This is an optimization exercise on Yosys and OpenROAD, whose aim is small area, not a production implementation. At most, simulation tests tie the RTL to the original design; equivalence was not proved. Some runs may be left out. An edit can pass the tests and still lose a function that they never use. Function not checked in run 3: the RTL went through the layout flow alone.

==> flow/design.v <==
module register_file(
    Clk  ,
	rst_n,
    WEN  ,
    RW   ,
    busW ,
    RX   ,
    RY   ,
    busX ,
    busY
);
    input        Clk, rst_n, WEN;
    input  [4:0] RW, RX, RY;
    input  [31:0] busW;
    output reg[31:0] busX, busY;
    integer i;
    reg[31:0] register[0:31];
	always@(*)begin
		busX = register[RX];
		busY = register[RY];
	end	
	always@(posedge Clk or negedge rst_n) begin
		if(!rst_n)
			for(i=0;i<=31;i=i+1)
				register[i]<=0;		
		else if(WEN)
			register[RW]<=busW;
	end
endmodule
module control(
	op ,
	func ,
	RegDst ,
	Jump ,
	JR ,
	JAL,
	Branch ,
	MemRead ,
	MemtoReg ,
	ALUOp ,
	MemWrite ,
	ALUSrc ,
	RegWrite
);
	input  [5:0] op; 
	input  [5:0] func; 
	output RegDst,Jump,JR,JAL,Branch,MemRead,MemtoReg,MemWrite,ALUSrc,RegWrite;
	output [3:0] ALUOp;
	assign RegDst  = (op==6'd0)   ? 1:0;
	assign Jump    = (op==6'd2 || op==6'd3)   ? 1:0;
	assign JR	   = (op==6'd0 && func==6'd8) ? 1:0;
	assign JAL     = (op==6'd3)   ? 1:0;
	assign Branch  = (op==6'd4)   ? 1:0;
	assign MemRead = (op==6'd35)  ? 1:0;
	assign MemtoReg= (op==6'd35)  ? 1:0;
	assign ALUOp   = (op==6'd4)   ? 4'd1: 
					 (op==6'd0)   ? 4'd2: 
					 (op==6'd8)   ? 4'd3: 
					 (op==6'd10)  ? 4'd4: 
					 (op==6'd12)  ? 4'd5: 
					 (op==6'd13)  ? 4'd6: 
					 (op==6'd14)  ? 4'd7: 
					 (op==6'd35)  ? 4'd0: 
					 (op==6'd43)  ? 4'd0: 
									  0 ;
	assign MemWrite= (op==6'd43)  ? 1:0;
	assign ALUSrc  = (op==6'd35 || op==6'd43)  ? 1:0;
	assign RegWrite= (op==6'd4  || op==6'd43)  ? 0:1;  
endmodule
module alu_control(
	func ,
	ALUOp,
	out
);
	input  [5:0] func;
	input  [3:0] ALUOp; 
	output reg [3:0] out;
	always@(*)begin
		case(ALUOp)
			4'd0:	out = 4'd2; 
			4'd1:   out = 4'd6; 
			4'd2:	out = (func==6'd0 )? 4'd3: 
						  (func==6'd2 )? 4'd4: 
						  (func==6'd3 )? 4'd5: 
						  (func==6'd27)? 4'd12: 
						  (func==6'd32)? 4'd2: 
						  (func==6'd34)? 4'd6: 
						  (func==6'd36)? 4'd0: 
						  (func==6'd37)? 4'd1: 
						  (func==6'd40)? 4'd13: 
						  (func==6'd42)? 4'd7: 
							               0;
			4'd3:	out = 4'b0010; 
			4'd4:	out = 4'b0111; 
			4'd5:	out = 4'b0000; 
			4'd6:	out = 4'b0001; 
			4'd7:	out = 4'b1101; 
			default: out = 4'd0;
		endcase
	end
endmodule
module alu(
    ctrl,
    x,
    y,
	shamt, 
    zero,
    out  
);
    input  [3:0] ctrl;
    input  [31:0] x;
    input  [31:0] y;
	input  [4:0] shamt;
    output        zero;
    output [31:0] out;
    wire   [31:0] add,sub;
	wire   [31:0] negy;
	wire   [31:0] sll,sra,srl;
	assign add  	= x+y;
	assign negy 	= ~y+32'd1;
	assign sub  	= x+negy;
	assign zero 	= (x==y)?1:0;
	assign sll  	= y<<shamt;
	assign srl      = y>>shamt;
	assign sra      = y>>>shamt;
	assign out  	= (ctrl==4'd0) 		 ? x&y        :
					  (ctrl==4'd1) 		 ? x|y        :
				      (ctrl==4'd2) 		 ? add[31:0]  :
					  (ctrl==4'd3)       ? sll        :
					  (ctrl==4'd4)       ? srl        :
					  (ctrl==4'd5)       ? sra        :
				      (ctrl==4'd6)  	 ? sub[31:0]  :
				      (ctrl==4'd7 && x<y)? 1          :
				      (ctrl==4'd12)    	 ? ~(x|y)     :
				      (ctrl==4'd13)      ? x^y        :
						       			   0	      ;	
endmodule
module mips_exu (
	input         clk,
	input         rst_n,
	input         in_valid,
	input  [31:0] in_instr,
	output reg        res_valid,
	output reg [31:0] res_data,
	output reg        res_zero
);
	wire [5:0] op     = in_instr[31:26];
	wire [4:0] rs     = in_instr[25:21];
	wire [4:0] rt     = in_instr[20:16];
	wire [4:0] rd     = in_instr[15:11];
	wire [4:0] shamt  = in_instr[10:6];
	wire [5:0] func   = in_instr[5:0];
	wire [15:0] imm   = in_instr[15:0];
	wire RegDst, Jump, JR, JAL, Branch, MemRead, MemtoReg, MemWrite, ALUSrc, RegWrite;
	wire [3:0] ALUOp;
	wire [3:0] alu_ctrl;
	control u_ctrl(
		.op(op), .func(func),
		.RegDst(RegDst), .Jump(Jump), .JR(JR), .JAL(JAL), .Branch(Branch),
		.MemRead(MemRead), .MemtoReg(MemtoReg), .ALUOp(ALUOp),
		.MemWrite(MemWrite), .ALUSrc(ALUSrc), .RegWrite(RegWrite)
	);
	alu_control u_aluctrl(.func(func), .ALUOp(ALUOp), .out(alu_ctrl));
	wire imm_sext  = (op==6'd8) || (op==6'd10) || (op==6'd35) || (op==6'd43);
	wire imm_zext  = (op==6'd12) || (op==6'd13) || (op==6'd14);
	wire use_imm   = ALUSrc || imm_sext || imm_zext;
	wire [31:0] imm_ext = imm_zext ? {16'd0, imm} : {{16{imm[15]}}, imm};
	wire alu_write = (op==6'd0) || (op==6'd8) || (op==6'd10) || imm_zext;
	wire wen       = in_valid && RegWrite && alu_write;
	wire [4:0] wreg = RegDst ? rd : rt;
	wire [31:0] busX, busY;
	wire [31:0] alu_y = use_imm ? imm_ext : busY;
	wire [31:0] alu_out;
	wire        alu_zero;
	register_file u_rf(
		.Clk(clk), .rst_n(rst_n), .WEN(wen), .RW(wreg), .busW(alu_out),
		.RX(rs), .RY(rt), .busX(busX), .busY(busY)
	);
	alu u_alu(
		.ctrl(alu_ctrl), .x(busX), .y(alu_y), .shamt(shamt),
		.zero(alu_zero), .out(alu_out)
	);
	always @(posedge clk or negedge rst_n) begin
		if (!rst_n)
			res_valid <= 1'b0;
		else
			res_valid <= in_valid;
	end
	always @(posedge clk) begin
		if (in_valid) begin
			res_data <= alu_out;
			res_zero <= alu_zero;
		end
	end
endmodule
==> flow/run.sh <==
#!/bin/bash
# synth_recipe.tcl (not shown) runs the flow's synth.tcl, then flattens the netlist and writes it again
# the make line also repeats each setting of config.mk as NAME=value (left out here)
make -C /OpenROAD-flow-scripts/flow DESIGN_CONFIG=/design/flow/config.mk WORK_HOME=/design/flow/orfs CLKGATE_MAP_FILE= SYNTH_SCRIPT=/design/flow/synth_recipe.tcl finish
==> flow/config.mk <==
export PLATFORM = sky130hd
export DESIGN_NAME = mips_exu
export DESIGN_NICKNAME = mips_exu
export VERILOG_FILES = /design/flow/design.v
export SDC_FILE = /design/flow/constraint.sdc
export NUM_CORES = 4
export LEC_CHECK = 0
export CAP_MARGIN = 20
export CELL_PAD_IN_SITES_DETAIL_PLACEMENT = 2
export CELL_PAD_IN_SITES_GLOBAL_PLACEMENT = 4
export CORE_MARGIN = 2
export CORE_UTILIZATION = 25
export PLACE_DENSITY = 0.3
export SLEW_MARGIN = 20
==> flow/constraint.sdc <==
create_clock -name core_clock -period 12.0 [get_ports {clk}]
set_input_delay 2.4000 -clock core_clock [delete_from_list [all_inputs] [get_ports {clk}]]
set_output_delay 2.4000 -clock core_clock [all_outputs]
set_load 0.01 [all_outputs]
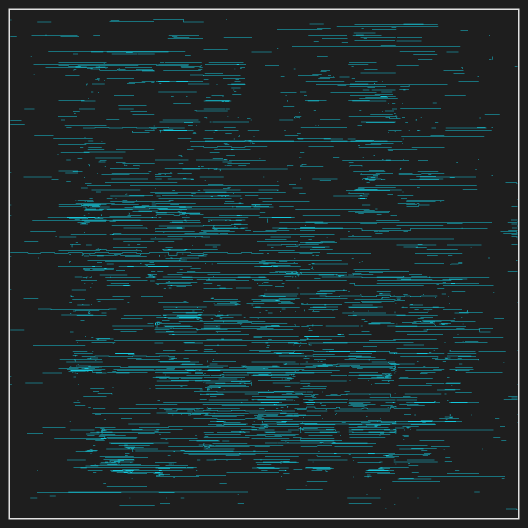
run_1/m3.png
Drawn at 1 px/um.
881 nets have wire on it. The wires run mostly horizontal. The layer holds 7.1% of the routed length.

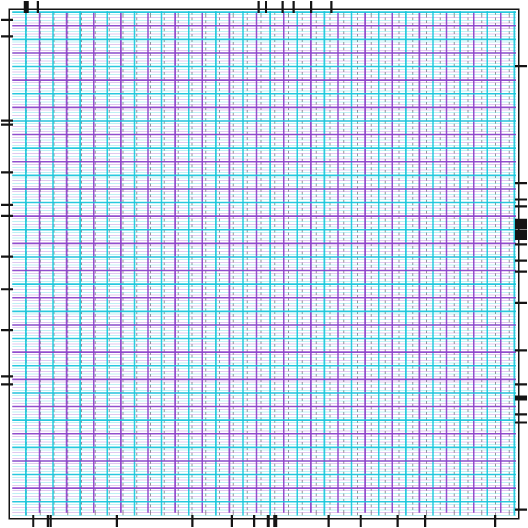
run_1/floorplan.png
Drawn at 1 px/um. Pins as bars on the die edge. Tap cells in gray.
Key: VSS = cyan; VDD = purple
186 met1 rails follow the rows. The core has 185 rows. 37 straps on met5.

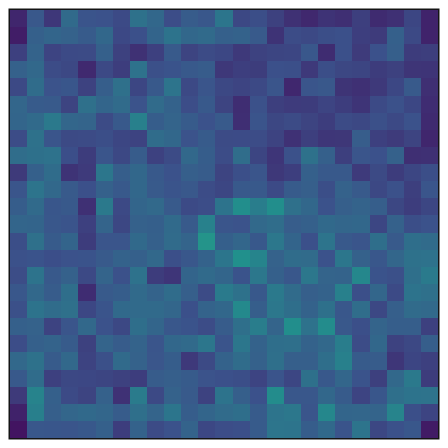
run_1/util_map.png
The die is cut into 25 by 25 equal tiles; dark purple is low, yellow is high, 0 to 100% covered.
The emptiest ninth of the die: north-east. The fullest tile reaches 51%. The mean over all tiles is 28%.

==> results.txt, run 1 <==
Status = finished clean
Clock Latency Late Sink = 0.85 ns
Fin util = 0.299
Synth top area share = 0.404
Layout area overhead = 19.3%
Core ar. = 253,000 sq um
GP Congestion = 0.938
Slew @ Worst Pin = 1.25 ns
Skew final = 0.0657 ns
Synth top cells by count = 1,025 x dfrtp_1, 867 x nand2_1, 644 x o21ai_0, 528 x clkbuf_1, 486 x nor2_1
Vias in the first global route = 67.3k
CTS buffer count = 142
Finish-stage setup viols = 0
Final Cycle Share = 0.890
Hold buffer count at CTS = 0
Post_cts resized = 0
Largest net degree at the start of global routing = 151
CP max stage delay = 0.90 ns
Slew Limit Fails = 0
Clk sink count = 1,058
Antenna viol nets, final = 0
Post-synth EDFFs = 33
Port-buffer cells = 68
RSZ-0062 raised after global routing = false
Die Ht = 508 um
Row Count = 185
Overall Global Routing Usage = 0.383
Synth Register Bits = 1,058
Vias per cell = 6.36
Rel. slew slack = 0.168
CP most frequent cell = o21ai_0
Setup_tns = 0 ns
Vias = 67.6k
Worst path bufs/invs = 5
CTS tree = built
Post-DP Area = 70,600 sq um
Worst-path cell chain = clkdlybuf4s50_1 -> nand2_1 -> nor2_4 -> buf_4 -> a22oi_1 -> nand3_1 -> or4_1 -> o21ai_0 -> inv_1 -> ha_1 -> inv_1 -> a21oi_1 -> o31ai_1 -> a21oi_1 -> o21bai_1 -> nor3_1 -> o21ai_0 -> a221oi_2 -> buf_4 -> xnor2_1 -> a2111oi_1 -> a311o_2 -> o21ai_0
CTS Buffer Depth = 3
Final Critical Period = 10.68 ns
CP top delay family = compound AO/OA/AOI/OAI gates
Root Driver = clkbuf_16
Reg clk slew, reported paths = 0.06 ns
H-tree Lvls = 4
Primary FF master, synth = dfrtp_1
Critical path capture point type = flip-flop
CP Launch Type = input port
Die width = 508 um
Synth top area cells = dfrtp_1 40%, mux2_2 6.1%, a22oi_1 5.3%
Final net count = 7,244
Initial Util = 0.251
Synth warn = 4
Crit Path Max Fanout = 33
Die area = 258,000 sq um
Post-CTS Repair Setup Buffers = 0
WL/cell = 47.6 um
Critical path type = in -> reg
CP startpoint = in_instr[22]
Routed wire length = 505,000 um
F_max = 0.0937 GHz
Hold Vio Cnt, Final = 0
Fillers = 28.0k
Drt drc = 0
Share of cells above drive strength 1 = 0.183
Synth Instances = 7,122
Netlist Area Pre-Place = 63,500 sq um
Initial antenna violation count = 73
Reg2reg start = u_rf.register[10][13]
Slowest CP cell = a2111oi_1
First-pass GRT wire length = 668,000 um
Fraction of registers with async set/reset = 0.969
Count of max-cap constraint violations = 0
GR Overflow Total = 0
Avg Inst Size Synth = 8.92 sq um
CP Data Arrival Time = 11.36 ns
Worst hold path class = reg -> reg
Hold wc startpoint = u_rf.register[0][30]
Top-count cell post-synth = dfrtp_1
Distinct cells, synth = 106
IO Count = 69
Fin area = 75,800 sq um
Initial drt markers = 8,411
Synth area leader = dfrtp_1
Hpwl dp = 354,000 um
Seq/Total Area, Yosys = 0.419
Worst endpoint required time = 12.68 ns
First-pass DRT Iterations = 6
run 1: worst paths after layout:
kind	endpoint	cells after the start	slack [ns]
min in group asynchronous	u_rf.register[6][2]	1	1.57
max in group asynchronous	u_rf.register[8][14]	3	8.03
setup / recovery	u_rf.register[13][24]	23	1.32
setup reg to reg	u_rf.register[13][24]	19	4.40
hold / removal	u_rf.register[0][30]	2	0.51
hold reg to reg	u_rf.register[0][30]	2	0.51
run 1: worst reg2reg max path: stages, from the launching register on:
cell       delay [ns]
dfrtp_1          0.40
and3_1           0.15
a2111oi_0        0.77
nand4_1          0.22
o22ai_1          0.72
o21ai_1          0.45
ha_1             0.62
inv_1            0.17
a21oi_1          0.26
o31ai_1          0.15
a21oi_1          0.19
o21bai_1         0.17
nor3_1           0.27
o21ai_0          0.35
a221oi_2         0.36
buf_4            0.19
xnor2_1          0.12
a2111oi_1        0.90
a311o_2          0.73
o21ai_0          0.27
run 1: cell usage in the layout, fill, tap and decap left out, types with 40 or more instances in the layout:
cell / netlist / final
a221oi_1: 126 / 126
o31ai_1: 48 / 46
nand3_1: 258 / 257
a2111oi_0: 84 / 82
inv_1: 133 / 132
nand4_1: 117 / 117
o211ai_1: 42 / 42
clkbuf_16: 0 / 142
a22oi_1: 445 / 445
mux2i_1: 62 / 62
ha_1: 94 / 94
dfrtp_1: 1025 / 1025
and3_1: 283 / 281
nor4_1: 69 / 65
clkdlybuf4s50_1: 0 / 58
mux2_2: 343 / 343
a211oi_1: 60 / 52
buf_12: 0 / 40
a22o_1: 108 / 107
nand2_1: 867 / 844
nor2_4: 1 / 68
nor3_1: 81 / 69
a21oi_1: 339 / 336
nor2_1: 486 / 398
buf_4: 9 / 398
o21ai_0: 644 / 633
run 1: registers in the layout (all words and copies together), names as in the netlist:
| signal | cells |
|---|---|
| u_rf.register | 1024 |
| res_zero | 1 |
| res_valid | 1 |
| res_data | 32 |
run 1: per-layer routing:
metal	routed length (um)	vias to the layer above	global-route usage
li1	-	26600	-
met2	216000	3332	0.569
met4	27700	30	0.180
met1	226000	36700	0.536
met3	35700	939	0.0678
met5	203	-	0
run 1: cells by family after synthesis:
| logic type | Yosys count | share of synthesized area |
|---|---|---|
| muxes | 435 | 0.0810 |
| buffers and inverters | 797 | 0.0505 |
| and+or+nand+nor | 2406 | 0.181 |
| xor gates and xnor gates | 36 | 0.00496 |
| DFF | 1058 | 0.419 |
| adders and majority gates | 96 | 0.0191 |
| AOI/OAI and AO/OA | 2294 | 0.244 |
run 1: stage by stage:
stage | setup slack, ns | hold slack (ns) | cells
6_report | 1.32 | 0.507 | 10600
5_1_grt | 1.05 | 0.537 | 10600
4_1_cts | 1.54 | 0.503 | 10600
3_5_place_dp | 0.669 | 0.489 | 10300
3_3_place_gp | -0.135 | 0.477 | 10300
2_1_floorplan | 4.05 | 0.460 | 7122
run 1: area by class of cell:
| cell class | count | area, sq um | share of cell area |
|---|---|---|---|
| inverter | 141 | 531 | 0.00700 |
| multi-input combinational | 5267 | 34800 | 0.459 |
| tap | 3366 | 4210 | 0.0556 |
| sequential | 1058 | 26600 | 0.352 |
| clock inverter | 66 | 1040 | 0.0138 |
| antenna | 20 | 50.0 | 0.000661 |
| timing repair buffer | 503 | 4450 | 0.0587 |
| clock buffer | 199 | 4060 | 0.0536 |
--- run 2 (diff from run 1) ---
==> flow/design.v (replaced) <==
module exu_alu(
	input  [5:0]  op,
	input  [5:0]  func,
	input  [4:0]  shamt,
	input  [31:0] x,
	input  [31:0] y,
	output reg [31:0] out,
	output        zero
);
	wire op_r = (op == 6'd0);
	wire f_sll = op_r && func == 6'd0;
	wire f_srl = op_r && (func == 6'd2 || func == 6'd3);
	wire f_nor = op_r && func == 6'd27;
	wire f_add = op_r ? func == 6'd32 :
	             !(op == 6'd4 || op == 6'd10 || op == 6'd12 || op == 6'd13 || op == 6'd14);
	wire f_sub = op_r ? func == 6'd34 : op == 6'd4;
	wire f_or  = op_r ? func == 6'd37 : op == 6'd13;
	wire f_xor = op_r ? func == 6'd40 : op == 6'd14;
	wire f_slt = op_r ? func == 6'd42 : op == 6'd10;
	wire        neg = f_sub || f_slt;
	wire [32:0] sum = {1'b0, x} + {1'b0, y ^ {32{neg}}} + {32'd0, neg};
	wire        ltu = !sum[32];
	assign zero = (x == y);
	always @(*) begin
		if (f_add || f_sub)
			out = sum[31:0];
		else if (f_slt)
			out = {31'd0, ltu};
		else if (f_sll)
			out = y << shamt;
		else if (f_srl)
			out = y >> shamt;
		else if (f_nor)
			out = ~(x | y);
		else if (f_or)
			out = x | y;
		else if (f_xor)
			out = x ^ y;
		else
			out = x & y;
	end
endmodule
module exu_aoi222(
	input  a1, b1, a2, b2, a3, b3,
	output y
);
	assign y = ~((a1 & b1) | (a2 & b2) | (a3 & b3));
endmodule
module exu_rdbit(
	input  [32:0] d,
	input  [32:0] sel,
	output        q
);
	wire [10:0] n;
	genvar g;
	generate
		for (g = 0; g < 11; g = g + 1) begin : g_aoi
			exu_aoi222 u_aoi(
				.a1(sel[3*g]), .b1(d[3*g]), .a2(sel[3*g+1]), .b2(d[3*g+1]),
				.a3(sel[3*g+2]), .b3(d[3*g+2]), .y(n[g])
			);
		end
	endgenerate
	assign q = ~&n;
endmodule
module mips_exu (
	input         clk,
	input         rst_n,
	input         in_valid,
	input  [31:0] in_instr,
	output reg        res_valid,
	output reg [31:0] res_data,
	output reg        res_zero
);
	wire [5:0]  op    = in_instr[31:26];
	wire [4:0]  rs    = in_instr[25:21];
	wire [4:0]  rt    = in_instr[20:16];
	wire [4:0]  rd    = in_instr[15:11];
	wire [4:0]  shamt = in_instr[10:6];
	wire [5:0]  func  = in_instr[5:0];
	wire [15:0] imm   = in_instr[15:0];
	wire op_r    = (op == 6'd0);
	wire imm_sext = (op == 6'd8) || (op == 6'd10) || (op == 6'd35) || (op == 6'd43);
	wire imm_zext = (op == 6'd12) || (op == 6'd13) || (op == 6'd14);
	wire use_imm  = imm_sext || imm_zext;
	wire writes   = op_r || (op == 6'd8) || (op == 6'd10) || imm_zext;
	wire wen      = in_valid && writes;
	wire [4:0] wreg = op_r ? rd : rt;
	wire [31:0] imm_ext = {{16{imm[15] & ~imm_zext}}, imm};
	reg  [31:0] regs [0:31];
	reg  [31:0] valid;
	wire [31:0] alu_out;
	wire [31:0] busX, busY;
	wire [31:0] selX = valid & (32'd1 << rs);
	wire [31:0] selY = valid & (32'd1 << rt) & {32{!use_imm}};
	genvar g;
	generate
		for (g = 0; g < 32; g = g + 1) begin : g_rd
			wire [32:0] col;
			genvar k;
			for (k = 0; k < 32; k = k + 1) begin : g_col
				assign col[k] = regs[k][g];
			end
			assign col[32] = 1'b0;
			exu_rdbit u_rx(.d(col), .sel({1'b0, selX}), .q(busX[g]));
			exu_rdbit u_ry(.d({imm_ext[g], col[31:0]}), .sel({use_imm, selY}), .q(busY[g]));
		end
	endgenerate
	generate
		for (g = 0; g < 32; g = g + 1) begin : g_reg
			wire we = wen && (wreg == g);
			always @(posedge clk)
				if (we) regs[g] <= alu_out;
			always @(posedge clk or negedge rst_n)
				if (!rst_n)
					valid[g] <= 1'b0;
				else if (we)
					valid[g] <= 1'b1;
		end
	endgenerate
	wire alu_zero;
	exu_alu u_alu(
		.op(op), .func(func), .shamt(shamt), .x(busX), .y(busY),
		.out(alu_out), .zero(alu_zero)
	);
	always @(posedge clk or negedge rst_n) begin
		if (!rst_n)
			res_valid <= 1'b0;
		else
			res_valid <= in_valid;
	end
	always @(posedge clk) begin
		res_data <= alu_out;
		res_zero <= alu_zero;
	end
endmodule
==> flow/config.mk (replaced) <==
export PLATFORM = sky130hd
export DESIGN_NAME = mips_exu
export DESIGN_NICKNAME = mips_exu
export VERILOG_FILES = /design/flow/design.v
export SDC_FILE = /design/flow/constraint.sdc
export NUM_CORES = 4
export LEC_CHECK = 0
export CAP_MARGIN = 20
export CORE_MARGIN = 2
export CORE_UTILIZATION = 50
export PLACE_DENSITY = 0.6
export SLEW_MARGIN = 20
export SYNTH_HIERARCHICAL = 1
export SYNTH_MINIMUM_KEEP_SIZE = 0
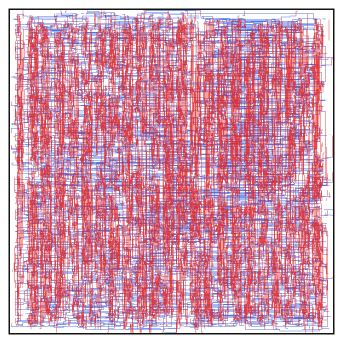
run_2/layers.png
Drawn at 1 px/um. Only two layers are drawn.
Key: M1 = blue [wire length 76.4 mm]; M2 = red [wire length 98.7 mm]

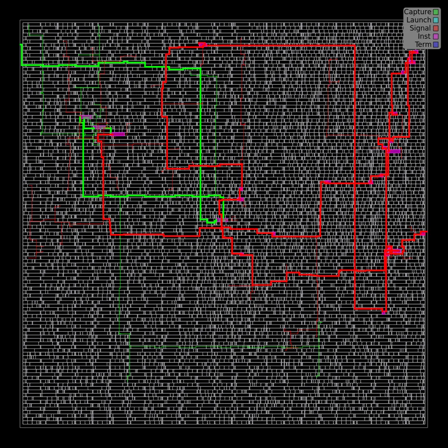
run_2/critical_path.png
setup_tns: 0 ns
fin cells: 5,233
Final Critical Period: 10.40 ns
fin util: 0.580
fin worst setup slack: 1.60 ns

==> run 2 against run 1 <==
Still clean on timing, DRC and antenna. Final cell count shrank 51%. Clock-buffer cell count shrank 46. Via count shrank 38%. Non-clock buffer count shrank 262. Largest cell class is now sequential cells. Core utilization grew 28 points. Critical path type unchanged. Critical path depth shrank 1. Highest routed layer unchanged.
==> results.txt, run 2 <==
Synth Instances = 3,431 (-52%)
Final Cycle Share = 0.867 (-0.0227)
Synth top area cells = edfxtp_1 60%, a222oi_1 14%, mux4_2 2.4%
Hpwl dp = 148,000 um (-58%)
CP Data Arrival Time = 10.90 ns (-0.46 ns)
Worst endpoint required time = 12.50 ns (-0.18 ns)
Vias = 42.1k (-38%)
Layout area overhead = 15.6%
Seq/Total Area, Yosys = 0.633 (+0.214)
Netlist Area Pre-Place = 50,900 sq um (-20%)
Status = finished clean
WL/cell = 44.5 um (-6.5%)
Rel. slew slack = 0.191 (+0.0232)
Post-synth EDFFs = 1,024 (+3000%)
Initial antenna violation count = 50 (-32%)
F_max = 0.0961 GHz (+2.6%)
Clock Latency Late Sink = 0.75 ns (-0.10 ns)
Worst hold path class = reg -> reg
Vias per cell = 8.04 (+26%)
GR Overflow Total = 0 (unchanged)
Primary FF master, synth = edfxtp_1
Share of cells above drive strength 1 = 0.155 (-0.0282)
Largest net degree at the start of global routing = 60 (-60%)
Port-buffer cells = 68 (unchanged)
Vias in the first global route = 39.0k (-42%)
Register area = 32,200 sq um (+21%)
Top-count cell post-synth = edfxtp_1
CTS tree = built
Most common cell after layout, fill and taps aside = edfxtp_1
Synth top area share = 0.604 (+0.200)
CP startpoint = in_instr[27]
Skew final = 0.0360 ns (-0.0297 ns)
Slew Limit Fails = 0 (unchanged)
Max FFs per register = 1,024 (unchanged)
Hold wc startpoint = valid[17]
CTS buffer count = 109 (-23%)
Reg2reg start = valid[27]
Overall Global Routing Usage = 0.439 (+0.0560)
Clk sink count = 1,090 (+3.0%)
CP Launch Type = input port
Largest register by flop count = regs
First-pass GRT wire length = 315,000 um (-53%)
Synth Register Bits = 1,090 (+3.0%)
Hold Vio Cnt, Final = 0 (unchanged)
Post-CTS Repair Setup Buffers = 0 (unchanged)
Count of max-cap constraint violations = 0 (unchanged)
Commonest cells after routing, fill and taps aside = 1,024 x edfxtp_1, 704 x a222oi_1, 173 x buf_4
Synth top cells by count = 1,024 x edfxtp_1, 704 x a222oi_1, 145 x nand4_1, 114 x nand2_1, 108 x nor2_1
CTS Buffer Depth = 3 (unchanged)
Crit Path Max Fanout = 32 (-3.0%)
Post_cts resized = 0 (unchanged)
Top flop regs = regs: 1024 flops, res_data: 32 flops, valid: 32 flops
H-tree Lvls = 3 (-1)
First-pass DRT Iterations = 14 (+8)
Drt drc = 0 (unchanged)
Critical path type = in -> reg
Avg Inst Size Synth = 14.8 sq um (+66%)
Final net count = 3,873 (-47%)
Hold buffer count at CTS = 0 (unchanged)
Synth warn = 9 (+5)
Placed cells = 4,998 (-52%)
Finish-stage setup viols = 0 (unchanged)
GP Congestion = 1.09 (+16%)
Routed wire length = 233,000 um (-54%)
R2r setup slk = 5.30 ns (+0.90 ns)
Reg clk slew, reported paths = 0.07 ns (about the same)
Fillers = 8,018 (-71%)
Distinct cells, synth = 92 (-13%)
Initial drt markers = 10.6k (+26%)
Root Driver = clkbuf_16
Slew @ Worst Pin = 1.20 ns (-0.0461 ns)
RSZ-0062 raised after global routing = false
Critical path capture point type = flip-flop
Antenna viol nets, final = 0 (unchanged)
Multi-input logic area = 18,700 sq um (-46%)
Fraction of registers with async set/reset = 0.0303 (-0.939)
Synth area leader = edfxtp_1
Initial Util = 0.502 (+0.251)
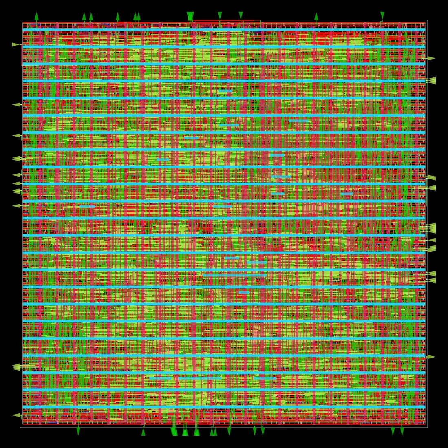
run_2/top_view.png
Row Count: 117
IO Count: 69
die width: 323 um
Die Ht: 323 um
die area: 104,000 sq um

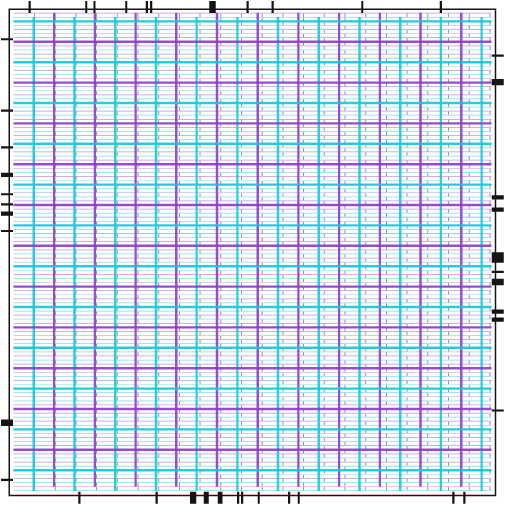
run_2/floorplan.png
Drawn at 1.5 px/um. Pins as bars on the die edge. Tap cells in gray.
Core ar.: 101,000 sq um

[run 2: through the flow]
| step | util | area (sq um) | hold WS (ns) | setup WS (ns) |
|---|---|---|---|---|
| after detailed placement | 0.542 | 55000 | 0.474 | 1.31 |
| after floorplan | - | 51200 | 0.441 | 1.43 |
| after CTS | 0.579 | 58800 | 0.491 | 2.04 |
| final | 0.580 | 58900 | 0.495 | 1.60 |
| after global routing | 0.580 | 58800 | 0.508 | 1.55 |
| after global placement | 0.542 | 55000 | 0.464 | 1.43 |
[run 2: critical path: stages]
cell	delay, ns
clkdlybuf4s50_1	0.72
nand2b_1	0.37
a211o_1	0.38
a21oi_4	0.61
buf_4	0.40
nor4_2	0.09
buf_4	0.36
a222oi_1	0.44
nand4_1	0.73
or3_1	0.76
buf_4	0.25
inv_1	0.10
xnor2_1	0.10
ha_1	0.23
a21o_1	0.25
a2111oi_0	0.63
o221ai_1	0.28
a41oi_4	0.35
o31ai_1	0.15
xnor2_1	0.20
o22ai_2	0.54
buf_4	0.45
[run 2: kinds of logic (layout without fill, tap and decap cells)]
kind of cell / Yosys count / after routing / synth area share
AOI/OAI and AO/OA: 1097 / 1097 / 0.194
xor gates and xnor gates: 51 / 51 / 0.00877
adders and majority gates: 96 / 96 / 0.0237
buffers and inverters: 209 / 554 / 0.0172
DFF: 1090 / 1090 / 0.633
muxes: 159 / 159 / 0.0456
other: 1 / 90 / 0.0000737
and+or+nand+nor: 728 / 728 / 0.0779
[run 2: final cells by class]
type,instances,share of cell area
multi-input cells,2195,0.318
clock buffers,153,0.0522
clock inverters,55,0.0118
well taps,1368,0.0291
inverters,105,0.00669
repair buffers,241,0.0337
diodes,26,0.00111
flip-flops and latches,1090,0.548
[run 2: worst paths after layout]
check | to | cells after the start
setup / recovery | regs[6][17] | 22
hold / removal | valid[17] | 2
setup reg to reg | regs[6][17] | 18
hold reg to reg | valid[17] | 2
max in group asynchronous | valid[28] | 1
min in group asynchronous | valid[5] | 1
[run 2: metal layers]
metal / track usage / up-vias / share of wire
met3: 0.168 / 852 / 0.16
met4: 0.297 / 36 / 0.081
met5: 0 / - / 0.0011
met1: 0.547 / 20700 / 0.33
li1: - / 16400 / -
met2: 0.634 / 4067 / 0.42
[run 2: per-module statistics from Yosys (local to each module, per instance)]
module      flops+latches  cells
mips_exu             1090   1373
exu_aoi222              0      1
exu_alu                 0   1098
exu_rdbit               0      4
==> run 3: a larger rewrite; changed files in full <==
==> flow/design.v <==
module exu_aoi222(input a1, b1, a2, b2, a3, b3, output y);
	assign y = ~((a1 & b1) | (a2 & b2) | (a3 & b3));
endmodule
module exu_mux2i(input a0, a1, s, output y);
	assign y = ~(s ? a1 : a0);
endmodule
module exu_xor2(input a, b, output y);
	assign y = a ^ b;
endmodule
module exu_xnor2(input a, b, output y);
	assign y = ~(a ^ b);
endmodule
module exu_nand2(input a, b, output y);
	assign y = ~(a & b);
endmodule
module exu_nand3(input a, b, c, output y);
	assign y = ~(a & b & c);
endmodule
module exu_nand4(input a, b, c, d, output y);
	assign y = ~(a & b & c & d);
endmodule
module exu_nand2b(input a_n, b, output y);
	assign y = a_n | ~b;
endmodule
module exu_inv(input a, output y);
	assign y = ~a;
endmodule
module exu_nor2(input a, b, output y);
	assign y = ~(a | b);
endmodule
module exu_rdbit(
	input  [32:0] d,
	input  [32:0] sel,
	output        q
);
	wire [10:0] n;
	genvar g;
	generate
		for (g = 0; g < 11; g = g + 1) begin : g_aoi
			exu_aoi222 u_aoi(
				.a1(sel[3*g]), .b1(d[3*g]), .a2(sel[3*g+1]), .b2(d[3*g+1]),
				.a3(sel[3*g+2]), .b3(d[3*g+2]), .y(n[g])
			);
		end
	endgenerate
	assign q = ~&n;
endmodule
module exu_alu(
	input  [5:0]  op,
	input  [5:0]  func,
	input  [4:0]  shamt,
	input  [31:0] x,
	input  [31:0] y,
	output [31:0] out,
	output        zero
);
	wire op_r  = (op == 6'd0);
	wire f_sll = op_r && func == 6'd0;
	wire f_srl = op_r && (func == 6'd2 || func == 6'd3);
	wire f_nor = op_r && func == 6'd27;
	wire f_add = op_r ? func == 6'd32 :
	             !(op == 6'd4 || op == 6'd10 || op == 6'd12 || op == 6'd13 || op == 6'd14);
	wire f_sub = op_r ? func == 6'd34 : op == 6'd4;
	wire f_or  = op_r ? func == 6'd37 : op == 6'd13;
	wire f_xor = op_r ? func == 6'd40 : op == 6'd14;
	wire f_slt = op_r ? func == 6'd42 : op == 6'd10;
	wire f_and = !(f_sll || f_srl || f_nor || f_add || f_sub || f_or || f_xor || f_slt);
	wire s_sum = f_add || f_sub;
	wire t_and = f_and || f_or;       
	wire t_xor = f_xor || f_or;       
	wire neg   = f_sub || f_slt;
	genvar i;
	wire [31:0] q, p, a, nr;
	generate
		for (i = 0; i < 32; i = i + 1) begin : g_bit
			exu_xor2  u_q(.a(x[i]), .b(y[i]), .y(q[i]));
			exu_xor2  u_p(.a(q[i]), .b(neg), .y(p[i]));
			exu_nor2  u_n(.a(x[i]), .b(y[i]), .y(nr[i]));
			exu_nor2  u_a(.a(q[i]), .b(nr[i]), .y(a[i]));    
		end
	endgenerate
	wire [31:0] sum;
	wire        cout;
	exu_adder u_add(.x(x), .p(p), .neg(neg), .sum(sum), .cout(cout));
	wire ltu = !cout;
	assign zero = ~|q;
	wire [31:0] sh [0:5];
	wire [4:0]  ns = ~shamt;
	generate
		for (i = 0; i < 32; i = i + 1) begin : g_rev
			exu_mux2i u_r(.a0(y[i]), .a1(y[31-i]), .s(f_sll), .y(sh[0][i]));
		end
		genvar l;
		for (l = 0; l < 5; l = l + 1) begin : g_lvl
			for (i = 0; i < 32; i = i + 1) begin : g_b
				if (i + (1 << l) < 32) begin : g_m
					exu_mux2i u_m(.a0(sh[l][i]), .a1(sh[l][i + (1 << l)]), .s(shamt[l]), .y(sh[l+1][i]));
				end else if (l % 2 == 0) begin : g_z0
					exu_nor2 u_z(.a(sh[l][i]), .b(shamt[l]), .y(sh[l+1][i]));
				end else begin : g_z1
					exu_nand2 u_z(.a(sh[l][i]), .b(ns[l]), .y(sh[l+1][i]));
				end
			end
		end
	endgenerate
	wire [31:0] r = sh[5];
	wire [31:0] o1, o2;
	generate
		for (i = 0; i < 32; i = i + 1) begin : g_out
			exu_aoi222 u_o1(.a1(s_sum), .b1(sum[i]), .a2(t_xor), .b2(q[i]), .a3(f_srl), .b3(r[i]), .y(o1[i]));
			exu_aoi222 u_o2(.a1(t_and), .b1(a[i]), .a2(f_nor), .b2(nr[i]), .a3(f_sll), .b3(r[31-i]), .y(o2[i]));
			if (i == 0) begin : g_slt
				assign out[i] = ~(o1[i] & o2[i]) | (f_slt & ltu);
			end else begin : g_n
				exu_nand2 u_o(.a(o1[i]), .b(o2[i]), .y(out[i]));
			end
		end
	endgenerate
endmodule
module exu_adder(
	input  [31:0] x,
	input  [31:0] p,
	input         neg,
	output [31:0] sum,
	output        cout
);
	wire nc2;
	wire nc5;
	wire ni6;
	wire nc10;
	wire nc13;
	wire ni14;
	wire nc18;
	wire nc21;
	wire ni22;
	wire nc26;
	wire pn29;
	wire g31;
	wire nc33;
	wire nc35;
	wire nc37;
	wire ni38;
	wire nc41;
	wire nc44;
	wire ni45;
	wire nc49;
	wire nc52;
	wire ni53;
	wire pn57;
	wire g59;
	wire nc61;
	wire nc63;
	wire nc65;
	wire nc67;
	wire nc70;
	wire nc73;
	wire ni74;
	wire nc78;
	wire pn81;
	wire g83;
	wire nc85;
	wire nc87;
	wire nc89;
	wire ni90;
	wire nc93;
	wire nc96;
	wire ni97;
	wire nc101;
	wire nc104;
	wire ni105;
	wire pn109;
	wire g111;
	wire nc113;
	wire nc115;
	wire nc117;
	wire nc119;
	wire nc122;
	wire nc125;
	wire ni126;
	wire nc130;
	wire pn133;
	wire g135;
	wire nc137;
	wire nc139;
	wire nc141;
	wire ni142;
	wire nc145;
	wire nc148;
	wire ni149;
	wire nc153;
	wire nc156;
	wire ni157;
	wire pn161;
	wire g163;
	wire nc165;
	wire nc167;
	wire nc169;
	wire nc171;
	wire nc174;
	wire nc177;
	wire ni178;
	wire nc182;
	wire pn185;
	wire g187;
	wire nc189;
	wire nc191;
	wire nc193;
	wire ni194;
	wire nc197;
	exu_xor2 u1(.a(p[0]), .b(neg), .y(sum[0]));
	exu_mux2i u3(.a0(x[0]), .a1(neg), .s(p[0]), .y(nc2));
	exu_xnor2 u4(.a(p[1]), .b(nc2), .y(sum[1]));
	exu_inv u7(.a(x[1]), .y(ni6));
	exu_mux2i u8(.a0(ni6), .a1(nc2), .s(p[1]), .y(nc5));
	exu_xor2 u9(.a(p[2]), .b(nc5), .y(sum[2]));
	exu_mux2i u11(.a0(x[2]), .a1(nc5), .s(p[2]), .y(nc10));
	exu_xnor2 u12(.a(p[3]), .b(nc10), .y(sum[3]));
	exu_inv u15(.a(x[3]), .y(ni14));
	exu_mux2i u16(.a0(ni14), .a1(nc10), .s(p[3]), .y(nc13));
	exu_xor2 u17(.a(p[4]), .b(nc13), .y(sum[4]));
	exu_mux2i u19(.a0(x[4]), .a1(nc13), .s(p[4]), .y(nc18));
	exu_xnor2 u20(.a(p[5]), .b(nc18), .y(sum[5]));
	exu_inv u23(.a(x[5]), .y(ni22));
	exu_mux2i u24(.a0(ni22), .a1(nc18), .s(p[5]), .y(nc21));
	exu_xor2 u25(.a(p[6]), .b(nc21), .y(sum[6]));
	exu_mux2i u27(.a0(x[6]), .a1(nc21), .s(p[6]), .y(nc26));
	exu_xnor2 u28(.a(p[7]), .b(nc26), .y(sum[7]));
	exu_nand4 u30(.a(p[4]), .b(p[5]), .c(p[6]), .d(p[7]), .y(pn29));
	exu_nand2b u32(.a_n(p[4]), .b(x[4]), .y(g31));
	exu_mux2i u34(.a0(ni22), .a1(g31), .s(p[5]), .y(nc33));
	exu_mux2i u36(.a0(x[6]), .a1(nc33), .s(p[6]), .y(nc35));
	exu_inv u39(.a(x[7]), .y(ni38));
	exu_mux2i u40(.a0(ni38), .a1(nc35), .s(p[7]), .y(nc37));
	exu_mux2i u42(.a0(nc13), .a1(nc37), .s(pn29), .y(nc41));
	exu_xnor2 u43(.a(p[8]), .b(nc41), .y(sum[8]));
	exu_inv u46(.a(x[8]), .y(ni45));
	exu_mux2i u47(.a0(ni45), .a1(nc41), .s(p[8]), .y(nc44));
	exu_xor2 u48(.a(p[9]), .b(nc44), .y(sum[9]));
	exu_mux2i u50(.a0(x[9]), .a1(nc44), .s(p[9]), .y(nc49));
	exu_xnor2 u51(.a(p[10]), .b(nc49), .y(sum[10]));
	exu_inv u54(.a(x[10]), .y(ni53));
	exu_mux2i u55(.a0(ni53), .a1(nc49), .s(p[10]), .y(nc52));
	exu_xor2 u56(.a(p[11]), .b(nc52), .y(sum[11]));
	exu_nand4 u58(.a(p[8]), .b(p[9]), .c(p[10]), .d(p[11]), .y(pn57));
	exu_nor2 u60(.a(p[8]), .b(ni45), .y(g59));
	exu_mux2i u62(.a0(x[9]), .a1(g59), .s(p[9]), .y(nc61));
	exu_mux2i u64(.a0(ni53), .a1(nc61), .s(p[10]), .y(nc63));
	exu_mux2i u66(.a0(x[11]), .a1(nc63), .s(p[11]), .y(nc65));
	exu_mux2i u68(.a0(nc41), .a1(nc65), .s(pn57), .y(nc67));
	exu_xor2 u69(.a(p[12]), .b(nc67), .y(sum[12]));
	exu_mux2i u71(.a0(x[12]), .a1(nc67), .s(p[12]), .y(nc70));
	exu_xnor2 u72(.a(p[13]), .b(nc70), .y(sum[13]));
	exu_inv u75(.a(x[13]), .y(ni74));
	exu_mux2i u76(.a0(ni74), .a1(nc70), .s(p[13]), .y(nc73));
	exu_xor2 u77(.a(p[14]), .b(nc73), .y(sum[14]));
	exu_mux2i u79(.a0(x[14]), .a1(nc73), .s(p[14]), .y(nc78));
	exu_xnor2 u80(.a(p[15]), .b(nc78), .y(sum[15]));
	exu_nand4 u82(.a(p[12]), .b(p[13]), .c(p[14]), .d(p[15]), .y(pn81));
	exu_nand2b u84(.a_n(p[12]), .b(x[12]), .y(g83));
	exu_mux2i u86(.a0(ni74), .a1(g83), .s(p[13]), .y(nc85));
	exu_mux2i u88(.a0(x[14]), .a1(nc85), .s(p[14]), .y(nc87));
	exu_inv u91(.a(x[15]), .y(ni90));
	exu_mux2i u92(.a0(ni90), .a1(nc87), .s(p[15]), .y(nc89));
	exu_mux2i u94(.a0(nc67), .a1(nc89), .s(pn81), .y(nc93));
	exu_xnor2 u95(.a(p[16]), .b(nc93), .y(sum[16]));
	exu_inv u98(.a(x[16]), .y(ni97));
	exu_mux2i u99(.a0(ni97), .a1(nc93), .s(p[16]), .y(nc96));
	exu_xor2 u100(.a(p[17]), .b(nc96), .y(sum[17]));
	exu_mux2i u102(.a0(x[17]), .a1(nc96), .s(p[17]), .y(nc101));
	exu_xnor2 u103(.a(p[18]), .b(nc101), .y(sum[18]));
	exu_inv u106(.a(x[18]), .y(ni105));
	exu_mux2i u107(.a0(ni105), .a1(nc101), .s(p[18]), .y(nc104));
	exu_xor2 u108(.a(p[19]), .b(nc104), .y(sum[19]));
	exu_nand4 u110(.a(p[16]), .b(p[17]), .c(p[18]), .d(p[19]), .y(pn109));
	exu_nor2 u112(.a(p[16]), .b(ni97), .y(g111));
	exu_mux2i u114(.a0(x[17]), .a1(g111), .s(p[17]), .y(nc113));
	exu_mux2i u116(.a0(ni105), .a1(nc113), .s(p[18]), .y(nc115));
	exu_mux2i u118(.a0(x[19]), .a1(nc115), .s(p[19]), .y(nc117));
	exu_mux2i u120(.a0(nc93), .a1(nc117), .s(pn109), .y(nc119));
	exu_xor2 u121(.a(p[20]), .b(nc119), .y(sum[20]));
	exu_mux2i u123(.a0(x[20]), .a1(nc119), .s(p[20]), .y(nc122));
	exu_xnor2 u124(.a(p[21]), .b(nc122), .y(sum[21]));
	exu_inv u127(.a(x[21]), .y(ni126));
	exu_mux2i u128(.a0(ni126), .a1(nc122), .s(p[21]), .y(nc125));
	exu_xor2 u129(.a(p[22]), .b(nc125), .y(sum[22]));
	exu_mux2i u131(.a0(x[22]), .a1(nc125), .s(p[22]), .y(nc130));
	exu_xnor2 u132(.a(p[23]), .b(nc130), .y(sum[23]));
	exu_nand4 u134(.a(p[20]), .b(p[21]), .c(p[22]), .d(p[23]), .y(pn133));
	exu_nand2b u136(.a_n(p[20]), .b(x[20]), .y(g135));
	exu_mux2i u138(.a0(ni126), .a1(g135), .s(p[21]), .y(nc137));
	exu_mux2i u140(.a0(x[22]), .a1(nc137), .s(p[22]), .y(nc139));
	exu_inv u143(.a(x[23]), .y(ni142));
	exu_mux2i u144(.a0(ni142), .a1(nc139), .s(p[23]), .y(nc141));
	exu_mux2i u146(.a0(nc119), .a1(nc141), .s(pn133), .y(nc145));
	exu_xnor2 u147(.a(p[24]), .b(nc145), .y(sum[24]));
	exu_inv u150(.a(x[24]), .y(ni149));
	exu_mux2i u151(.a0(ni149), .a1(nc145), .s(p[24]), .y(nc148));
	exu_xor2 u152(.a(p[25]), .b(nc148), .y(sum[25]));
	exu_mux2i u154(.a0(x[25]), .a1(nc148), .s(p[25]), .y(nc153));
	exu_xnor2 u155(.a(p[26]), .b(nc153), .y(sum[26]));
	exu_inv u158(.a(x[26]), .y(ni157));
	exu_mux2i u159(.a0(ni157), .a1(nc153), .s(p[26]), .y(nc156));
	exu_xor2 u160(.a(p[27]), .b(nc156), .y(sum[27]));
	exu_nand4 u162(.a(p[24]), .b(p[25]), .c(p[26]), .d(p[27]), .y(pn161));
	exu_nor2 u164(.a(p[24]), .b(ni149), .y(g163));
	exu_mux2i u166(.a0(x[25]), .a1(g163), .s(p[25]), .y(nc165));
	exu_mux2i u168(.a0(ni157), .a1(nc165), .s(p[26]), .y(nc167));
	exu_mux2i u170(.a0(x[27]), .a1(nc167), .s(p[27]), .y(nc169));
	exu_mux2i u172(.a0(nc145), .a1(nc169), .s(pn161), .y(nc171));
	exu_xor2 u173(.a(p[28]), .b(nc171), .y(sum[28]));
	exu_mux2i u175(.a0(x[28]), .a1(nc171), .s(p[28]), .y(nc174));
	exu_xnor2 u176(.a(p[29]), .b(nc174), .y(sum[29]));
	exu_inv u179(.a(x[29]), .y(ni178));
	exu_mux2i u180(.a0(ni178), .a1(nc174), .s(p[29]), .y(nc177));
	exu_xor2 u181(.a(p[30]), .b(nc177), .y(sum[30]));
	exu_mux2i u183(.a0(x[30]), .a1(nc177), .s(p[30]), .y(nc182));
	exu_xnor2 u184(.a(p[31]), .b(nc182), .y(sum[31]));
	exu_nand4 u186(.a(p[28]), .b(p[29]), .c(p[30]), .d(p[31]), .y(pn185));
	exu_nand2b u188(.a_n(p[28]), .b(x[28]), .y(g187));
	exu_mux2i u190(.a0(ni178), .a1(g187), .s(p[29]), .y(nc189));
	exu_mux2i u192(.a0(x[30]), .a1(nc189), .s(p[30]), .y(nc191));
	exu_inv u195(.a(x[31]), .y(ni194));
	exu_mux2i u196(.a0(ni194), .a1(nc191), .s(p[31]), .y(nc193));
	exu_mux2i u198(.a0(nc171), .a1(nc193), .s(pn185), .y(nc197));
	exu_inv u_co(.a(nc197), .y(cout));
endmodule
module mips_exu (
	input         clk,
	input         rst_n,
	input         in_valid,
	input  [31:0] in_instr,
	output reg        res_valid,
	output reg [31:0] res_data,
	output reg        res_zero
);
	wire [5:0]  op    = in_instr[31:26];
	wire [4:0]  rs    = in_instr[25:21];
	wire [4:0]  rt    = in_instr[20:16];
	wire [4:0]  rd    = in_instr[15:11];
	wire [4:0]  shamt = in_instr[10:6];
	wire [5:0]  func  = in_instr[5:0];
	wire [15:0] imm   = in_instr[15:0];
	wire op_r    = (op == 6'd0);
	wire imm_sext = (op == 6'd8) || (op == 6'd10) || (op == 6'd35) || (op == 6'd43);
	wire imm_zext = (op == 6'd12) || (op == 6'd13) || (op == 6'd14);
	wire use_imm  = imm_sext || imm_zext;
	wire writes   = op_r || (op == 6'd8) || (op == 6'd10) || imm_zext;
	wire wen      = in_valid && writes;
	wire [4:0] wreg = op_r ? rd : rt;
	wire [31:0] imm_ext = {{16{imm[15] & ~imm_zext}}, imm};
	reg  [31:0] regs [0:31];
	reg  [31:0] valid;
	wire [31:0] alu_out;
	wire [31:0] busX, busY;
	wire [31:0] selX = valid & (32'd1 << rs);
	wire [31:0] selY = valid & (32'd1 << rt) & {32{!use_imm}};
	genvar g;
	generate
		for (g = 0; g < 32; g = g + 1) begin : g_rd
			wire [31:0] col;
			genvar k;
			for (k = 0; k < 32; k = k + 1) begin : g_col
				assign col[k] = regs[k][g];
			end
			exu_rdbit u_rx(.d({col[31], col}), .sel({selX[31], selX}), .q(busX[g]));
			exu_rdbit u_ry(.d({imm_ext[g], col}), .sel({use_imm, selY}), .q(busY[g]));
		end
	endgenerate
	generate
		for (g = 0; g < 32; g = g + 1) begin : g_reg
			wire we = wen && (wreg == g);
			always @(posedge clk)
				if (we) regs[g] <= alu_out;
			always @(posedge clk or negedge rst_n)
				if (!rst_n)
					valid[g] <= 1'b0;
				else if (we)
					valid[g] <= 1'b1;
		end
	endgenerate
	wire alu_zero;
	exu_alu u_alu(
		.op(op), .func(func), .shamt(shamt), .x(busX), .y(busY),
		.out(alu_out), .zero(alu_zero)
	);
	always @(posedge clk or negedge rst_n) begin
		if (!rst_n)
			res_valid <= 1'b0;
		else
			res_valid <= in_valid;
	end
	always @(posedge clk) begin
		res_data <= alu_out;
		res_zero <= alu_zero;
	end
endmodule
==> flow/config.mk <==
export PLATFORM = sky130hd
export DESIGN_NAME = mips_exu
export DESIGN_NICKNAME = mips_exu
export VERILOG_FILES = /design/flow/design.v
export SDC_FILE = /design/flow/constraint.sdc
export NUM_CORES = 4
export LEC_CHECK = 0
export CAP_MARGIN = 20
export CORE_MARGIN = 2
export CORE_UTILIZATION = 55
export CTS_BUF_LIST = sky130_fd_sc_hd__clkbuf_8
export CTS_CLUSTER_DIAMETER = 80
export CTS_CLUSTER_SIZE = 16
export PLACE_DENSITY = 0.65
export SLEW_MARGIN = 20
export SYNTH_HIERARCHICAL = 1
export SYNTH_MINIMUM_KEEP_SIZE = 0
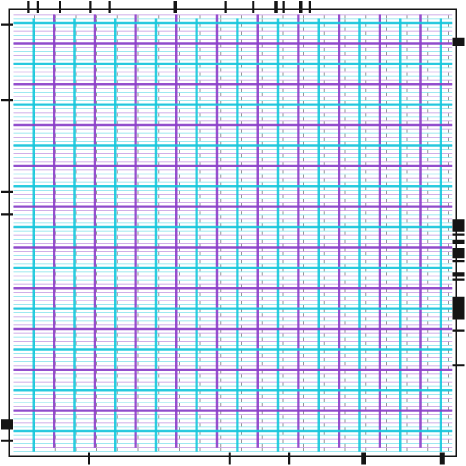
run_3/floorplan.png
Drawn at 1.5 px/um. Pins as bars on the die edge. Tap cells in gray.
Die Ht: 297 um
die width: 297 um
Core ar.: 85,100 sq um

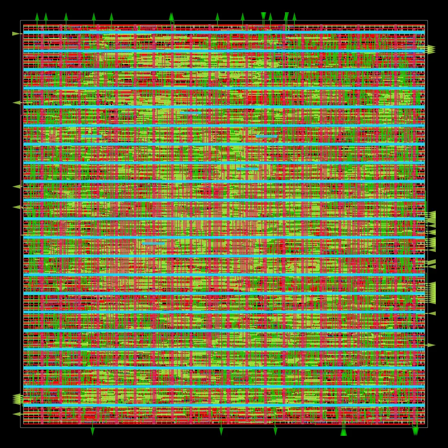
run_3/top_view.png
fin cells: 4,417
Row Count: 107
fin util: 0.615
fin area: 52,300 sq um

==> run 3 against run 2 <==
Via count down 12%. Synthesized area is 7.2% lower. Maximum frequency down 5.2%. Critical path depth increased by 6. Clock-buffer cell count fell by 71. Highest routed layer unchanged. Clock skew up 0.029 ns. Worst hold slack gained 0.014 ns. Sequential share of layout area grew 6.8 points. First-iteration DRC count increased by 0.87%. Global-route usage is 2.6 points lower.
==> results.txt, run 3 <==
Status = finished clean
CP Launch Type = input port
CTS tree = built
Synth Register Bits = 1,090 (unchanged)
GR Overflow Total = 0 (unchanged)
Synth warn = 9 (unchanged)
Synth Instances = 2,914 (-15%)
Register area = 32,200 sq um (unchanged)
CP most frequent cell = mux2i_1
H-tree Lvls = 3 (unchanged)
Layout area overhead = 10.8%
Die area = 88,200 sq um (-15%)
Top flop regs = regs: 1024 flops, res_data: 32 flops, valid: 32 flops
Initial antenna violation count = 15 (-70%)
Fin Hold WS = 0.509 ns (+0.0138 ns)
F_max = 0.0911 GHz (-5.2%)
Clk sink count = 1,090 (unchanged)
Post_cts resized = 0 (unchanged)
Hold buffer count at CTS = 0 (unchanged)
Final net count = 3,237 (-16%)
Root Driver = clkbuf_8
CP Data Arrival Time = 11.28 ns (+0.38 ns)
Clock Latency Late Sink = 0.80 ns (+0.05 ns)
Finish-stage setup viols = 0 (unchanged)
Avg Inst Size Synth = 16.2 sq um (+9.2%)
CP top delay family = multiplexers
Slew @ Worst Pin = 1.26 ns (+0.0551 ns)
Vias in the first global route = 34.7k (-11%)
CP max stage delay = 0.72 ns (-0.04 ns)
Skew final = 0.0652 ns (+0.0292 ns)
Antenna viol nets, final = 0 (unchanged)
Seq/Total Area, Yosys = 0.683 (+0.0495)
First-pass GRT wire length = 260,000 um (-18%)
Slew Limit Fails = 0 (unchanged)
Post-CTS Repair Setup Buffers = 0 (unchanged)
Top-count cell post-synth = edfxtp_1
Largest register by flop count = regs
RSZ-0062 raised after global routing = false
Worst hold path class = reg -> reg
Hold depth = 2 (unchanged)
Hpwl dp = 117,000 um (-21%)
Most common cell after layout, fill and taps aside = edfxtp_1
Slowest CP cell = clkdlybuf4s50_1
Initial drt markers = 10.7k (+0.87%)
Reg clk slew, reported paths = 0.11 ns (+0.04 ns)
Routed wire length = 188,000 um (-19%)
Critical path capture point type = flip-flop
Port-buffer cells = 68 (unchanged)
Drt drc = 0 (unchanged)
Worst reg2reg path depth = 23 (+5)
Synth area leader = edfxtp_1
Setup_tns = 0 ns (unchanged)
Worst endpoint required time = 12.31 ns (-0.19 ns)
Count of max-cap constraint violations = 0 (unchanged)
Primary FF master, synth = edfxtp_1
Synth top area share = 0.651 (+0.0472)
Fraction of registers with async set/reset = 0.0303 (unchanged)
Overall Global Routing Usage = 0.413 (-0.0258)
Final Cycle Share = 0.915 (+0.0477)
Distinct cells, synth = 66 (-28%)
Worst path bufs/invs = 3 (-3)
Vias per cell = 8.37 (+4.1%)
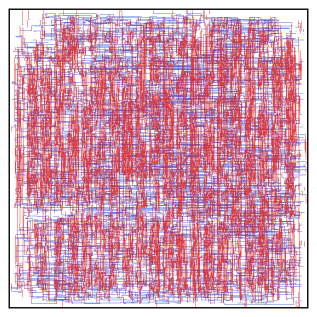
run_3/layers.png
Drawn at 1 px/um. Only two layers are drawn.
WL/cell: 42.6 um
Vias: 37.0k

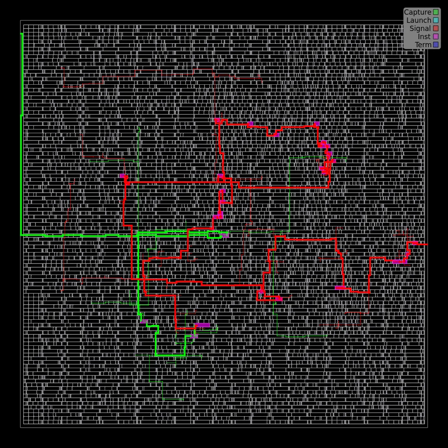
run_3/critical_path.png
Final Critical Period: 10.98 ns
fin worst setup slack: 1.02 ns

run 3: cell families after synthesis:
kind of cell    Yosys count  synth area share
compound gates          837             0.176
buf+inv                  71           0.00710
flops                  1090             0.683
simple gates            605            0.0705
xor+xnor                 97            0.0180
mux                     214            0.0454
run 3: worst reg2reg max path, stage by stage (launching register included):
cell      delay, ns
dfrtp_1        0.43
and3_1         0.41
buf_4          0.40
a222oi_1       0.39
nand4_1        0.23
or3_1          0.52
xor2_1         0.34
xor2_1         0.31
mux2i_1        0.16
mux2i_1        0.29
mux2i_1        0.17
mux2i_1        0.37
mux2i_1        0.22
mux2i_1        0.35
mux2i_1        0.23
mux2i_1        0.35
mux2i_1        0.26
mux2i_1        0.38
mux2i_1        0.19
mux2i_1        0.27
mux2i_1        0.14
xnor2_1        0.15
a222oi_1       0.33
nand2_1        0.61
run 3: path summary, 6_finish.rpt:
path                              startpoint           to  slack (ns)
worst max-delay path            in_instr[28]  regs[3][31]        1.02
min in group asynchronous              rst_n     valid[1]        2.05
worst min register to register      valid[5]     valid[5]        0.51
worst min-delay path                valid[5]     valid[5]        0.51
worst max register to register     valid[23]  regs[3][31]        4.03
max in group asynchronous              rst_n     valid[8]        9.61
run 3: cell type report:
| cell class | count | area share |
|---|---|---|
| Tap cell | 1144 | 0.0274 |
| Inverter | 45 | 0.00323 |
| Clock inverter | 65 | 0.00617 |
| Antenna cell | 6 | 0.000287 |
| Timing Repair Buffer | 232 | 0.0367 |
| Multi-Input combinational cell | 1753 | 0.289 |
| Clock buffer | 82 | 0.0216 |
| Sequential cell | 1090 | 0.616 |
run 3: layer usage:
layer | part of all wire | routed length [um] | GRT usage
met3 | 0.17 | 31700 | 0.119
met1 | 0.33 | 63000 | 0.551
met5 | 0.00037 | 69 | 0
met2 | 0.42 | 78300 | 0.590
met4 | 0.081 | 15200 | 0.278
run 3: stage by stage:
step | cells | setup slack [ns] | utilization | area [sq um]
finish | 4417 | 1.02 | 0.615 | 52300
detailed placement | 4263 | 0.569 | 0.597 | 50900
CTS | 4410 | 1.40 | 0.614 | 52300
floorplan | 2914 | 1.14 | - | 47200
global placement | 4262 | 0.849 | 0.597 | 50800
global route | 4412 | 0.527 | 0.614 | 52300
run 3: modules after synthesis, one instance, submodules excluded, a selection:
module	times used	cells	cell area, sq um	flip-flops and latches
exu_nand2	41	1	3.75	0
exu_xor2	80	1	8.76	0
exu_alu	1	51	334	0
exu_xnor2	16	1	8.76	0
exu_nor2	88	1	3.75	0
exu_rdbit	64	4	23.8	0
exu_nand2b	4	1	6.26	0
--- run 4 (diff from run 3) ---
--- a/flow/design.v
+++ b/flow/design.v
@@ -28,6 +28,12 @@
 module exu_nor2(input a, b, output y);
 	assign y = ~(a | b);
 endmodule
+module exu_and3(input a, b, c, output y);
+	assign y = a & b & c;
+endmodule
+module exu_or2(input a, b, output y);
+	assign y = a | b;
+endmodule
 module exu_rdbit(
 	input  [32:0] d,
 	input  [32:0] sel,
@@ -349,33 +355,50 @@
 	wire [4:0] wreg = op_r ? rd : rt;
 	wire [31:0] imm_ext = {{16{imm[15] & ~imm_zext}}, imm};
 	reg  [31:0] regs [0:31];
-	reg  [31:0] valid;
+	reg  [31:0] valid;            
 	wire [31:0] alu_out;
 	wire [31:0] busX, busY;
-	wire [31:0] selX = valid & (32'd1 << rs);
-	wire [31:0] selY = valid & (32'd1 << rt) & {32{!use_imm}};
+	wire [3:0] loX, loY, nloW;
+	wire [7:0] hiX, hiY, nhiW;
 	genvar g;
 	generate
-		for (g = 0; g < 32; g = g + 1) begin : g_rd
-			wire [31:0] col;
-			genvar k;
-			for (k = 0; k < 32; k = k + 1) begin : g_col
-				assign col[k] = regs[k][g];
-			end
-			exu_rdbit u_rx(.d({col[31], col}), .sel({selX[31], selX}), .q(busX[g]));
-			exu_rdbit u_ry(.d({imm_ext[g], col}), .sel({use_imm, selY}), .q(busY[g]));
+		for (g = 0; g < 4; g = g + 1) begin : g_lo
+			assign loX[g]  = (rs[1:0] == g);
+			assign loY[g]  = (rt[1:0] == g);
+			assign nloW[g] = ~(wreg[1:0] == g);
+		end
+		for (g = 0; g < 8; g = g + 1) begin : g_hi
+			assign hiX[g]  = (rs[4:2] == g);
+			assign hiY[g]  = (rt[4:2] == g && !use_imm);
+			assign nhiW[g] = ~(wreg[4:2] == g && wen);
 		end
 	endgenerate
+	wire [31:0] selX, selY, we;
 	generate
 		for (g = 0; g < 32; g = g + 1) begin : g_reg
-			wire we = wen && (wreg == g);
+			exu_and3 u_sx(.a(valid[g]), .b(hiX[g/4]), .c(loX[g%4]), .y(selX[g]));
+			exu_and3 u_sy(.a(valid[g]), .b(hiY[g/4]), .c(loY[g%4]), .y(selY[g]));
+			exu_nor2 u_we(.a(nhiW[g/4]), .b(nloW[g%4]), .y(we[g]));
+			wire valid_d;
+			exu_or2  u_vd(.a(we[g]), .b(valid[g]), .y(valid_d));
 			always @(posedge clk)
-				if (we) regs[g] <= alu_out;
+				if (we[g]) regs[g] <= alu_out;
 			always @(posedge clk or negedge rst_n)
 				if (!rst_n)
 					valid[g] <= 1'b0;
-				else if (we)
-					valid[g] <= 1'b1;
+				else
+					valid[g] <= valid_d;
+		end
+	endgenerate
+	generate
+		for (g = 0; g < 32; g = g + 1) begin : g_rd
+			wire [31:0] col;
+			genvar k;
+			for (k = 0; k < 32; k = k + 1) begin : g_col
+				assign col[k] = regs[k][g];
+			end
+			exu_rdbit u_rx(.d({col[31], col}), .sel({selX[31], selX}), .q(busX[g]));
+			exu_rdbit u_ry(.d({imm_ext[g], col}), .sel({use_imm, selY}), .q(busY[g]));
 		end
 	endgenerate
 	wire alu_zero;
==> flow/config.mk (replaced) <==
export PLATFORM = sky130hd
export DESIGN_NAME = mips_exu
export DESIGN_NICKNAME = mips_exu
export VERILOG_FILES = /design/flow/design.v
export SDC_FILE = /design/flow/constraint.sdc
export NUM_CORES = 4
export LEC_CHECK = 0
export CAP_MARGIN = 10
export CORE_MARGIN = 2
export CORE_UTILIZATION = 50
export CTS_BUF_LIST = sky130_fd_sc_hd__clkbuf_8
export CTS_CLUSTER_DIAMETER = 80
export CTS_CLUSTER_SIZE = 16
export PLACE_DENSITY = 0.6
export SLEW_MARGIN = 10
export SYNTH_HIERARCHICAL = 1
export SYNTH_MINIMUM_KEEP_SIZE = 0
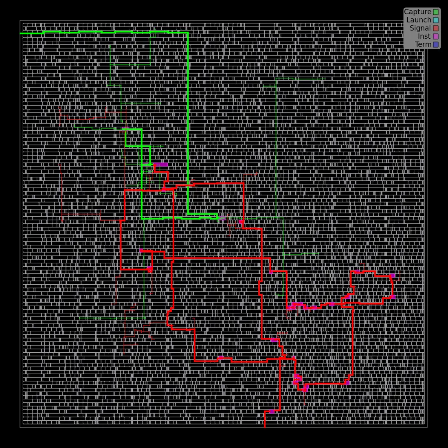
run_4/critical_path.png
fin worst setup slack: 0.834 ns
Final Critical Period: 11.17 ns

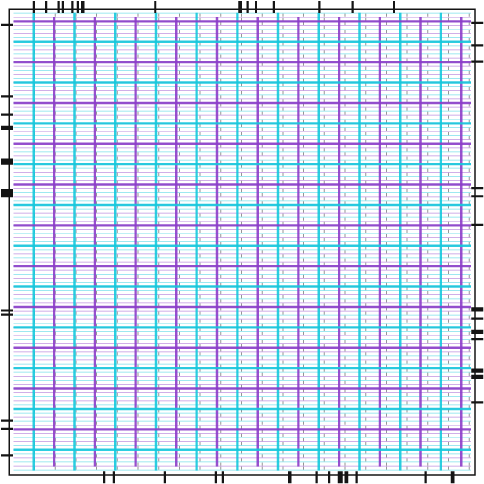
run_4/floorplan.png
Drawn at 1.5 px/um. Pins as bars on the die edge. Tap cells in gray.
Core ar.: 92,900 sq um

==> run 4 against run 3 <==
Still clean. Via count shrank 2.6%. Maximum frequency shrank 1.7%. Register-to-register slack improved by 0.14 ns. Worst hold slack got worse by 0.016 ns. Sequential share of layout area grew 0.30 points. Largest cell class unchanged.
==> results.txt, run 4 <==
Status = finished clean
Slew Limit Fails = 0 (unchanged)
Hold wc startpoint = valid[28]
GR Overflow Total = 0 (unchanged)
Register area = 32,200 sq um (unchanged)
Initial antenna violation count = 31 (+16)
Final net count = 3,210 (-0.83%)
Hpwl dp = 126,000 um (+7.1%)
Synth area leader = edfxtp_1
Primary FF master, synth = edfxtp_1
Fillers = 7,400
Vias in the first global route = 33.4k (-3.8%)
Largest family of logic cells by synthesized area = compound AO/OA/AOI/OAI gates
Seq/Total Area, Yosys = 0.691 (+0.00826)
Worst endpoint required time = 12.48 ns (+0.17 ns)
Synth Instances = 2,840 (-2.5%)
Fin util = 0.560 (-0.0541)
CP Launch Type = input port
Antenna viol nets, final = 0 (unchanged)
Crit Path Max Fanout = 33
Final Cycle Share = 0.930 (+0.0158)
Top-count cell post-synth = edfxtp_1
H-tree Lvls = 3 (unchanged)
Count of max-cap constraint violations = 0 (unchanged)
WL/cell = 42.2 um (-0.99%)
Reg2reg start = valid[15]
Synth Register Bits = 1,090 (unchanged)
CTS tree = built
Worst hold path class = reg -> reg
Overall Global Routing Usage = 0.389 (-0.0241)
CP Data Arrival Time = 11.65 ns (+0.37 ns)
Layout area overhead = 11.6%
Row Count = 112 (+4.7%)
Slew @ Worst Pin = 1.28 ns (+0.0256 ns)
Rel. slew slack = 0.146
Drt drc = 0 (unchanged)
Critical path type = in -> reg
Root Driver = clkbuf_8
Post-CTS Repair Setup Buffers = 0 (unchanged)
Setup_tns = 0 ns (unchanged)
Clk sink count = 1,090 (unchanged)
Distinct cells, synth = 54 (-18%)
XOR/XNOR Fraction of Synth Area = 0.0182 (+0.000218)
F_max = 0.0896 GHz (-1.7%)
Synth top area share = 0.659 (+0.00788)
Most common cell after layout, fill and taps aside = edfxtp_1
Skew final = 0.0616 ns (-0.00352 ns)
Vias per cell = 8.00 (-4.4%)
Multiplexer share of the synthesized area = 0.0459 (+0.000549)
CP startpoint = in_instr[26]
Die area = 95,800 sq um (+8.6%)
Fraction of registers with async set/reset = 0.0303 (unchanged)
Adder-cell area share of the yosys netlist = 0 (unchanged)
Critical path capture point type = flip-flop
Initial drt markers = 9,943 (-7.1%)
Finish-stage setup viols = 0 (unchanged)
Largest register by flop count = regs
RSZ-0062 raised after global routing = false
Reg clk slew, reported paths = 0.11 ns (about the same)
Port-buffer cells = 68 (unchanged)
Synth Area in Simple Gates = 0.0727 (+0.00217)
Vias = 36.0k (-2.6%)
Avg Inst Size Synth = 16.4 sq um (+1.4%)
Post_cts resized = 0 (unchanged)
Complex-gate fraction of the synthesized area = 0.170 (-0.00642)
First-pass GRT wire length = 260,000 um (about the same)
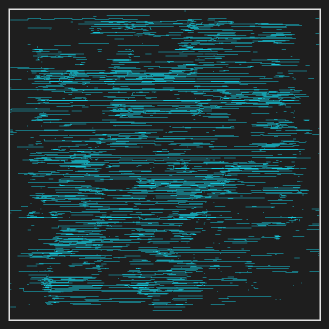
run_4/m3.png
Drawn at 1 px/um.
The layer holds 14% of the routed length. 753 nets have wire on it. The wires run mostly horizontal. The layer carries 27.1 mm of wire.

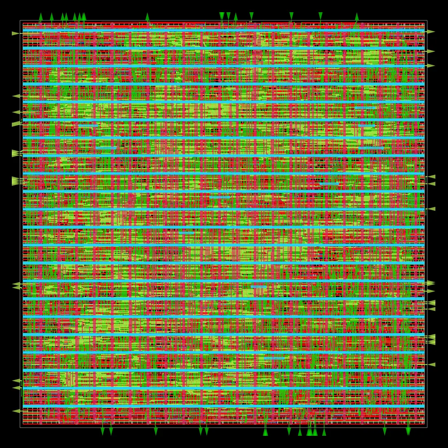
run_4/top_view.png
routed wire length: 190,000 um
die width: 309 um

-- run 4: changes by cell type in the layout (fill, tap and decap cells not counted), sizes merged, moves of 6 or more --
cell | before | now
a21oi | 1 | 7
a31o | 13 | 0
and3 | 33 | 65
buf | 169 | 194
inv | 107 | 79
nand2 | 80 | 53
nor2 | 108 | 133
nor3 | 44 | 6
nor4 | 32 | 19
o221ai | 0 | 8
o31ai | 23 | 1
or2 | 5 | 38
-- run 4: worst paths after layout --
check | slack [ns] | cells after the start | to
min in group asynchronous | 1.77 | 1 | valid[2]
min reg2reg | 0.49 | 1 | valid[28]
max reg2reg | 4.17 | 23 | regs[28][31]
max | 0.83 | 26 | regs[28][31]
max in group asynchronous | 9.61 | 1 | res_valid
min | 0.49 | 1 | valid[28]
-- run 4: per-stage QoR --
| stage | hold slack (ns) | worst slack [ns] | std cells | instance area [sq um] |
|---|---|---|---|---|
| finish | 0.493 | 0.834 | 4503 | 52100 |
| global route | 0.504 | 0.605 | 4494 | 52100 |
| CTS | 0.488 | 1.31 | 4492 | 52000 |
| detailed placement | 0.462 | 0.535 | 4348 | 50600 |
| global placement | 0.456 | 0.588 | 4348 | 50600 |
| floorplan | 0.440 | 1.14 | 2840 | 46700 |
-- run 4: final cells by class --
cell class	instances	share of cell area
antenna	11	0.000529
clock buffer	81	0.0214
clock inverter	63	0.00555
inverter	23	0.00166
multi-input combinational	1723	0.281
sequential	1090	0.619
tap	1254	0.0301
timing repair buffer	258	0.0408
-- run 4: modules after synthesis (local to each module, per instance), excerpt --
module	cells	cell area, sq um
exu_aoi222	1	10.0
exu_rdbit	4	23.8
exu_xnor2	1	8.76
exu_nor2	1	3.75
exu_alu	51	334
exu_nand2b	1	6.26
exu_mux2i	1	10.0
exu_nand2	1	3.75
exu_nand4	1	6.26
exu_inv	1	3.75
mips_exu	1170	32800
exu_and3	1	6.26
-- run 4: routing by layer --
layer | routed length, um | vias to the layer above | track usage
met4 | 12300 | 20 | 0.212
li1 | - | 14200 | -
met3 | 27100 | 558 | 0.107
met2 | 83200 | 3257 | 0.581
met5 | 128 | - | 0
met1 | 67200 | 18000 | 0.518
-- run 4: kinds of logic (layout without fill, tap and decap cells) --
group           Yosys count  after routing
mux                     214            214
compound gates          799            799
other cells               0             11
buf+inv                  27            425
xor+xnor                 97             97
simple gates            613            613
flops                  1090           1090
-- run 4: critical path, stage by stage --
cell and delay [ns]:
clkdlybuf4s50_1 0.84, a211oi_2 0.35, nor4_1 1.00, and3_1 1.04
a222oi_1 0.33, nand4_1 0.34, or3_1 0.27, xor2_1 0.32
xor2_1 0.29, mux2i_1 0.31, mux2i_1 0.16, mux2i_1 0.24
mux2i_1 0.18, mux2i_1 0.39, mux2i_1 0.24, mux2i_1 0.36
mux2i_1 0.23, mux2i_1 0.45, mux2i_1 0.26, mux2i_1 0.29
mux2i_1 0.16, mux2i_1 0.20, xnor2_1 0.10, a222oi_1 0.37
nand2_1 0.19, buf_4 0.29
--- run 5 (diff from run 4) ---
--- a/flow/design.v
+++ b/flow/design.v
@@ -31,6 +31,9 @@
 module exu_and3(input a, b, c, output y);
 	assign y = a & b & c;
 endmodule
+module exu_ao22(input a1, b1, a2, b2, output y);
+	assign y = (a1 & b1) | (a2 & b2);
+endmodule
 module exu_or2(input a, b, output y);
 	assign y = a | b;
 endmodule
@@ -373,16 +376,22 @@
 			assign nhiW[g] = ~(wreg[4:2] == g && wen);
 		end
 	endgenerate
-	wire [31:0] selX, selY, we;
+	wire [31:0] selX, selY, we, nwe;
 	generate
 		for (g = 0; g < 32; g = g + 1) begin : g_reg
 			exu_and3 u_sx(.a(valid[g]), .b(hiX[g/4]), .c(loX[g%4]), .y(selX[g]));
 			exu_and3 u_sy(.a(valid[g]), .b(hiY[g/4]), .c(loY[g%4]), .y(selY[g]));
 			exu_nor2 u_we(.a(nhiW[g/4]), .b(nloW[g%4]), .y(we[g]));
+			exu_or2  u_nwe(.a(nhiW[g/4]), .b(nloW[g%4]), .y(nwe[g]));
 			wire valid_d;
 			exu_or2  u_vd(.a(we[g]), .b(valid[g]), .y(valid_d));
+			wire [31:0] regs_d;
+			genvar k;
+			for (k = 0; k < 32; k = k + 1) begin : g_hold
+				exu_ao22 u_h(.a1(we[g]), .b1(alu_out[k]), .a2(nwe[g]), .b2(regs[g][k]), .y(regs_d[k]));
+			end
 			always @(posedge clk)
-				if (we[g]) regs[g] <= alu_out;
+				regs[g] <= regs_d;
 			always @(posedge clk or negedge rst_n)
 				if (!rst_n)
 					valid[g] <= 1'b0;
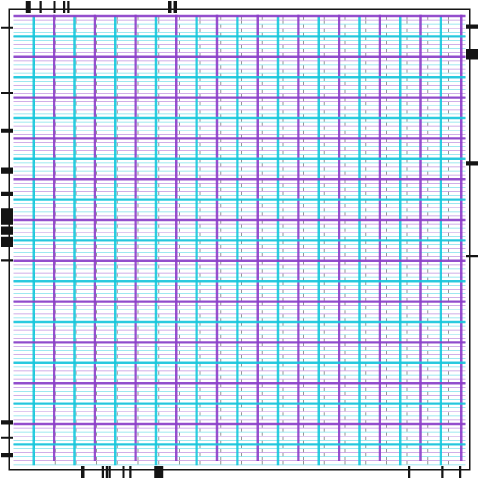
run_5/floorplan.png
Drawn at 1.5 px/um. Pins as bars on the die edge. Tap cells in gray.
Key: VSS = cyan; VDD = purple
69 signal pins sit on the boundary. 111 met1 rails follow the rows. The core has 110 rows. 1,176 tap cells. 22 straps on met4.

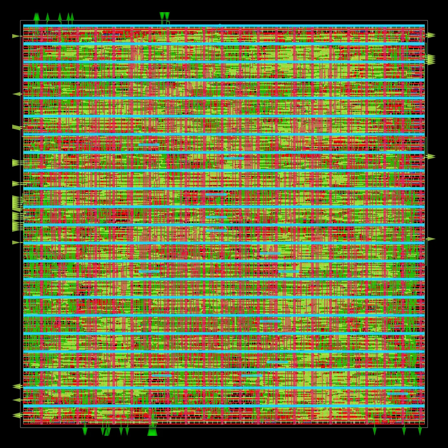
run_5/top_view.png
die width: 306 um
fin util: 0.561

==> run 5 against run 4 <==
Critical endpoint is now regs[29][31]. Synthesized area down 2.3%. Worst setup slack gained 0.059 ns. Die area shrank 2.3%. Flip-flop and latch count is the same. Critical path type unchanged. Highest routed layer unchanged.
==> results.txt, run 5 <==
Status = finished clean
Fillers = 7,697 (+4.0%)
Post-CTS Repair Setup Buffers = 0 (unchanged)
Antenna viol nets, final = 0 (unchanged)
Die area = 93,600 sq um (-2.3%)
First-pass DRT Iterations = 13
Routed wire length = 233,000 um (+23%)
Slew Limit Fails = 0 (unchanged)
Top-count cell post-synth = dfxtp_1
Largest net degree at the start of global routing = 42
Largest register by flop count = regs
Finish-stage setup viols = 0 (unchanged)
Synth area leader = dfxtp_1
Count of max-cap constraint violations = 0 (unchanged)
Final Cycle Share = 0.926 (-0.00489)
Share of cells above drive strength 1 = 0.0846
Worst reg2reg path depth = 23 (unchanged)
Synth top cells by count = 1,057 x dfxtp_1, 1,024 x a22o_1, 768 x a222oi_1, 214 x mux2i_1, 137 x nand4_1
Top flop regs = regs: 1024 flops, res_data: 32 flops, valid: 32 flops
Synth warn = 10
Crit Path Max Fanout = 21 (-36%)
Distinct cells, synth = 54 (unchanged)
Fraction of registers with async set/reset = 0.0303 (unchanged)
Initial drt markers = 12.9k (+30%)
Setup_tns = 0 ns (unchanged)
Worst endpoint required time = 12.70 ns (+0.22 ns)
WL/cell = 43.0 um (+1.8%)
Register area = 22,000 sq um (-32%)
Reg2reg start = valid[18]
Hold Vio Cnt, Final = 0
CP Data Arrival Time = 11.81 ns (+0.16 ns)
Synth Register Bits = 1,090 (unchanged)
GP Congestion = 1.05
Initial Util = 0.506
Synth Instances = 3,896 (+37%)
Clock Latency Late Sink = 0.83 ns
First-pass GRT wire length = 325,000 um (+25%)
Primary FF master, synth = dfxtp_1
CTS buffer count = 79
Root Driver = clkbuf_8
CTS Buffer Depth = 3
CP most frequent cell = mux2i_1
Avg Inst Size Synth = 11.7 sq um (-29%)
Seq/Total Area, Yosys = 0.482 (-0.209)
Worst hold path class = reg -> reg
Skew final = 0.0560 ns (-0.00564 ns)
GR Overflow Total = 0 (unchanged)
H-tree Lvls = 3 (unchanged)
Worst R2R End = regs[29][31]
Core ar. = 90,100 sq um (-3.0%)
Vias per cell = 8.74 (+9.2%)
Rel. slew slack = 0.0651 (-0.0810)
Max FFs per register = 1,024
Synth top area share = 0.464 (-0.195)
Port-buffer cells = 68 (unchanged)
Hpwl dp = 145,000 um (+15%)
R2r setup slk = 3.93 ns (-0.24 ns)
Critical path type = in -> reg
Hold wc startpoint = valid[7]
Vias in the first global route = 43.7k (+31%)
CTS tree = built
Initial antenna violation count = 35 (+13%)
Critical path capture point type = flip-flop
Row Count = 110 (-1.8%)
Post_cts resized = 0 (unchanged)
Overall Global Routing Usage = 0.473 (+0.0845)
Post-synth EDFFs = 0
Most common cell after layout, fill and taps aside = dfxtp_1
Slowest CP cell = and3_1
Fin Hold WS = 0.492 ns (-0.000528 ns)
Reg clk slew, reported paths = 0.12 ns (about the same)
CP max stage delay = 1.12 ns (+0.08 ns)
Slew @ Worst Pin = 1.40 ns (+0.118 ns)
Multi-input logic area = 23,800 sq um
Final net count = 4,247 (+32%)
Hold buffer count at CTS = 0
Layout area overhead = 11.0%
Netlist Area Pre-Place = 45,600 sq um
Hold depth = 1 (unchanged)
IO Count = 69
Synth top area cells = dfxtp_1 46%, a22o_1 20%, a222oi_1 17%
Worst path bufs/invs = 3 (+1)
Drt drc = 0 (unchanged)
CP Launch Type = input port
F_max = 0.0900 GHz (+0.53%)
RSZ-0062 raised after global routing = false
Vias = 47.3k (+31%)
Commonest cells after routing, fill and taps aside = 1,057 x dfxtp_1, 1,024 x a22o_1, 768 x a222oi_1
Clk sink count = 1,090 (unchanged)
Hold Path End = valid[7]
CP top delay family = multiplexers
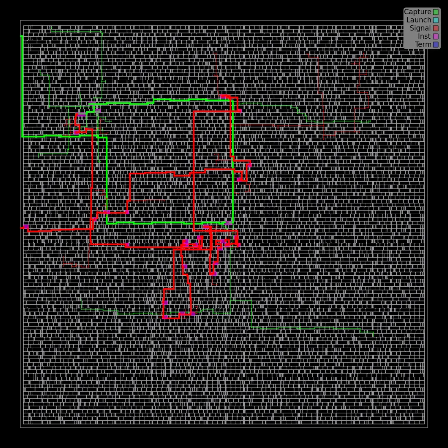
run_5/critical_path.png
fin worst setup slack: 0.893 ns
Final Critical Period: 11.11 ns

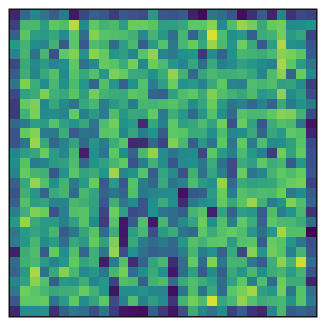
run_5/util_map.png
Drawn at 1 px/um. The die is cut into 31 by 31 equal tiles; dark purple is low, yellow is high, 0 to 100% covered.
The mean over all tiles is 53%. The fullest tile reaches 94%. 0.10% of the tiles are nearly empty. 11% of the tiles are over 75% full.

## run 5: changes by cell type after synthesis, sizes merged
cell and delta:
edfxtp -1024, a22o +1024, or2 +32, dfxtp +1024
## run 5: metal layers
layer | vias to the layer above | part of all wire | global-route usage
met3 | 1022 | 0.18 | 0.206
met4 | 26 | 0.080 | 0.297
met5 | - | 0.00076 | 0
met1 | 23000 | 0.35 | 0.599
li1 | 18400 | - | -
met2 | 4937 | 0.39 | 0.657
## run 5: metrics by stage
step / util / cells / instance area, sq um / setup WS [ns]
6_report: 0.561 / 5419 / 50600 / 0.893
3_3_place_gp: 0.547 / 5305 / 49300 / 0.841
4_1_cts: 0.561 / 5405 / 50600 / 1.48
5_1_grt: 0.561 / 5410 / 50600 / 0.725
2_1_floorplan: - / 3896 / 45600 / 0.988
3_5_place_dp: 0.547 / 5305 / 49300 / 0.677
## run 5: logic make-up (layout without fill, tap and decap cells)
logic type	Yosys count	after routing	share of synthesized area
AO/OA/AOI/OAI	1823	1823	0.371
flip-flops	1090	1090	0.482
AND/OR/NAND/NOR	645	645	0.0788
multiplexers	214	214	0.0470
XOR/XNOR	97	97	0.0186
buffers and inverters	27	362	0.00239
other	0	12	0
## run 5: how the worst max path moves through the flow
stage,cells past startpoint,end,startpoint,slack [ns]
floorplan,22,regs[0][31],in_instr[0],0.99
global placement,30,regs[8][31],in_instr[26],0.84
detailed placement,29,regs[6][31],in_instr[31],0.68
CTS,29,regs[26][31],in_instr[31],1.48
global route,28,regs[25][31],in_instr[31],0.73
finish,28,regs[29][31],in_instr[31],0.89
## run 5: area by class of cell
type / instances / share of cell area
antenna: 12 / 0.000593
tap: 1176 / 0.0291
sequential: 1090 / 0.434
timing repair buffer: 239 / 0.0388
inverter: 23 / 0.00171
multi-input combinational: 2779 / 0.471
clock inverter: 20 / 0.00304
clock buffer: 80 / 0.0218
## run 5: per-module statistics from Yosys, one instance, submodules excluded, excerpt
module | times used | area [sq um]
exu_and3 | 64 | 6.26
exu_ao22 | 1024 | 8.76
exu_aoi222 | 768 | 10.0
exu_mux2i | 214 | 10.0
exu_nand2 | 41 | 3.75
exu_nand2b | 4 | 6.26
exu_nand4 | 7 | 6.26
exu_or2 | 64 | 6.26
exu_xnor2 | 16 | 8.76
exu_xor2 | 80 | 8.76
--- run 6 (diff from run 5) ---
==> flow/flow/run.sh (new file) <==
#!/bin/bash
# The standard layout (standard.sh, the standard flow's own ORFS run) with two changes
# to how cells are added after synthesis:
#  - ports are buffered with the smallest buffer rather than ORFS's default,
#  - clock tree synthesis runs without dummy loads (the clock is far from
#    critical, so the skew they balance does not matter).
# make's full output goes to flow_make.log here; each ORFS step also keeps its
# own log under orfs/logs/.
set -euo pipefail
bash standard.sh \
	"BUFFER_PORTS_ARGS=-buffer_cell sky130_fd_sc_hd__buf_1" \
	"CTS_ARGS=-sink_clustering_enable -repair_clock_nets -dont_use_dummy_load -buf_list sky130_fd_sc_hd__clkbuf_8 -sink_clustering_size 16 -sink_clustering_max_diameter 80" \
	finish > flow_make.log 2>&1
==> flow/standard.sh (new file) <==
#!/bin/bash
# synth_recipe.tcl (not shown) runs the flow's synth.tcl, then flattens the netlist and writes it again
# the make line also repeats each setting of config.mk as NAME=value (left out here)
make -C /OpenROAD-flow-scripts/flow DESIGN_CONFIG=/design/flow/config.mk WORK_HOME=/design/flow/orfs CLKGATE_MAP_FILE= SYNTH_SCRIPT=/design/flow/synth_recipe.tcl "${@:-finish}"
--- a/flow/config.mk
+++ b/flow/config.mk
@@ -11,7 +11,7 @@
 export CTS_BUF_LIST = sky130_fd_sc_hd__clkbuf_8
 export CTS_CLUSTER_DIAMETER = 80
 export CTS_CLUSTER_SIZE = 16
-export PLACE_DENSITY = 0.6
+export PLACE_DENSITY = 0.65
 export SLEW_MARGIN = 10
 export SYNTH_HIERARCHICAL = 1
 export SYNTH_MINIMUM_KEEP_SIZE = 0
removed: flow/run.sh
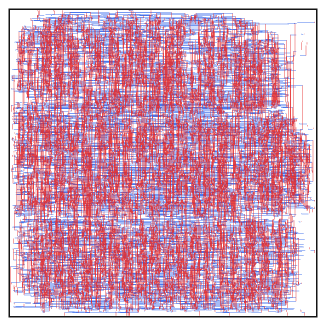
run_6/layers.png
Drawn at 1 px/um. Only two layers are drawn.
Vias: 45.4k
routed wire length: 213,000 um
Overall Global Routing Usage: 0.432
WL/cell: 39.5 um

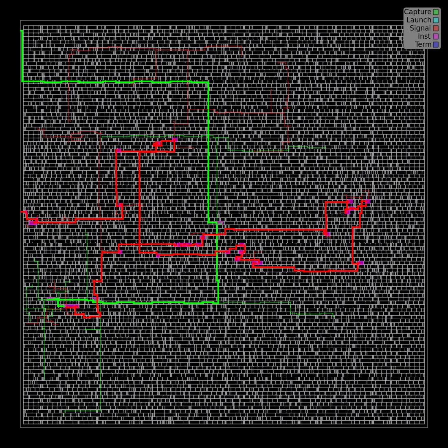
run_6/critical_path.png
fin util: 0.554
fin worst setup slack: 0.699 ns
fin cells: 5,382

==> run 6 against run 5 <==
Still clean on timing, DRC and antenna. Synthesized cell count unchanged. Final cell count down 0.68%. Maximum frequency down 1.7%. Final area down 1.3%. Critical endpoint is now regs[1][31].
==> results.txt, run 6 <==
Status = finished clean
Die area = 93,600 sq um (unchanged)
CP Data Arrival Time = 11.95 ns (+0.14 ns)
First-pass DRT Iterations = 17 (+4)
Max FFs per register = 1,024 (unchanged)
Slew @ Worst Pin = 1.40 ns (+0.00277 ns)
Commonest cells after routing, fill and taps aside = 1,057 x dfxtp_1, 1,024 x a22o_1, 768 x a222oi_1
Seq/Total Area, Yosys = 0.482 (unchanged)
Initial drt markers = 11.6k (-10%)
Synth top cells by count = 1,057 x dfxtp_1, 1,024 x a22o_1, 768 x a222oi_1, 214 x mux2i_1, 137 x nand4_1
Fin Hold WS = 0.493 ns (+0.000306 ns)
Vias per cell = 8.43 (-3.5%)
Final Cycle Share = 0.942 (+0.0162)
Worst endpoint required time = 12.65 ns (-0.05 ns)
Initial antenna violation count = 6 (-83%)
Slew Limit Fails = 0 (unchanged)
Hold buffer count at CTS = 0 (unchanged)
Met3 WL = 36,600 um (-11%)
Post_cts resized = 0 (unchanged)
Core ar. = 90,100 sq um (unchanged)
Clk sink count = 1,090 (unchanged)
Worst hold path class = reg -> reg
CTS tree = built
CTS buffer count = 79 (unchanged)
Crit Path Max Fanout = 33 (+57%)
Largest net degree at the start of global routing = 53 (+26%)
Synth Register Bits = 1,090 (unchanged)
Initial Util = 0.506 (unchanged)
Clock Latency Late Sink = 0.76 ns (-0.07 ns)
Top flop regs = regs: 1024 flops, res_data: 32 flops, valid: 32 flops
Critical path capture point type = flip-flop
Port-buffer cells = 68 (unchanged)
Most common cell after layout, fill and taps aside = dfxtp_1
Hold wc startpoint = valid[20]
Post-DP Area = 48,900 sq um (-0.85%)
CP startpoint = in_instr[27]
Critical path type = in -> reg
Vias in the first global route = 41.2k (-5.8%)
Top-count cell post-synth = dfxtp_1
H-tree Lvls = 3 (unchanged)
Hpwl dp = 132,000 um (-9.2%)
Reg clk slew, reported paths = 0.10 ns (-0.02 ns)
RSZ-0062 raised after global routing = false
GR Overflow Total = 0 (unchanged)
Layout area overhead = 9.65%
Synth Instances = 3,896 (unchanged)
CP Launch Type = input port
First-pass GRT wire length = 299,000 um (-8.0%)
Primary FF master, synth = dfxtp_1
Distinct cells, synth = 54 (unchanged)
Count of max-cap constraint violations = 0 (unchanged)
Synth top area cells = dfxtp_1 46%, a22o_1 20%, a222oi_1 17%
Fraction of registers with async set/reset = 0.0303 (unchanged)
Antenna viol nets, final = 0 (unchanged)
Share of cells above drive strength 1 = 0.0897 (+0.00511)
Drt drc = 0 (unchanged)
IO Count = 69 (unchanged)
Finish-stage setup viols = 0 (unchanged)
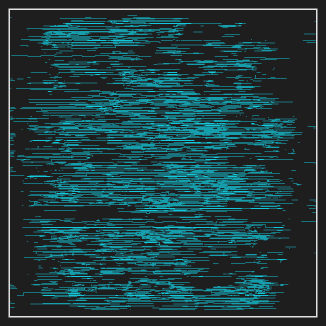
run_6/m3.png
Drawn at 1 px/um.
The wires run mostly horizontal. The longest straight run is 171 um. The layer carries 36.6 mm of wire. The layer holds 17% of the routed length. 906 nets have wire on it.

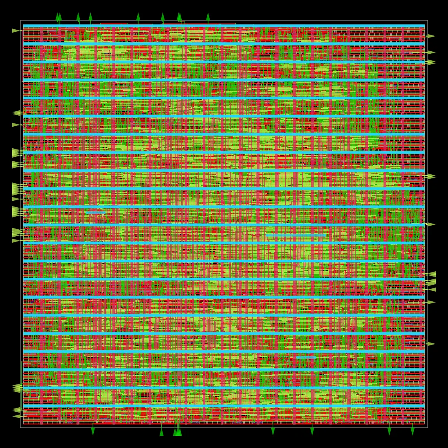
run_6/top_view.png
Die Ht: 306 um
fin area: 50,000 sq um

## run 6: final cells by class
class                           count  area [sq um]
Antenna cell                        4          10.0
Tap cell                         1176          1470
Fill cell                        7797         40200
Clock buffer                       79          1090
Sequential cell                  1090         22000
Inverter                           23          86.3
Multi-Input combinational cell   2779         23800
Timing Repair Buffer              231          1490
## run 6: worst max-delay path: stages
cell and delay (ns):
buf_1 0.34, nand2_1 0.17, nor4b_2 0.90, nor4_1 0.26
and3_2 0.58, a222oi_1 0.54, nand4_1 0.33, or3_1 0.55
xor2_1 0.42, xor2_1 0.29, mux2i_1 0.16, mux2i_1 0.35
mux2i_1 0.17, mux2i_1 0.55, mux2i_1 0.36, mux2i_1 0.37
mux2i_1 0.19, mux2i_1 0.33, mux2i_1 0.24, mux2i_1 0.62
mux2i_1 0.24, mux2i_1 0.26, mux2i_1 0.13, xnor2_1 0.15
a222oi_1 0.31, nand2_1 0.15, buf_4 0.29, a22o_1 0.25
## run 6: worst paths after layout
| check | to | slack (ns) | depth (start not counted) |
|---|---|---|---|
| hold / removal | valid[20] | 0.49 | 1 |
| max in group asynchronous | valid[16] | 9.44 | 1 |
| setup / recovery | regs[1][31] | 0.70 | 28 |
| setup reg to reg | regs[1][31] | 3.70 | 24 |
| hold reg to reg | valid[20] | 0.49 | 1 |
| min in group asynchronous | valid[13] | 1.85 | 1 |
## run 6: logic make-up after synthesis
group                     synth area share
buffers and inverters              0.00239
muxes                               0.0470
AOI/OAI and AO/OA                    0.371
and+or+nand+nor                     0.0788
DFF                                  0.482
xor gates and xnor gates            0.0186
## run 6: per-layer routing
layer	vias up	track usage
li1	18300	-
met1	22100	0.600
met2	4283	0.555
met3	698	0.163
met4	6	0.268
met5	-	0.00103
## run 6: modules after synthesis (local to each module, per instance), excerpt
module,area (sq um),flops+latches,times used,cells
exu_xor2,8.76,0,80,1
exu_alu,334,0,1,51
mips_exu,22500,1090,1,1170
exu_nor2,3.75,0,120,1
exu_rdbit,23.8,0,64,4
exu_mux2i,10.0,0,214,1
exu_ao22,8.76,0,1024,1
## run 6: per-stage QoR
stage                     std cells  setup slack (ns)
after detailed placement       5299             0.713
after global placement         5299             0.982
after global routing           5379             0.477
final                          5382             0.699
after floorplan                3896             0.988
after CTS                      5378              1.48
--- run 7 (diff from run 6) ---
--- a/flow/config.mk
+++ b/flow/config.mk
@@ -7,11 +7,11 @@
 export LEC_CHECK = 0
 export CAP_MARGIN = 10
 export CORE_MARGIN = 2
-export CORE_UTILIZATION = 50
+export CORE_UTILIZATION = 48
 export CTS_BUF_LIST = sky130_fd_sc_hd__clkbuf_8
 export CTS_CLUSTER_DIAMETER = 80
 export CTS_CLUSTER_SIZE = 16
-export PLACE_DENSITY = 0.65
+export PLACE_DENSITY = 0.6
 export SLEW_MARGIN = 10
 export SYNTH_HIERARCHICAL = 1
 export SYNTH_MINIMUM_KEEP_SIZE = 0
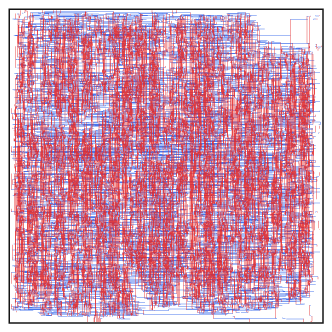
run_7/layers.png
Drawn at 1 px/um. Only two layers are drawn.
Key: M2 = red [wire length 89.3 mm]; M1 = blue [wire length 83.1 mm]

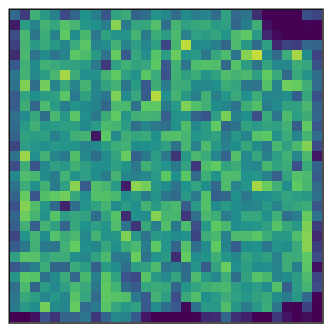
run_7/util_map.png
Drawn at 1 px/um. The die is cut into 31 by 31 equal tiles; dark purple is low, yellow is high, 0 to 100% covered.
The mean over all tiles is 50%. 4.8% of the tiles are over 75% full. 2.9% of the tiles are nearly empty. The fullest tile reaches 91%.

==> run 7 against run 6 <==
Global-route usage decreased by 0.24 points. Still clean on timing, DRC and antenna. Via count shrank 0.12%. Worst setup slack better by 0.26 ns. Core utilization fell by 2.4 points. Synthesized area is the same. Largest cell class unchanged. Worst hold slack got worse by 0.00077 ns.
==> results.txt, run 7 <==
Fillers = 8,483 (+8.8%)
Slew @ Worst Pin = 1.33 ns (-0.0767 ns)
Initial antenna violation count = 42 (+36)
H-tree Lvls = 3 (unchanged)
WL/cell = 40.3 um (+1.9%)
Hold Path End = valid[29]
GR Overflow Total = 0 (unchanged)
Clk sink count = 1,090 (unchanged)
Reg clk slew, reported paths = 0.11 ns (about the same)
Finish-stage setup viols = 0 (unchanged)
Hold depth = 1 (unchanged)
Port-buffer cells = 68 (unchanged)
CP max stage delay = 0.99 ns (+0.09 ns)
CP Data Arrival Time = 11.70 ns (-0.25 ns)
Top flop regs = regs: 1024 flops, res_data: 32 flops, valid: 32 flops
F_max = 0.0906 GHz
Worst endpoint required time = 12.66 ns (about the same)
Worst R2R End = regs[28][30]
Synth Register Bits = 1,090 (unchanged)
Post-DP Area = 49,000 sq um (+0.30%)
CTS tree = built
Antenna viol nets, final = 0 (unchanged)
Count of max-cap constraint violations = 0 (unchanged)
Register area = 22,000 sq um (unchanged)
CP most frequent cell = mux2i_1
Overall Global Routing Usage = 0.429 (-0.00236)
Drt drc = 0 (unchanged)
Worst reg2reg path depth = 23 (-4.2%)
Largest net degree at the start of global routing = 37 (-30%)
Hold wc startpoint = valid[29]
Crit Path Max Fanout = 21 (-36%)
IO Count = 69 (unchanged)
Hpwl dp = 136,000 um (+3.4%)
Largest register by flop count = regs
Initial Util = 0.482 (-0.0237)
Vias in the first global route = 41.1k (-0.20%)
Clock Latency Late Sink = 0.80 ns (+0.04 ns)
Hold buffer count at CTS = 0 (unchanged)
Vias = 45.3k (-0.12%)
Synth top area cells = dfxtp_1 46%, a22o_1 20%, a222oi_1 17%
Slew Limit Fails = 0 (unchanged)
Max FFs per register = 1,024 (unchanged)
CP startpoint = in_instr[30]
Final Cycle Share = 0.920 (-0.0217)
Post_cts resized = 0 (unchanged)
Worst hold path class = reg -> reg
Status = finished clean
Multi-input logic area = 23,800 sq um (about the same)
First-pass DRT Iterations = 14 (-3)
Critical path capture point type = flip-flop
Slowest CP cell = and3_1
Initial drt markers = 12.1k (+4.3%)
CP Launch Type = input port
Most common cell after layout, fill and taps aside = dfxtp_1
Avg Inst Size Synth = 11.7 sq um
CTS buffer count = 78 (-1.3%)
Seq/Total Area, Yosys = 0.482 (unchanged)
Vias per cell = 8.26 (-2.0%)
Core ar. = 94,600 sq um (+4.9%)
Top-count cell post-synth = dfxtp_1
First-pass GRT wire length = 308,000 um (+3.1%)
Primary FF master, synth = dfxtp_1
Routed wire length = 221,000 um (+3.9%)
RSZ-0062 raised after global routing = false
Synth Instances = 3,896 (unchanged)
Share of cells above drive strength 1 = 0.0863 (-0.00339)
Critical path type = in -> reg
Layout area overhead = 10.0%
Distinct cells, synth = 54 (unchanged)
Skew final = 0.0806 ns
Commonest cells after routing, fill and taps aside = 1,057 x dfxtp_1, 1,024 x a22o_1, 768 x a222oi_1
Synth top cells by count = 1,057 x dfxtp_1, 1,024 x a22o_1, 768 x a222oi_1, 214 x mux2i_1, 137 x nand4_1
R2r setup slk = 3.92 ns (+0.22 ns)
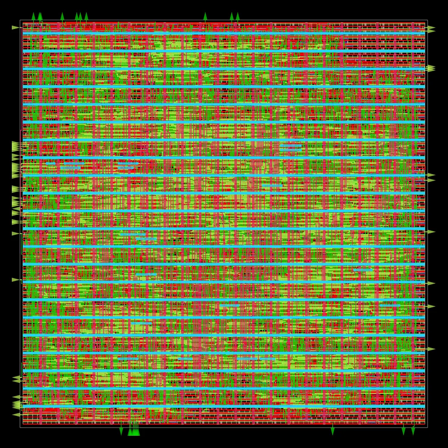
run_7/top_view.png
fin cells: 5,486
Die Ht: 312 um
fin area: 50,100 sq um
die area: 97,400 sq um

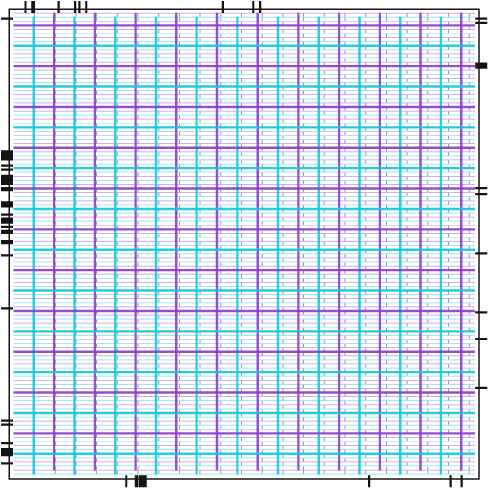
run_7/floorplan.png
Drawn at 1.5 px/um. Pins as bars on the die edge. Tap cells in gray.
Key: VSS = cyan; VDD = purple
22 straps on met5. 22 straps on met4. 114 met1 rails follow the rows. 1,265 tap cells.

==> run 7: changes by cell type in the layout (fill, tap and decap cells not counted), moves of 3 or more <==
| cell | delta |
|---|---|
| diode_2 | +12 |
| and3_1 | +11 |
| and3_2 | -11 |
| or2_1 | +7 |
| buf_4 | +3 |
| or2_2 | -7 |
==> run 7: cell type report <==
| type | instances | area share |
|---|---|---|
| multi-input cells | 2779 | 0.476 |
| flip-flops and latches | 1090 | 0.439 |
| well taps | 1265 | 0.0316 |
| repair buffers | 235 | 0.0305 |
| clock buffers | 78 | 0.0214 |
| inverters | 23 | 0.00172 |
| diodes | 16 | 0.000799 |
==> run 7: critical path: cells and delay by family <==
kind | cells | cell delay (ns)
XOR/XNOR | 3 | 0.84
AO/OA/AOI/OAI | 4 | 0.92
multiplexers | 12 | 3.42
AND/OR/NAND/NOR | 6 | 3.28
buffers and inverters | 3 | 0.78
==> run 7: logic make-up after synthesis <==
kind of cell / synth area share
mux: 0.0470
simple gates: 0.0788
compound gates: 0.371
buf+inv: 0.00239
xor+xnor: 0.0186
flops: 0.482
==> run 7: how the worst max path moves through the flow <==
stage                     slack (ns)      endpoint  depth (start not counted)
final                           0.96  regs[28][30]                         28
after global routing            0.92  regs[24][30]                         28
after CTS                       1.54  regs[25][30]                         28
after detailed placement        0.73  regs[12][30]                         28
after global placement          1.07  regs[28][30]                         28
after floorplan                 0.99   regs[0][31]                         22
==> run 7: through the flow <==
stage               hold WS [ns]   util  worst slack (ns)
floorplan                  0.440      -             0.988
CTS                        0.486  0.530              1.54
global route               0.505  0.530             0.920
finish                     0.492  0.530             0.959
global placement           0.454  0.518              1.07
detailed placement         0.459  0.518             0.732
==> run 7: per-layer routing <==
metal / wire length, um / part of all wire / GRT usage / vias up
li1: - / - / - / 18300
met1: 83100 / 0.38 / 0.570 / 22200
met2: 89300 / 0.40 / 0.610 / 3983
met3: 32800 / 0.15 / 0.145 / 787
met4: 15500 / 0.070 / 0.241 / 38
met5: 245 / 0.0011 / 0 / -
==> run 7: modules after synthesis, one instance, submodules excluded, excerpt <==
module / times used / area (sq um) / flip-flops and latches / cells
mips_exu: 1 / 22500 / 1090 / 1170
exu_alu: 1 / 334 / 0 / 51
exu_mux2i: 214 / 10.0 / 0 / 1
exu_aoi222: 768 / 10.0 / 0 / 1
exu_ao22: 1024 / 8.76 / 0 / 1
exu_xnor2: 16 / 8.76 / 0 / 1
exu_or2: 64 / 6.26 / 0 / 1
exu_nor2: 120 / 3.75 / 0 / 1
exu_inv: 17 / 3.75 / 0 / 1
--- run 8 (diff from run 7) ---
--- a/flow/design.v
+++ b/flow/design.v
@@ -31,9 +31,6 @@
 module exu_and3(input a, b, c, output y);
 	assign y = a & b & c;
 endmodule
-module exu_ao22(input a1, b1, a2, b2, output y);
-	assign y = (a1 & b1) | (a2 & b2);
-endmodule
 module exu_or2(input a, b, output y);
 	assign y = a | b;
 endmodule
@@ -376,22 +373,16 @@
 			assign nhiW[g] = ~(wreg[4:2] == g && wen);
 		end
 	endgenerate
-	wire [31:0] selX, selY, we, nwe;
+	wire [31:0] selX, selY, we;
 	generate
 		for (g = 0; g < 32; g = g + 1) begin : g_reg
 			exu_and3 u_sx(.a(valid[g]), .b(hiX[g/4]), .c(loX[g%4]), .y(selX[g]));
 			exu_and3 u_sy(.a(valid[g]), .b(hiY[g/4]), .c(loY[g%4]), .y(selY[g]));
 			exu_nor2 u_we(.a(nhiW[g/4]), .b(nloW[g%4]), .y(we[g]));
-			exu_or2  u_nwe(.a(nhiW[g/4]), .b(nloW[g%4]), .y(nwe[g]));
 			wire valid_d;
 			exu_or2  u_vd(.a(we[g]), .b(valid[g]), .y(valid_d));
-			wire [31:0] regs_d;
-			genvar k;
-			for (k = 0; k < 32; k = k + 1) begin : g_hold
-				exu_ao22 u_h(.a1(we[g]), .b1(alu_out[k]), .a2(nwe[g]), .b2(regs[g][k]), .y(regs_d[k]));
-			end
 			always @(posedge clk)
-				regs[g] <= regs_d;
+				if (we[g]) regs[g] <= alu_out;
 			always @(posedge clk or negedge rst_n)
 				if (!rst_n)
 					valid[g] <= 1'b0;
--- a/flow/config.mk
+++ b/flow/config.mk
@@ -7,7 +7,7 @@
 export LEC_CHECK = 0
 export CAP_MARGIN = 10
 export CORE_MARGIN = 2
-export CORE_UTILIZATION = 48
+export CORE_UTILIZATION = 50
 export CTS_BUF_LIST = sky130_fd_sc_hd__clkbuf_8
 export CTS_CLUSTER_DIAMETER = 80
 export CTS_CLUSTER_SIZE = 16
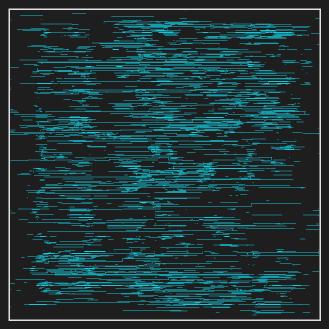
run_8/m3.png
Drawn at 1 px/um.
The longest straight run is 219 um. The wires run mostly horizontal.

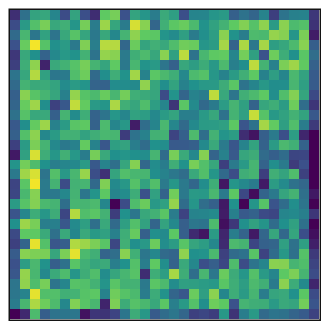
run_8/util_map.png
Drawn at 1 px/um. The die is cut into 31 by 31 equal tiles; dark purple is low, yellow is high, 0 to 100% covered.
The emptiest ninth of the die: east. The mean over all tiles is 52%. 12% of the tiles are over 75% full.

==> run 8 against run 7 <==
Still clean on timing, DRC and antenna. Critical path depth shrank 1. Register-to-register slack gained 0.20 ns. Die area shrank 1.7%. Maximum frequency grew 1.9%. Non-clock buffer count grew 5. Flip-flop and latch count is the same. Final cell count shrank 19%. Clock-buffer cell count grew 2. Final area grew 2.2%. Worst setup slack gained 0.21 ns. Highest routed layer unchanged.
==> results.txt, run 8 <==
Placed cells = 4,330
Fraction of registers with async set/reset = 0.0303
Largest register by flop count = regs
Primary FF master, synth = edfxtp_1
Final Cycle Share = 0.903 (-0.0172)
Share of cells above drive strength 1 = 0.102 (+0.0160)
Finish-stage setup viols = 0 (unchanged)
Most common cell after layout, fill and taps aside = edfxtp_1
Die area = 95,800 sq um (-1.7%)
Netlist Area Pre-Place = 46,700 sq um
Synth Register Bits = 1,090 (unchanged)
Avg Inst Size Synth = 16.4 sq um (+40%)
First-pass GRT wire length = 262,000 um (-15%)
Critical path capture point type = flip-flop
Post-DP Area = 50,100 sq um (+2.1%)
Layout area overhead = 9.77%
Hpwl dp = 124,000 um (-8.9%)
Port-buffer cells = 68 (unchanged)
CTS buffer count = 80 (+2.6%)
Largest net degree at the start of global routing = 50 (+35%)
Fin cells = 4,430 (-19%)
Vias in the first global route = 33.2k (-19%)
GR Overflow Total = 0 (unchanged)
Root Driver = clkbuf_8
Synth top area cells = edfxtp_1 66%, a222oi_1 16%, mux2i_1 4.6%
Count of max-cap constraint violations = 0 (unchanged)
Status = finished clean
Fin area = 51,200 sq um (+2.2%)
Hold buffer count at CTS = 0 (unchanged)
Seq/Total Area, Yosys = 0.691 (+0.209)
Skew final = 0.115 ns (+0.0342 ns)
CTS tree = built
Worst endpoint required time = 12.48 ns (-0.18 ns)
Top flop regs = regs: 1024 flops, res_data: 32 flops, valid: 32 flops
RSZ-0062 raised after global routing = false
Antenna viol nets, final = 0 (unchanged)
CP most frequent cell = mux2i_1
Routed wire length = 192,000 um (-13%)
WL/cell = 43.3 um (+7.4%)
Post_cts resized = 0 (unchanged)
CP max stage delay = 0.94 ns (-0.05 ns)
Critical path type = in -> reg
Max FFs per register = 1,024 (unchanged)
H-tree Lvls = 3 (unchanged)
IO Count = 69 (unchanged)
Final net count = 3,193
Initial drt markers = 9,928 (-18%)
Commonest cells after routing, fill and taps aside = 1,024 x edfxtp_1, 768 x a222oi_1, 214 x mux2i_1
Overall Global Routing Usage = 0.394 (-0.0352)
Top-count cell post-synth = edfxtp_1
Slew @ Worst Pin = 1.18 ns (-0.143 ns)
Die Ht = 309 um (-0.85%)
Slew Limit Fails = 0 (unchanged)
Synth top cells by count = 1,024 x edfxtp_1, 768 x a222oi_1, 214 x mux2i_1, 137 x nand4_1, 133 x nor2_1
First-pass DRT Iterations = 15 (+1)
Clock Latency Late Sink = 0.81 ns (about the same)
Initial antenna violation count = 39 (-7.1%)
Post-CTS Repair Setup Buffers = 0
Distinct cells, synth = 54 (unchanged)
Core ar. = 92,900 sq um (-1.8%)
CP Data Arrival Time = 11.32 ns (-0.38 ns)
Vias = 35.9k (-21%)
Synth top area share = 0.659
Initial Util = 0.502 (+0.0203)
CP Launch Type = input port
Crit Path Max Fanout = 33 (+57%)
Row Count = 112
Clk sink count = 1,090 (unchanged)
F_max = 0.0923 GHz (+1.9%)
Vias per cell = 8.11 (-1.8%)
Drt drc = 0 (unchanged)
Synth Instances = 2,840 (-27%)
Hold Vio Cnt, Final = 0
Worst hold path class = reg -> reg
Reg clk slew, reported paths = 0.09 ns (-0.02 ns)
Slowest CP cell = a211oi_2
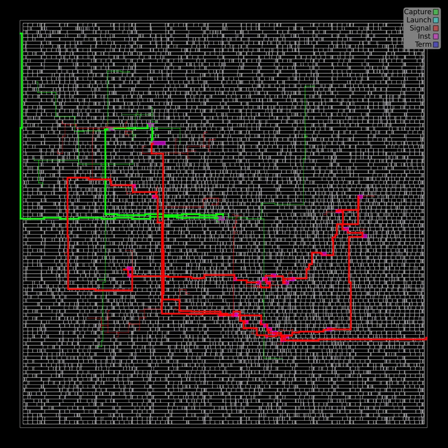
run_8/critical_path.png
fin worst setup slack: 1.17 ns
Final Critical Period: 10.83 ns

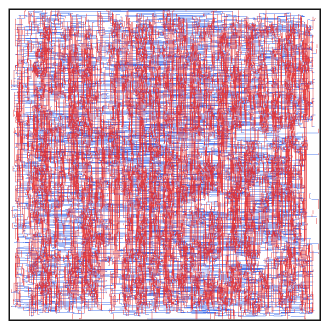
run_8/layers.png
Drawn at 1 px/um. Only two layers are drawn.
Key: M2 = red [wire length 82.9 mm]; M1 = blue [wire length 67.0 mm]

[run 8: cell types whose count changed after synthesis, sizes merged]
cell,before,now
or2,70,38
a22o,1024,0
edfxtp,0,1024
dfxtp,1057,33
[run 8: worst paths after layout]
check                             start           to  slack, ns  cells past startpoint
hold reg to reg               valid[27]    valid[27]       0.48                      1
setup reg to reg               valid[2]  regs[6][31]       4.12                     24
hold / removal                valid[27]    valid[27]       0.48                      1
min in group asynchronous         rst_n    valid[13]       1.69                      2
setup / recovery           in_instr[30]  regs[6][31]       1.17                     27
max in group asynchronous         rst_n     valid[9]       9.84                      2
[run 8: final cells by class]
| type | count | area, sq um |
|---|---|---|
| Timing Repair Buffer | 240 | 1570 |
| Fill cell | 7415 | 41700 |
| Inverter | 23 | 86.3 |
| Tap cell | 1254 | 1570 |
| Multi-Input combinational cell | 1723 | 14600 |
| Antenna cell | 20 | 50.0 |
| Sequential cell | 1090 | 32200 |
| Clock buffer | 80 | 1100 |
[run 8: modules after synthesis, one instance, submodules excluded, excerpt]
module	flip-flops and latches	cells inside	cell area, sq um	copies in the design
exu_aoi222	0	1	10.0	768
exu_inv	0	1	3.75	17
mips_exu	1090	1170	32800	1
exu_nand2	0	1	3.75	41
exu_or2	0	1	6.26	32
exu_mux2i	0	1	10.0	214
[run 8: per-stage QoR]
step           hold WS (ns)  setup WS [ns]  utilization
6_report              0.480           1.17        0.551
5_1_grt               0.505          0.725        0.551
4_1_cts               0.484           1.53        0.551
3_5_place_dp          0.462          0.734        0.539
3_3_place_gp          0.458          0.933        0.539
2_1_floorplan         0.440           1.14            -
[run 8: kinds of logic (layout without fill, tap and decap cells)]
logic type             after synthesis  in the layout  synth area share
AO/OA/AOI/OAI                      799            799             0.170
XOR/XNOR                            97             97            0.0182
buffers and inverters               27            343           0.00233
flip-flops                        1090           1090             0.691
multiplexers                       214            214            0.0459
other                                0             20                 0
AND/OR/NAND/NOR                    613            613            0.0727
[run 8: routing by layer]
layer,up-vias,wire length (um),track usage
li1,14100,-,-
met1,17800,67000,0.531
met2,3443,82900,0.583
met3,517,28900,0.105
met4,12,12800,0.217
met5,-,89,0
[run 8: worst max-delay path: cells and delay by family]
family	cells	cell delay [ns]
muxes	13	3.62
xor gates and xnor gates	3	0.76
buffers and inverters	2	0.41
AOI/OAI and AO/OA	3	1.77
and+or+nand+nor	6	2.28
--- run 9 (diff from run 8) ---
==> flow/flow/run.sh (replaced) <==
#!/bin/bash
# The standard layout (standard.sh, the standard flow's own ORFS run) with three changes
# to how cells are added after synthesis:
#  - ports are buffered with the smallest buffer rather than ORFS's default,
#  - clock tree synthesis runs without dummy loads (the clock is far from
#    critical, so the skew they balance does not matter),
#  - after global routing, cells on paths with positive slack are downsized
#    (ORFS's RECOVER_POWER step).
# make's full output goes to flow_make.log here; each ORFS step also keeps its
# own log under orfs/logs/.
set -euo pipefail
bash standard.sh \
	"BUFFER_PORTS_ARGS=-buffer_cell sky130_fd_sc_hd__buf_1" \
	"CTS_ARGS=-sink_clustering_enable -repair_clock_nets -dont_use_dummy_load -buf_list sky130_fd_sc_hd__clkbuf_8 -sink_clustering_size 16 -sink_clustering_max_diameter 80" \
	"RECOVER_POWER=100" \
	finish > flow_make.log 2>&1
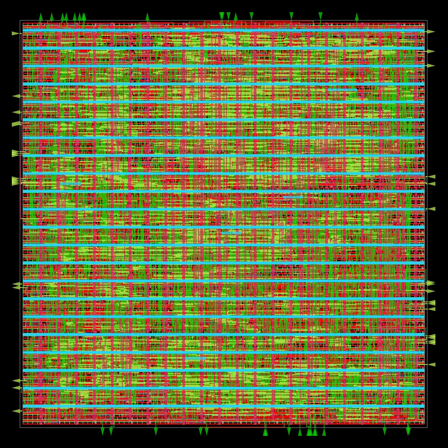
run_9/top_view.png
die area: 95,800 sq um
fin cells: 4,428

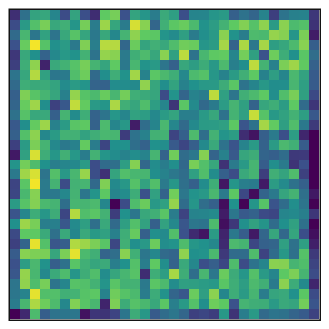
run_9/util_map.png
Drawn at 1 px/um. The die is cut into 31 by 31 equal tiles; dark purple is low, yellow is high, 0 to 100% covered.
The fullest tile reaches 99%. The mean over all tiles is 52%. 12% of the tiles are over 75% full. 1.1% of the tiles are nearly empty.

==> run 9 against run 8 <==
Worst setup slack lost 0.38 ns. Maximum frequency down 3.4%. Synthesized area did not move. Flip-flop and latch count did not move. Core utilization decreased by 0.33 points. Non-clock buffer count is the same. Final cell count about the same. Critical path depth shrank 3. Sequential share of layout area up 0.38 points. Now fails the layout checks on capacitance limit, slew limit.
==> results.txt, run 9 <==
Slew @ Worst Pin = 3.21 ns (+2.03 ns)
Core ar. = 92,900 sq um (unchanged)
Max FFs per register = 1,024 (unchanged)
Row Count = 112 (unchanged)
Largest family of logic cells by synthesized area = compound AO/OA/AOI/OAI gates
Netlist Area Pre-Place = 46,700 sq um (unchanged)
Final net count = 3,193 (unchanged)
Hold Vio Cnt, Final = 0 (unchanged)
Largest net degree at the start of global routing = 50 (unchanged)
CP startpoint = in_instr[30]
XOR/XNOR Fraction of Synth Area = 0.0182 (unchanged)
Vias in the first global route = 33.2k (unchanged)
Critical path type = in -> reg
Drt drc = 0 (unchanged)
Skew final = 0.111 ns (-0.00402 ns)
First-pass GRT wire length = 262,000 um (unchanged)
Synth Area in Simple Gates = 0.0727 (unchanged)
Clock Latency Late Sink = 0.80 ns (about the same)
Initial drt markers = 9,793 (-1.4%)
RSZ-0062 raised after global routing = false
Post_cts resized = 0 (unchanged)
Hpwl dp = 124,000 um (unchanged)
Count of max-cap constraint violations = 49 (+49)
Synth top area cells = edfxtp_1 66%, a222oi_1 16%, mux2i_1 4.6%
Port-buffer cells = 68 (unchanged)
Initial antenna violation count = 38 (-2.6%)
CTS tree = built
Initial Util = 0.502 (unchanged)
CP max stage delay = 1.09 ns (+0.15 ns)
Status = finished with violations
Antenna viol nets, final = 0 (unchanged)
CP most frequent cell = mux2i_1
Crit Path Max Fanout = 33 (unchanged)
Reg clk slew, reported paths = 0.10 ns (about the same)
Die Ht = 309 um (unchanged)
CTS buffer count = 80 (unchanged)
Top-count cell post-synth = edfxtp_1
Top flop regs = regs: 1024 flops, res_data: 32 flops, valid: 32 flops
Slew Limit Fails = 1,523 (+1,523)
Share of cells above drive strength 1 = 0.0811 (-0.0212)
Root Driver = clkbuf_8
Distinct cells, synth = 54 (unchanged)
Slowest CP cell = and3_1
Worst hold path class = reg -> reg
Finish-stage setup viols = 0 (unchanged)
Hold buffer count at CTS = 0 (unchanged)
H-tree Lvls = 3 (unchanged)
Largest register by flop count = regs
Most common cell after layout, fill and taps aside = edfxtp_1
Vias per cell = 8.12 (about the same)
Fraction of registers with async set/reset = 0.0303 (unchanged)
Fillers = 7,490 (+1.0%)
GR Overflow Total = 0 (unchanged)
Final Cycle Share = 0.935 (+0.0319)
Worst endpoint required time = 12.29 ns (-0.19 ns)
Adder-cell area share of the yosys netlist = 0 (unchanged)
Critical path capture point type = flip-flop
Avg Inst Size Synth = 16.4 sq um (unchanged)
CP Launch Type = input port
IO Count = 69 (unchanged)
Synth Register Bits = 1,090 (unchanged)
Overall Global Routing Usage = 0.394 (unchanged)
Layout check faults = capacitance limit, slew limit
Layout area overhead = 9.12%
Hold wc startpoint = valid[27]
Fin util = 0.548 (-0.00329)
Multiplexer share of the synthesized area = 0.0459 (unchanged)
CP Data Arrival Time = 11.51 ns (+0.19 ns)
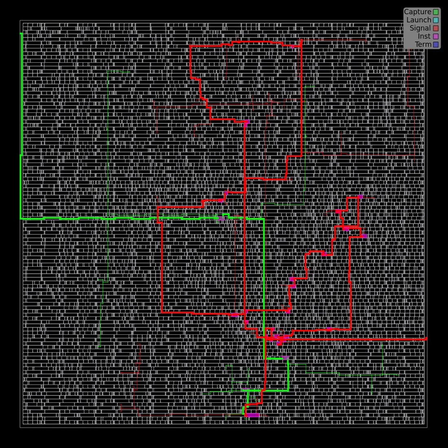
run_9/critical_path.png
fin worst setup slack: 0.783 ns
Final Critical Period: 11.22 ns

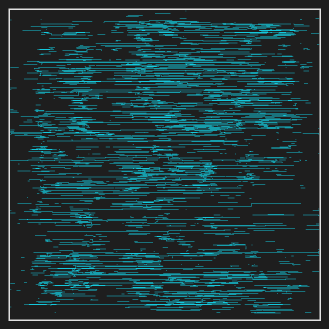
run_9/m3.png
Drawn at 1 px/um.
routed wire length: 192,000 um
Vias: 35.9k

==> run 9: cell counts after synthesis <==
No cell type changed its count.
==> run 9: metrics by stage <==
| stage | hold WS (ns) | area (sq um) | worst slack [ns] | cells |
|---|---|---|---|---|
| final | 0.486 | 50900 | 0.783 | 4428 |
| after global routing | 0.505 | 50900 | 0.402 | 4422 |
| after CTS | 0.484 | 51200 | 1.53 | 4410 |
| after detailed placement | 0.462 | 50100 | 0.734 | 4330 |
| after global placement | 0.458 | 50100 | 0.933 | 4330 |
| after floorplan | 0.440 | 46700 | 1.14 | 2840 |
==> run 9: path summary, 6_finish.rpt <==
check	end	slack, ns	cells after the start
worst max-delay path	regs[24][30]	0.78	24
worst min-delay path	valid[27]	0.49	1
worst max register to register	regs[24][30]	3.76	20
worst min register to register	valid[27]	0.49	1
max in group asynchronous	valid[10]	7.89	2
min in group asynchronous	valid[13]	2.56	2
==> run 9: cell type report <==
type / count / area, sq um / share of cell area
diodes: 18 / 45.0 / 0.000885
clock buffers: 80 / 1100 / 0.0216
inverters: 23 / 86.3 / 0.00170
multi-input cells: 1723 / 14500 / 0.285
flip-flops and latches: 1090 / 32200 / 0.633
well taps: 1254 / 1570 / 0.0308
repair buffers: 240 / 1350 / 0.0264
==> run 9: kinds of logic (layout without fill, tap and decap cells) <==
| family | count (synthesis) | count (layout) |
|---|---|---|
| xor+xnor | 97 | 97 |
| mux | 214 | 214 |
| buf+inv | 27 | 343 |
| other cells | 0 | 18 |
| flops | 1090 | 1090 |
| compound gates | 799 | 799 |
| simple gates | 613 | 613 |
==> run 9: per-layer routing <==
metal	wire length, um	up-vias	global-route usage
met5	73	-	0
met3	28600	525	0.105
met2	82900	3388	0.583
met1	67000	17900	0.531
met4	12900	10	0.217
li1	-	14100	-
==> run 9: critical path, delay by kind of cell <==
| kind | cells | cell delay [ns] |
|---|---|---|
| buf+inv | 3 | 1.63 |
| simple gates | 6 | 2.96 |
| xor+xnor | 3 | 0.77 |
| mux | 9 | 2.84 |
| compound gates | 3 | 0.85 |
==> run 9: Yosys stat by module, one instance, submodules excluded, excerpt <==
module,copies in the design,flip-flops and latches
exu_rdbit,64,0
exu_xor2,80,0
mips_exu,1,1090
exu_inv,17,0
exu_aoi222,768,0
exu_nand2,41,0
exu_alu,1,0
exu_mux2i,214,0
exu_nor2,120,0
exu_or2,32,0
exu_xnor2,16,0
exu_nand2b,4,0
exu_nand4,7,0
exu_and3,64,0
--- run 10 (diff from run 9) ---
--- a/flow/design.v
+++ b/flow/design.v
@@ -31,6 +31,9 @@
 module exu_and3(input a, b, c, output y);
 	assign y = a & b & c;
 endmodule
+module exu_ao22(input a1, b1, a2, b2, output y);
+	assign y = (a1 & b1) | (a2 & b2);
+endmodule
 module exu_or2(input a, b, output y);
 	assign y = a | b;
 endmodule
@@ -373,16 +376,22 @@
 			assign nhiW[g] = ~(wreg[4:2] == g && wen);
 		end
 	endgenerate
-	wire [31:0] selX, selY, we;
+	wire [31:0] selX, selY, we, nwe;
 	generate
 		for (g = 0; g < 32; g = g + 1) begin : g_reg
 			exu_and3 u_sx(.a(valid[g]), .b(hiX[g/4]), .c(loX[g%4]), .y(selX[g]));
 			exu_and3 u_sy(.a(valid[g]), .b(hiY[g/4]), .c(loY[g%4]), .y(selY[g]));
 			exu_nor2 u_we(.a(nhiW[g/4]), .b(nloW[g%4]), .y(we[g]));
+			exu_or2  u_nwe(.a(nhiW[g/4]), .b(nloW[g%4]), .y(nwe[g]));
 			wire valid_d;
 			exu_or2  u_vd(.a(we[g]), .b(valid[g]), .y(valid_d));
+			wire [31:0] regs_d;
+			genvar k;
+			for (k = 0; k < 32; k = k + 1) begin : g_hold
+				exu_ao22 u_h(.a1(we[g]), .b1(alu_out[k]), .a2(nwe[g]), .b2(regs[g][k]), .y(regs_d[k]));
+			end
 			always @(posedge clk)
-				if (we[g]) regs[g] <= alu_out;
+				regs[g] <= regs_d;
 			always @(posedge clk or negedge rst_n)
 				if (!rst_n)
 					valid[g] <= 1'b0;
==> flow/flow/run.sh (replaced) <==
#!/bin/bash
# The standard layout (standard.sh, the standard flow's own ORFS run) with three changes
# to how cells are added after synthesis:
#  - ports are buffered with the smallest buffer rather than ORFS's default,
#  - clock tree synthesis runs without dummy loads (the clock is far from
#    critical, so the skew they balance does not matter),
#  - global placement keeps the timing-driven buffering and resizing only
#    from its later iterations (overflow below 0.2), when cells sit near
#    their final places.
# make's full output goes to flow_make.log here; each ORFS step also keeps its
# own log under orfs/logs/.
set -euo pipefail
bash standard.sh \
	"BUFFER_PORTS_ARGS=-buffer_cell sky130_fd_sc_hd__buf_1" \
	"CTS_ARGS=-sink_clustering_enable -repair_clock_nets -dont_use_dummy_load -buf_list sky130_fd_sc_hd__clkbuf_8 -sink_clustering_size 16 -sink_clustering_max_diameter 80" \
	"GPL_KEEP_OVERFLOW=0.2" \
	finish > flow_make.log 2>&1
--- a/flow/config.mk
+++ b/flow/config.mk
@@ -11,7 +11,7 @@
 export CTS_BUF_LIST = sky130_fd_sc_hd__clkbuf_8
 export CTS_CLUSTER_DIAMETER = 80
 export CTS_CLUSTER_SIZE = 16
-export PLACE_DENSITY = 0.6
+export PLACE_DENSITY = 0.65
 export SLEW_MARGIN = 10
 export SYNTH_HIERARCHICAL = 1
 export SYNTH_MINIMUM_KEEP_SIZE = 0
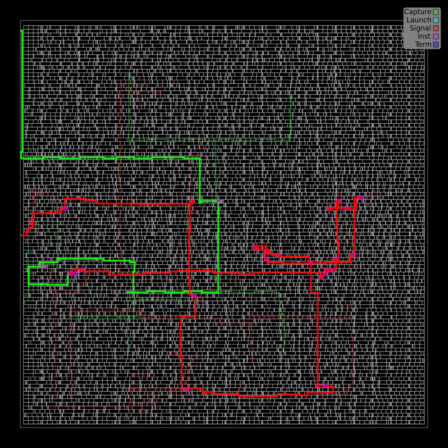
run_10/critical_path.png
Final Critical Period: 10.61 ns
fin util: 0.553
fin cells: 5,345

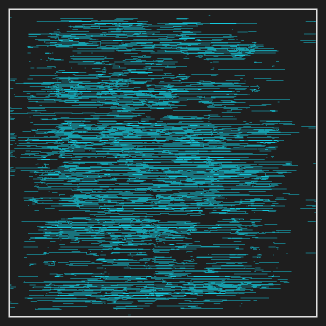
run_10/m3.png
Drawn at 1 px/um.
The longest straight run is 208 um. The layer carries 37.3 mm of wire. The layer holds 18% of the routed length.

==> run 10 against run 9 <==
The run now finishes clean. Critical path depth is the same. Global-route usage grew 3.6 points. Core utilization grew 0.46 points. First-iteration DRC count grew 19%. Final cell count grew 21%. Synthesized area shrank 2.3%. Clock-buffer cell count shrank 1. Worst hold slack gained 0.0077 ns. Synthesized cell count grew 37%. Sequential share of layout area shrank 19 points. Routed wire length grew 11%. Critical endpoint is now regs[25][26]. Highest routed layer unchanged.
==> results.txt, run 10 <==
Hold Vio Cnt, Final = 0 (unchanged)
H-tree Lvls = 3 (unchanged)
GR Overflow Total = 0 (unchanged)
Post_cts resized = 0 (unchanged)
Placed cells = 5,256 (+21%)
Uppermost routed layer = met5
Antenna viol nets, final = 0 (unchanged)
Port-buffer cells = 68 (unchanged)
Clock Latency Late Sink = 0.78 ns (-0.02 ns)
Critical path capture point type = flip-flop
Status = finished clean
Crit Path Max Fanout = 33 (unchanged)
CTS tree = built
Hpwl dp = 130,000 um (+4.9%)
Avg Inst Size Synth = 11.7 sq um (-29%)
Hold buffer count at CTS = 0 (unchanged)
Layout area overhead = 9.30%
Reg clk slew, reported paths = 0.10 ns (about the same)
CP top delay family = simple AND/OR/NAND/NOR gates
Finish-stage setup viols = 0 (unchanged)
Largest register by flop count = regs
Hold Path End = valid[25]
Worst reg2reg path depth = 25 (+25%)
Fin worst setup slack = 1.39 ns (+0.609 ns)
CP max stage delay = 1.03 ns (-0.06 ns)
M1 wire length = 80,000 um (+19%)
Seq/Total Area, Yosys = 0.482
Worst endpoint required time = 12.63 ns (+0.34 ns)
Hold wc startpoint = valid[25]
Synth area leader = dfxtp_1
Drt drc = 0 (unchanged)
Skew final = 0.0857 ns (-0.0251 ns)
Worst R2R End = regs[20][0]
Row Count = 110 (-1.8%)
RSZ-0062 raised after global routing = false
IO Count = 69 (unchanged)
Synth Register Bits = 1,090 (unchanged)
Netlist Area Pre-Place = 45,600 sq um (-2.3%)
Final Cycle Share = 0.884 (-0.0508)
Initial antenna violation count = 16 (-58%)
Final net count = 4,198 (+31%)
R2r setup slk = 4.39 ns (+0.63 ns)
First-pass GRT wire length = 298,000 um (+14%)
Synth top area cells = dfxtp_1 46%, a22o_1 20%, a222oi_1 17%
Most common cell after layout, fill and taps aside = dfxtp_1
Max FFs per register = 1,024 (unchanged)
Die Ht = 306 um (-1.2%)
Slew @ Worst Pin = 1.40 ns (-1.80 ns)
Top flop regs = regs: 1024 flops, res_data: 32 flops, valid: 32 flops
Worst path bufs/invs = 2 (-1)
Largest net degree at the start of global routing = 58 (+16%)
Vias = 45.1k (+25%)
Met2 WL = 80,400 um (-3.0%)
Fraction of registers with async set/reset = 0.0303 (unchanged)
Count of max-cap constraint violations = 0 (-100%)
Routed wire length = 212,000 um (+11%)
Met3 WL = 37,300 um (+30%)
Vias in the first global route = 41.2k (+24%)
Hold depth = 1 (unchanged)
Synth top area share = 0.464
Top-count cell post-synth = dfxtp_1
Share of cells above drive strength 1 = 0.0937 (+0.0126)
Overall Global Routing Usage = 0.430 (+0.0357)
CTS buffer count = 79 (-1.3%)
CP most frequent cell = mux2i_1
Distinct cells, synth = 54 (unchanged)
Slew Limit Fails = 0 (-100%)
Vias per cell = 8.43 (+3.9%)
CP Launch Type = input port
Initial drt markers = 11.7k (+19%)
Critical path type = in -> reg
Pre-CTS setup slack = 1.06 ns (+0.331 ns)
Die area = 93,600 sq um (-2.3%)
F_max = 0.0943 GHz
Root Driver = clkbuf_8
CP Data Arrival Time = 11.24 ns (-0.27 ns)
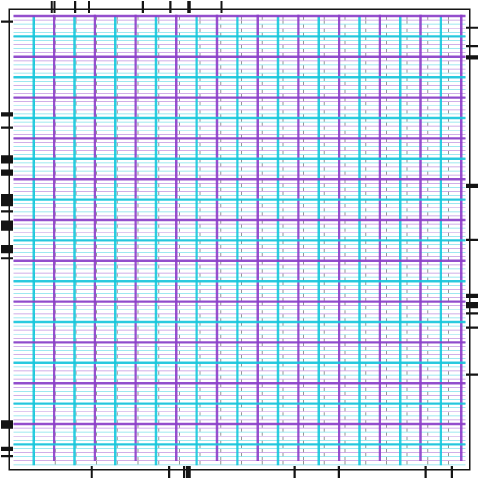
run_10/floorplan.png
Drawn at 1.5 px/um. Pins as bars on the die edge. Tap cells in gray.
Key: VSS = cyan; VDD = purple
The core has 110 rows. 69 signal pins sit on the boundary.

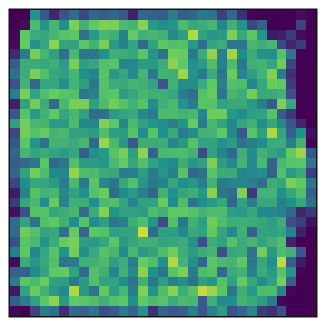
run_10/util_map.png
Drawn at 1 px/um. The die is cut into 31 by 31 equal tiles; dark purple is low, yellow is high, 0 to 100% covered.
Core ar.: 90,100 sq um
Initial Util: 0.506

==> run 10: how the worst max path moves through the flow <==
stage	start	end	slack, ns	depth (start not counted)
final	in_instr[30]	regs[25][26]	1.39	24
after global routing	in_instr[28]	regs[26][26]	1.23	25
after CTS	in_instr[30]	regs[25][26]	1.81	24
after detailed placement	in_instr[30]	regs[27][26]	1.06	25
after global placement	in_instr[28]	regs[15][26]	1.31	25
after floorplan	in_instr[0]	regs[0][31]	0.99	22
==> run 10: stage by stage <==
| stage | cell area, sq um | hold slack (ns) |
|---|---|---|
| 3_5_place_dp | 48700 | 0.465 |
| 6_report | 49800 | 0.494 |
| 4_1_cts | 49800 | 0.490 |
| 3_3_place_gp | 48700 | 0.457 |
| 2_1_floorplan | 45600 | 0.440 |
| 5_1_grt | 49800 | 0.513 |
==> run 10: area by class of cell <==
cell class                 instances  area (sq um)
clock buffer                      79          1090
fill                            7798         40300
inverter                          23          86.3
multi-input combinational       2779         24000
antenna                            8          20.0
sequential                      1090         22000
timing repair buffer             190          1200
tap                             1176          1470
==> run 10: per-module statistics from Yosys (local to each module, per instance), a selection <==
module / cell area, sq um / flops+latches
exu_rdbit: 23.8 / 0
exu_xnor2: 8.76 / 0
exu_alu: 334 / 0
exu_ao22: 8.76 / 0
exu_and3: 6.26 / 0
exu_nand2: 3.75 / 0
mips_exu: 22500 / 1090
==> run 10: metal layers <==
metal  up-vias  track usage
li1      18300            -
met1     21700        0.589
met3       694        0.171
met5         -            0
met2      4366        0.561
met4         8        0.257
==> run 10: worst register-to-register path, delay by kind of cell (launching register included) <==
family / cells / cell delay [ns]
mux: 11 / 2.85
simple gates: 5 / 1.24
compound gates: 3 / 1.19
buf+inv: 4 / 1.08
xor+xnor: 2 / 0.68
flops: 1 / 0.47
==> run 10: cell families after synthesis <==
logic type,share of synthesized area
compound gates,0.371
flops,0.482
buf+inv,0.00239
xor+xnor,0.0186
mux,0.0470
simple gates,0.0788

-- port drivers added, routing unchanged --
The results above use ideal ports. As a check the final layouts listed here were re-extracted and re-timed, cells and wires unchanged.
Step 1 sets driving cells, clkbuf_16 on the clock port and buf_2 on the other inputs (assumed; they add their load-dependent delay and slew).
Step 2 adds t to the input delays and takes it off the output delays; t is the mean of the earliest and latest rising clock arrival at the registers after step 1. Input paths then give back, and output paths get back, about the clock's delay inside the block.
Three values: ideal ports, drivers, drivers and shift; two values: the first two.
| run | t (ns) | setup WS [ns] | pins driven straight from the clock port |
|---|---|---|---|
| run 1 | 0.920 | 1.323 / 1.400 / 0.479 | 1 |
| run 2 | 0.810 | 1.595 / 1.651 / 0.841 | 1 |
| run 3 | 0.833 | 1.023 / 1.062 / 0.229 | 1 |
| run 4 | 0.828 | 0.834 / 0.818 / -0.009 | 1 |
| run 5 | 0.871 | 0.893 / 0.932 / 0.061 | 1 |
| run 6 | 0.786 | 0.699 / 0.747 / -0.039 | 1 |
| run 7 | 0.834 | 0.959 / 1.005 / 0.171 | 1 |
| run 8 | 0.819 | 1.165 / 1.137 / 0.318 | 1 |
| run 9 | 0.814 | 0.783 / 0.710 / -0.104 | 1 |
| run 10 | 0.803 | 1.392 / 1.432 / 0.629 | 1 |
The setup slack of run 9, which loses most, moves by -0.073 ns with the drivers and by -0.887 ns with both steps.
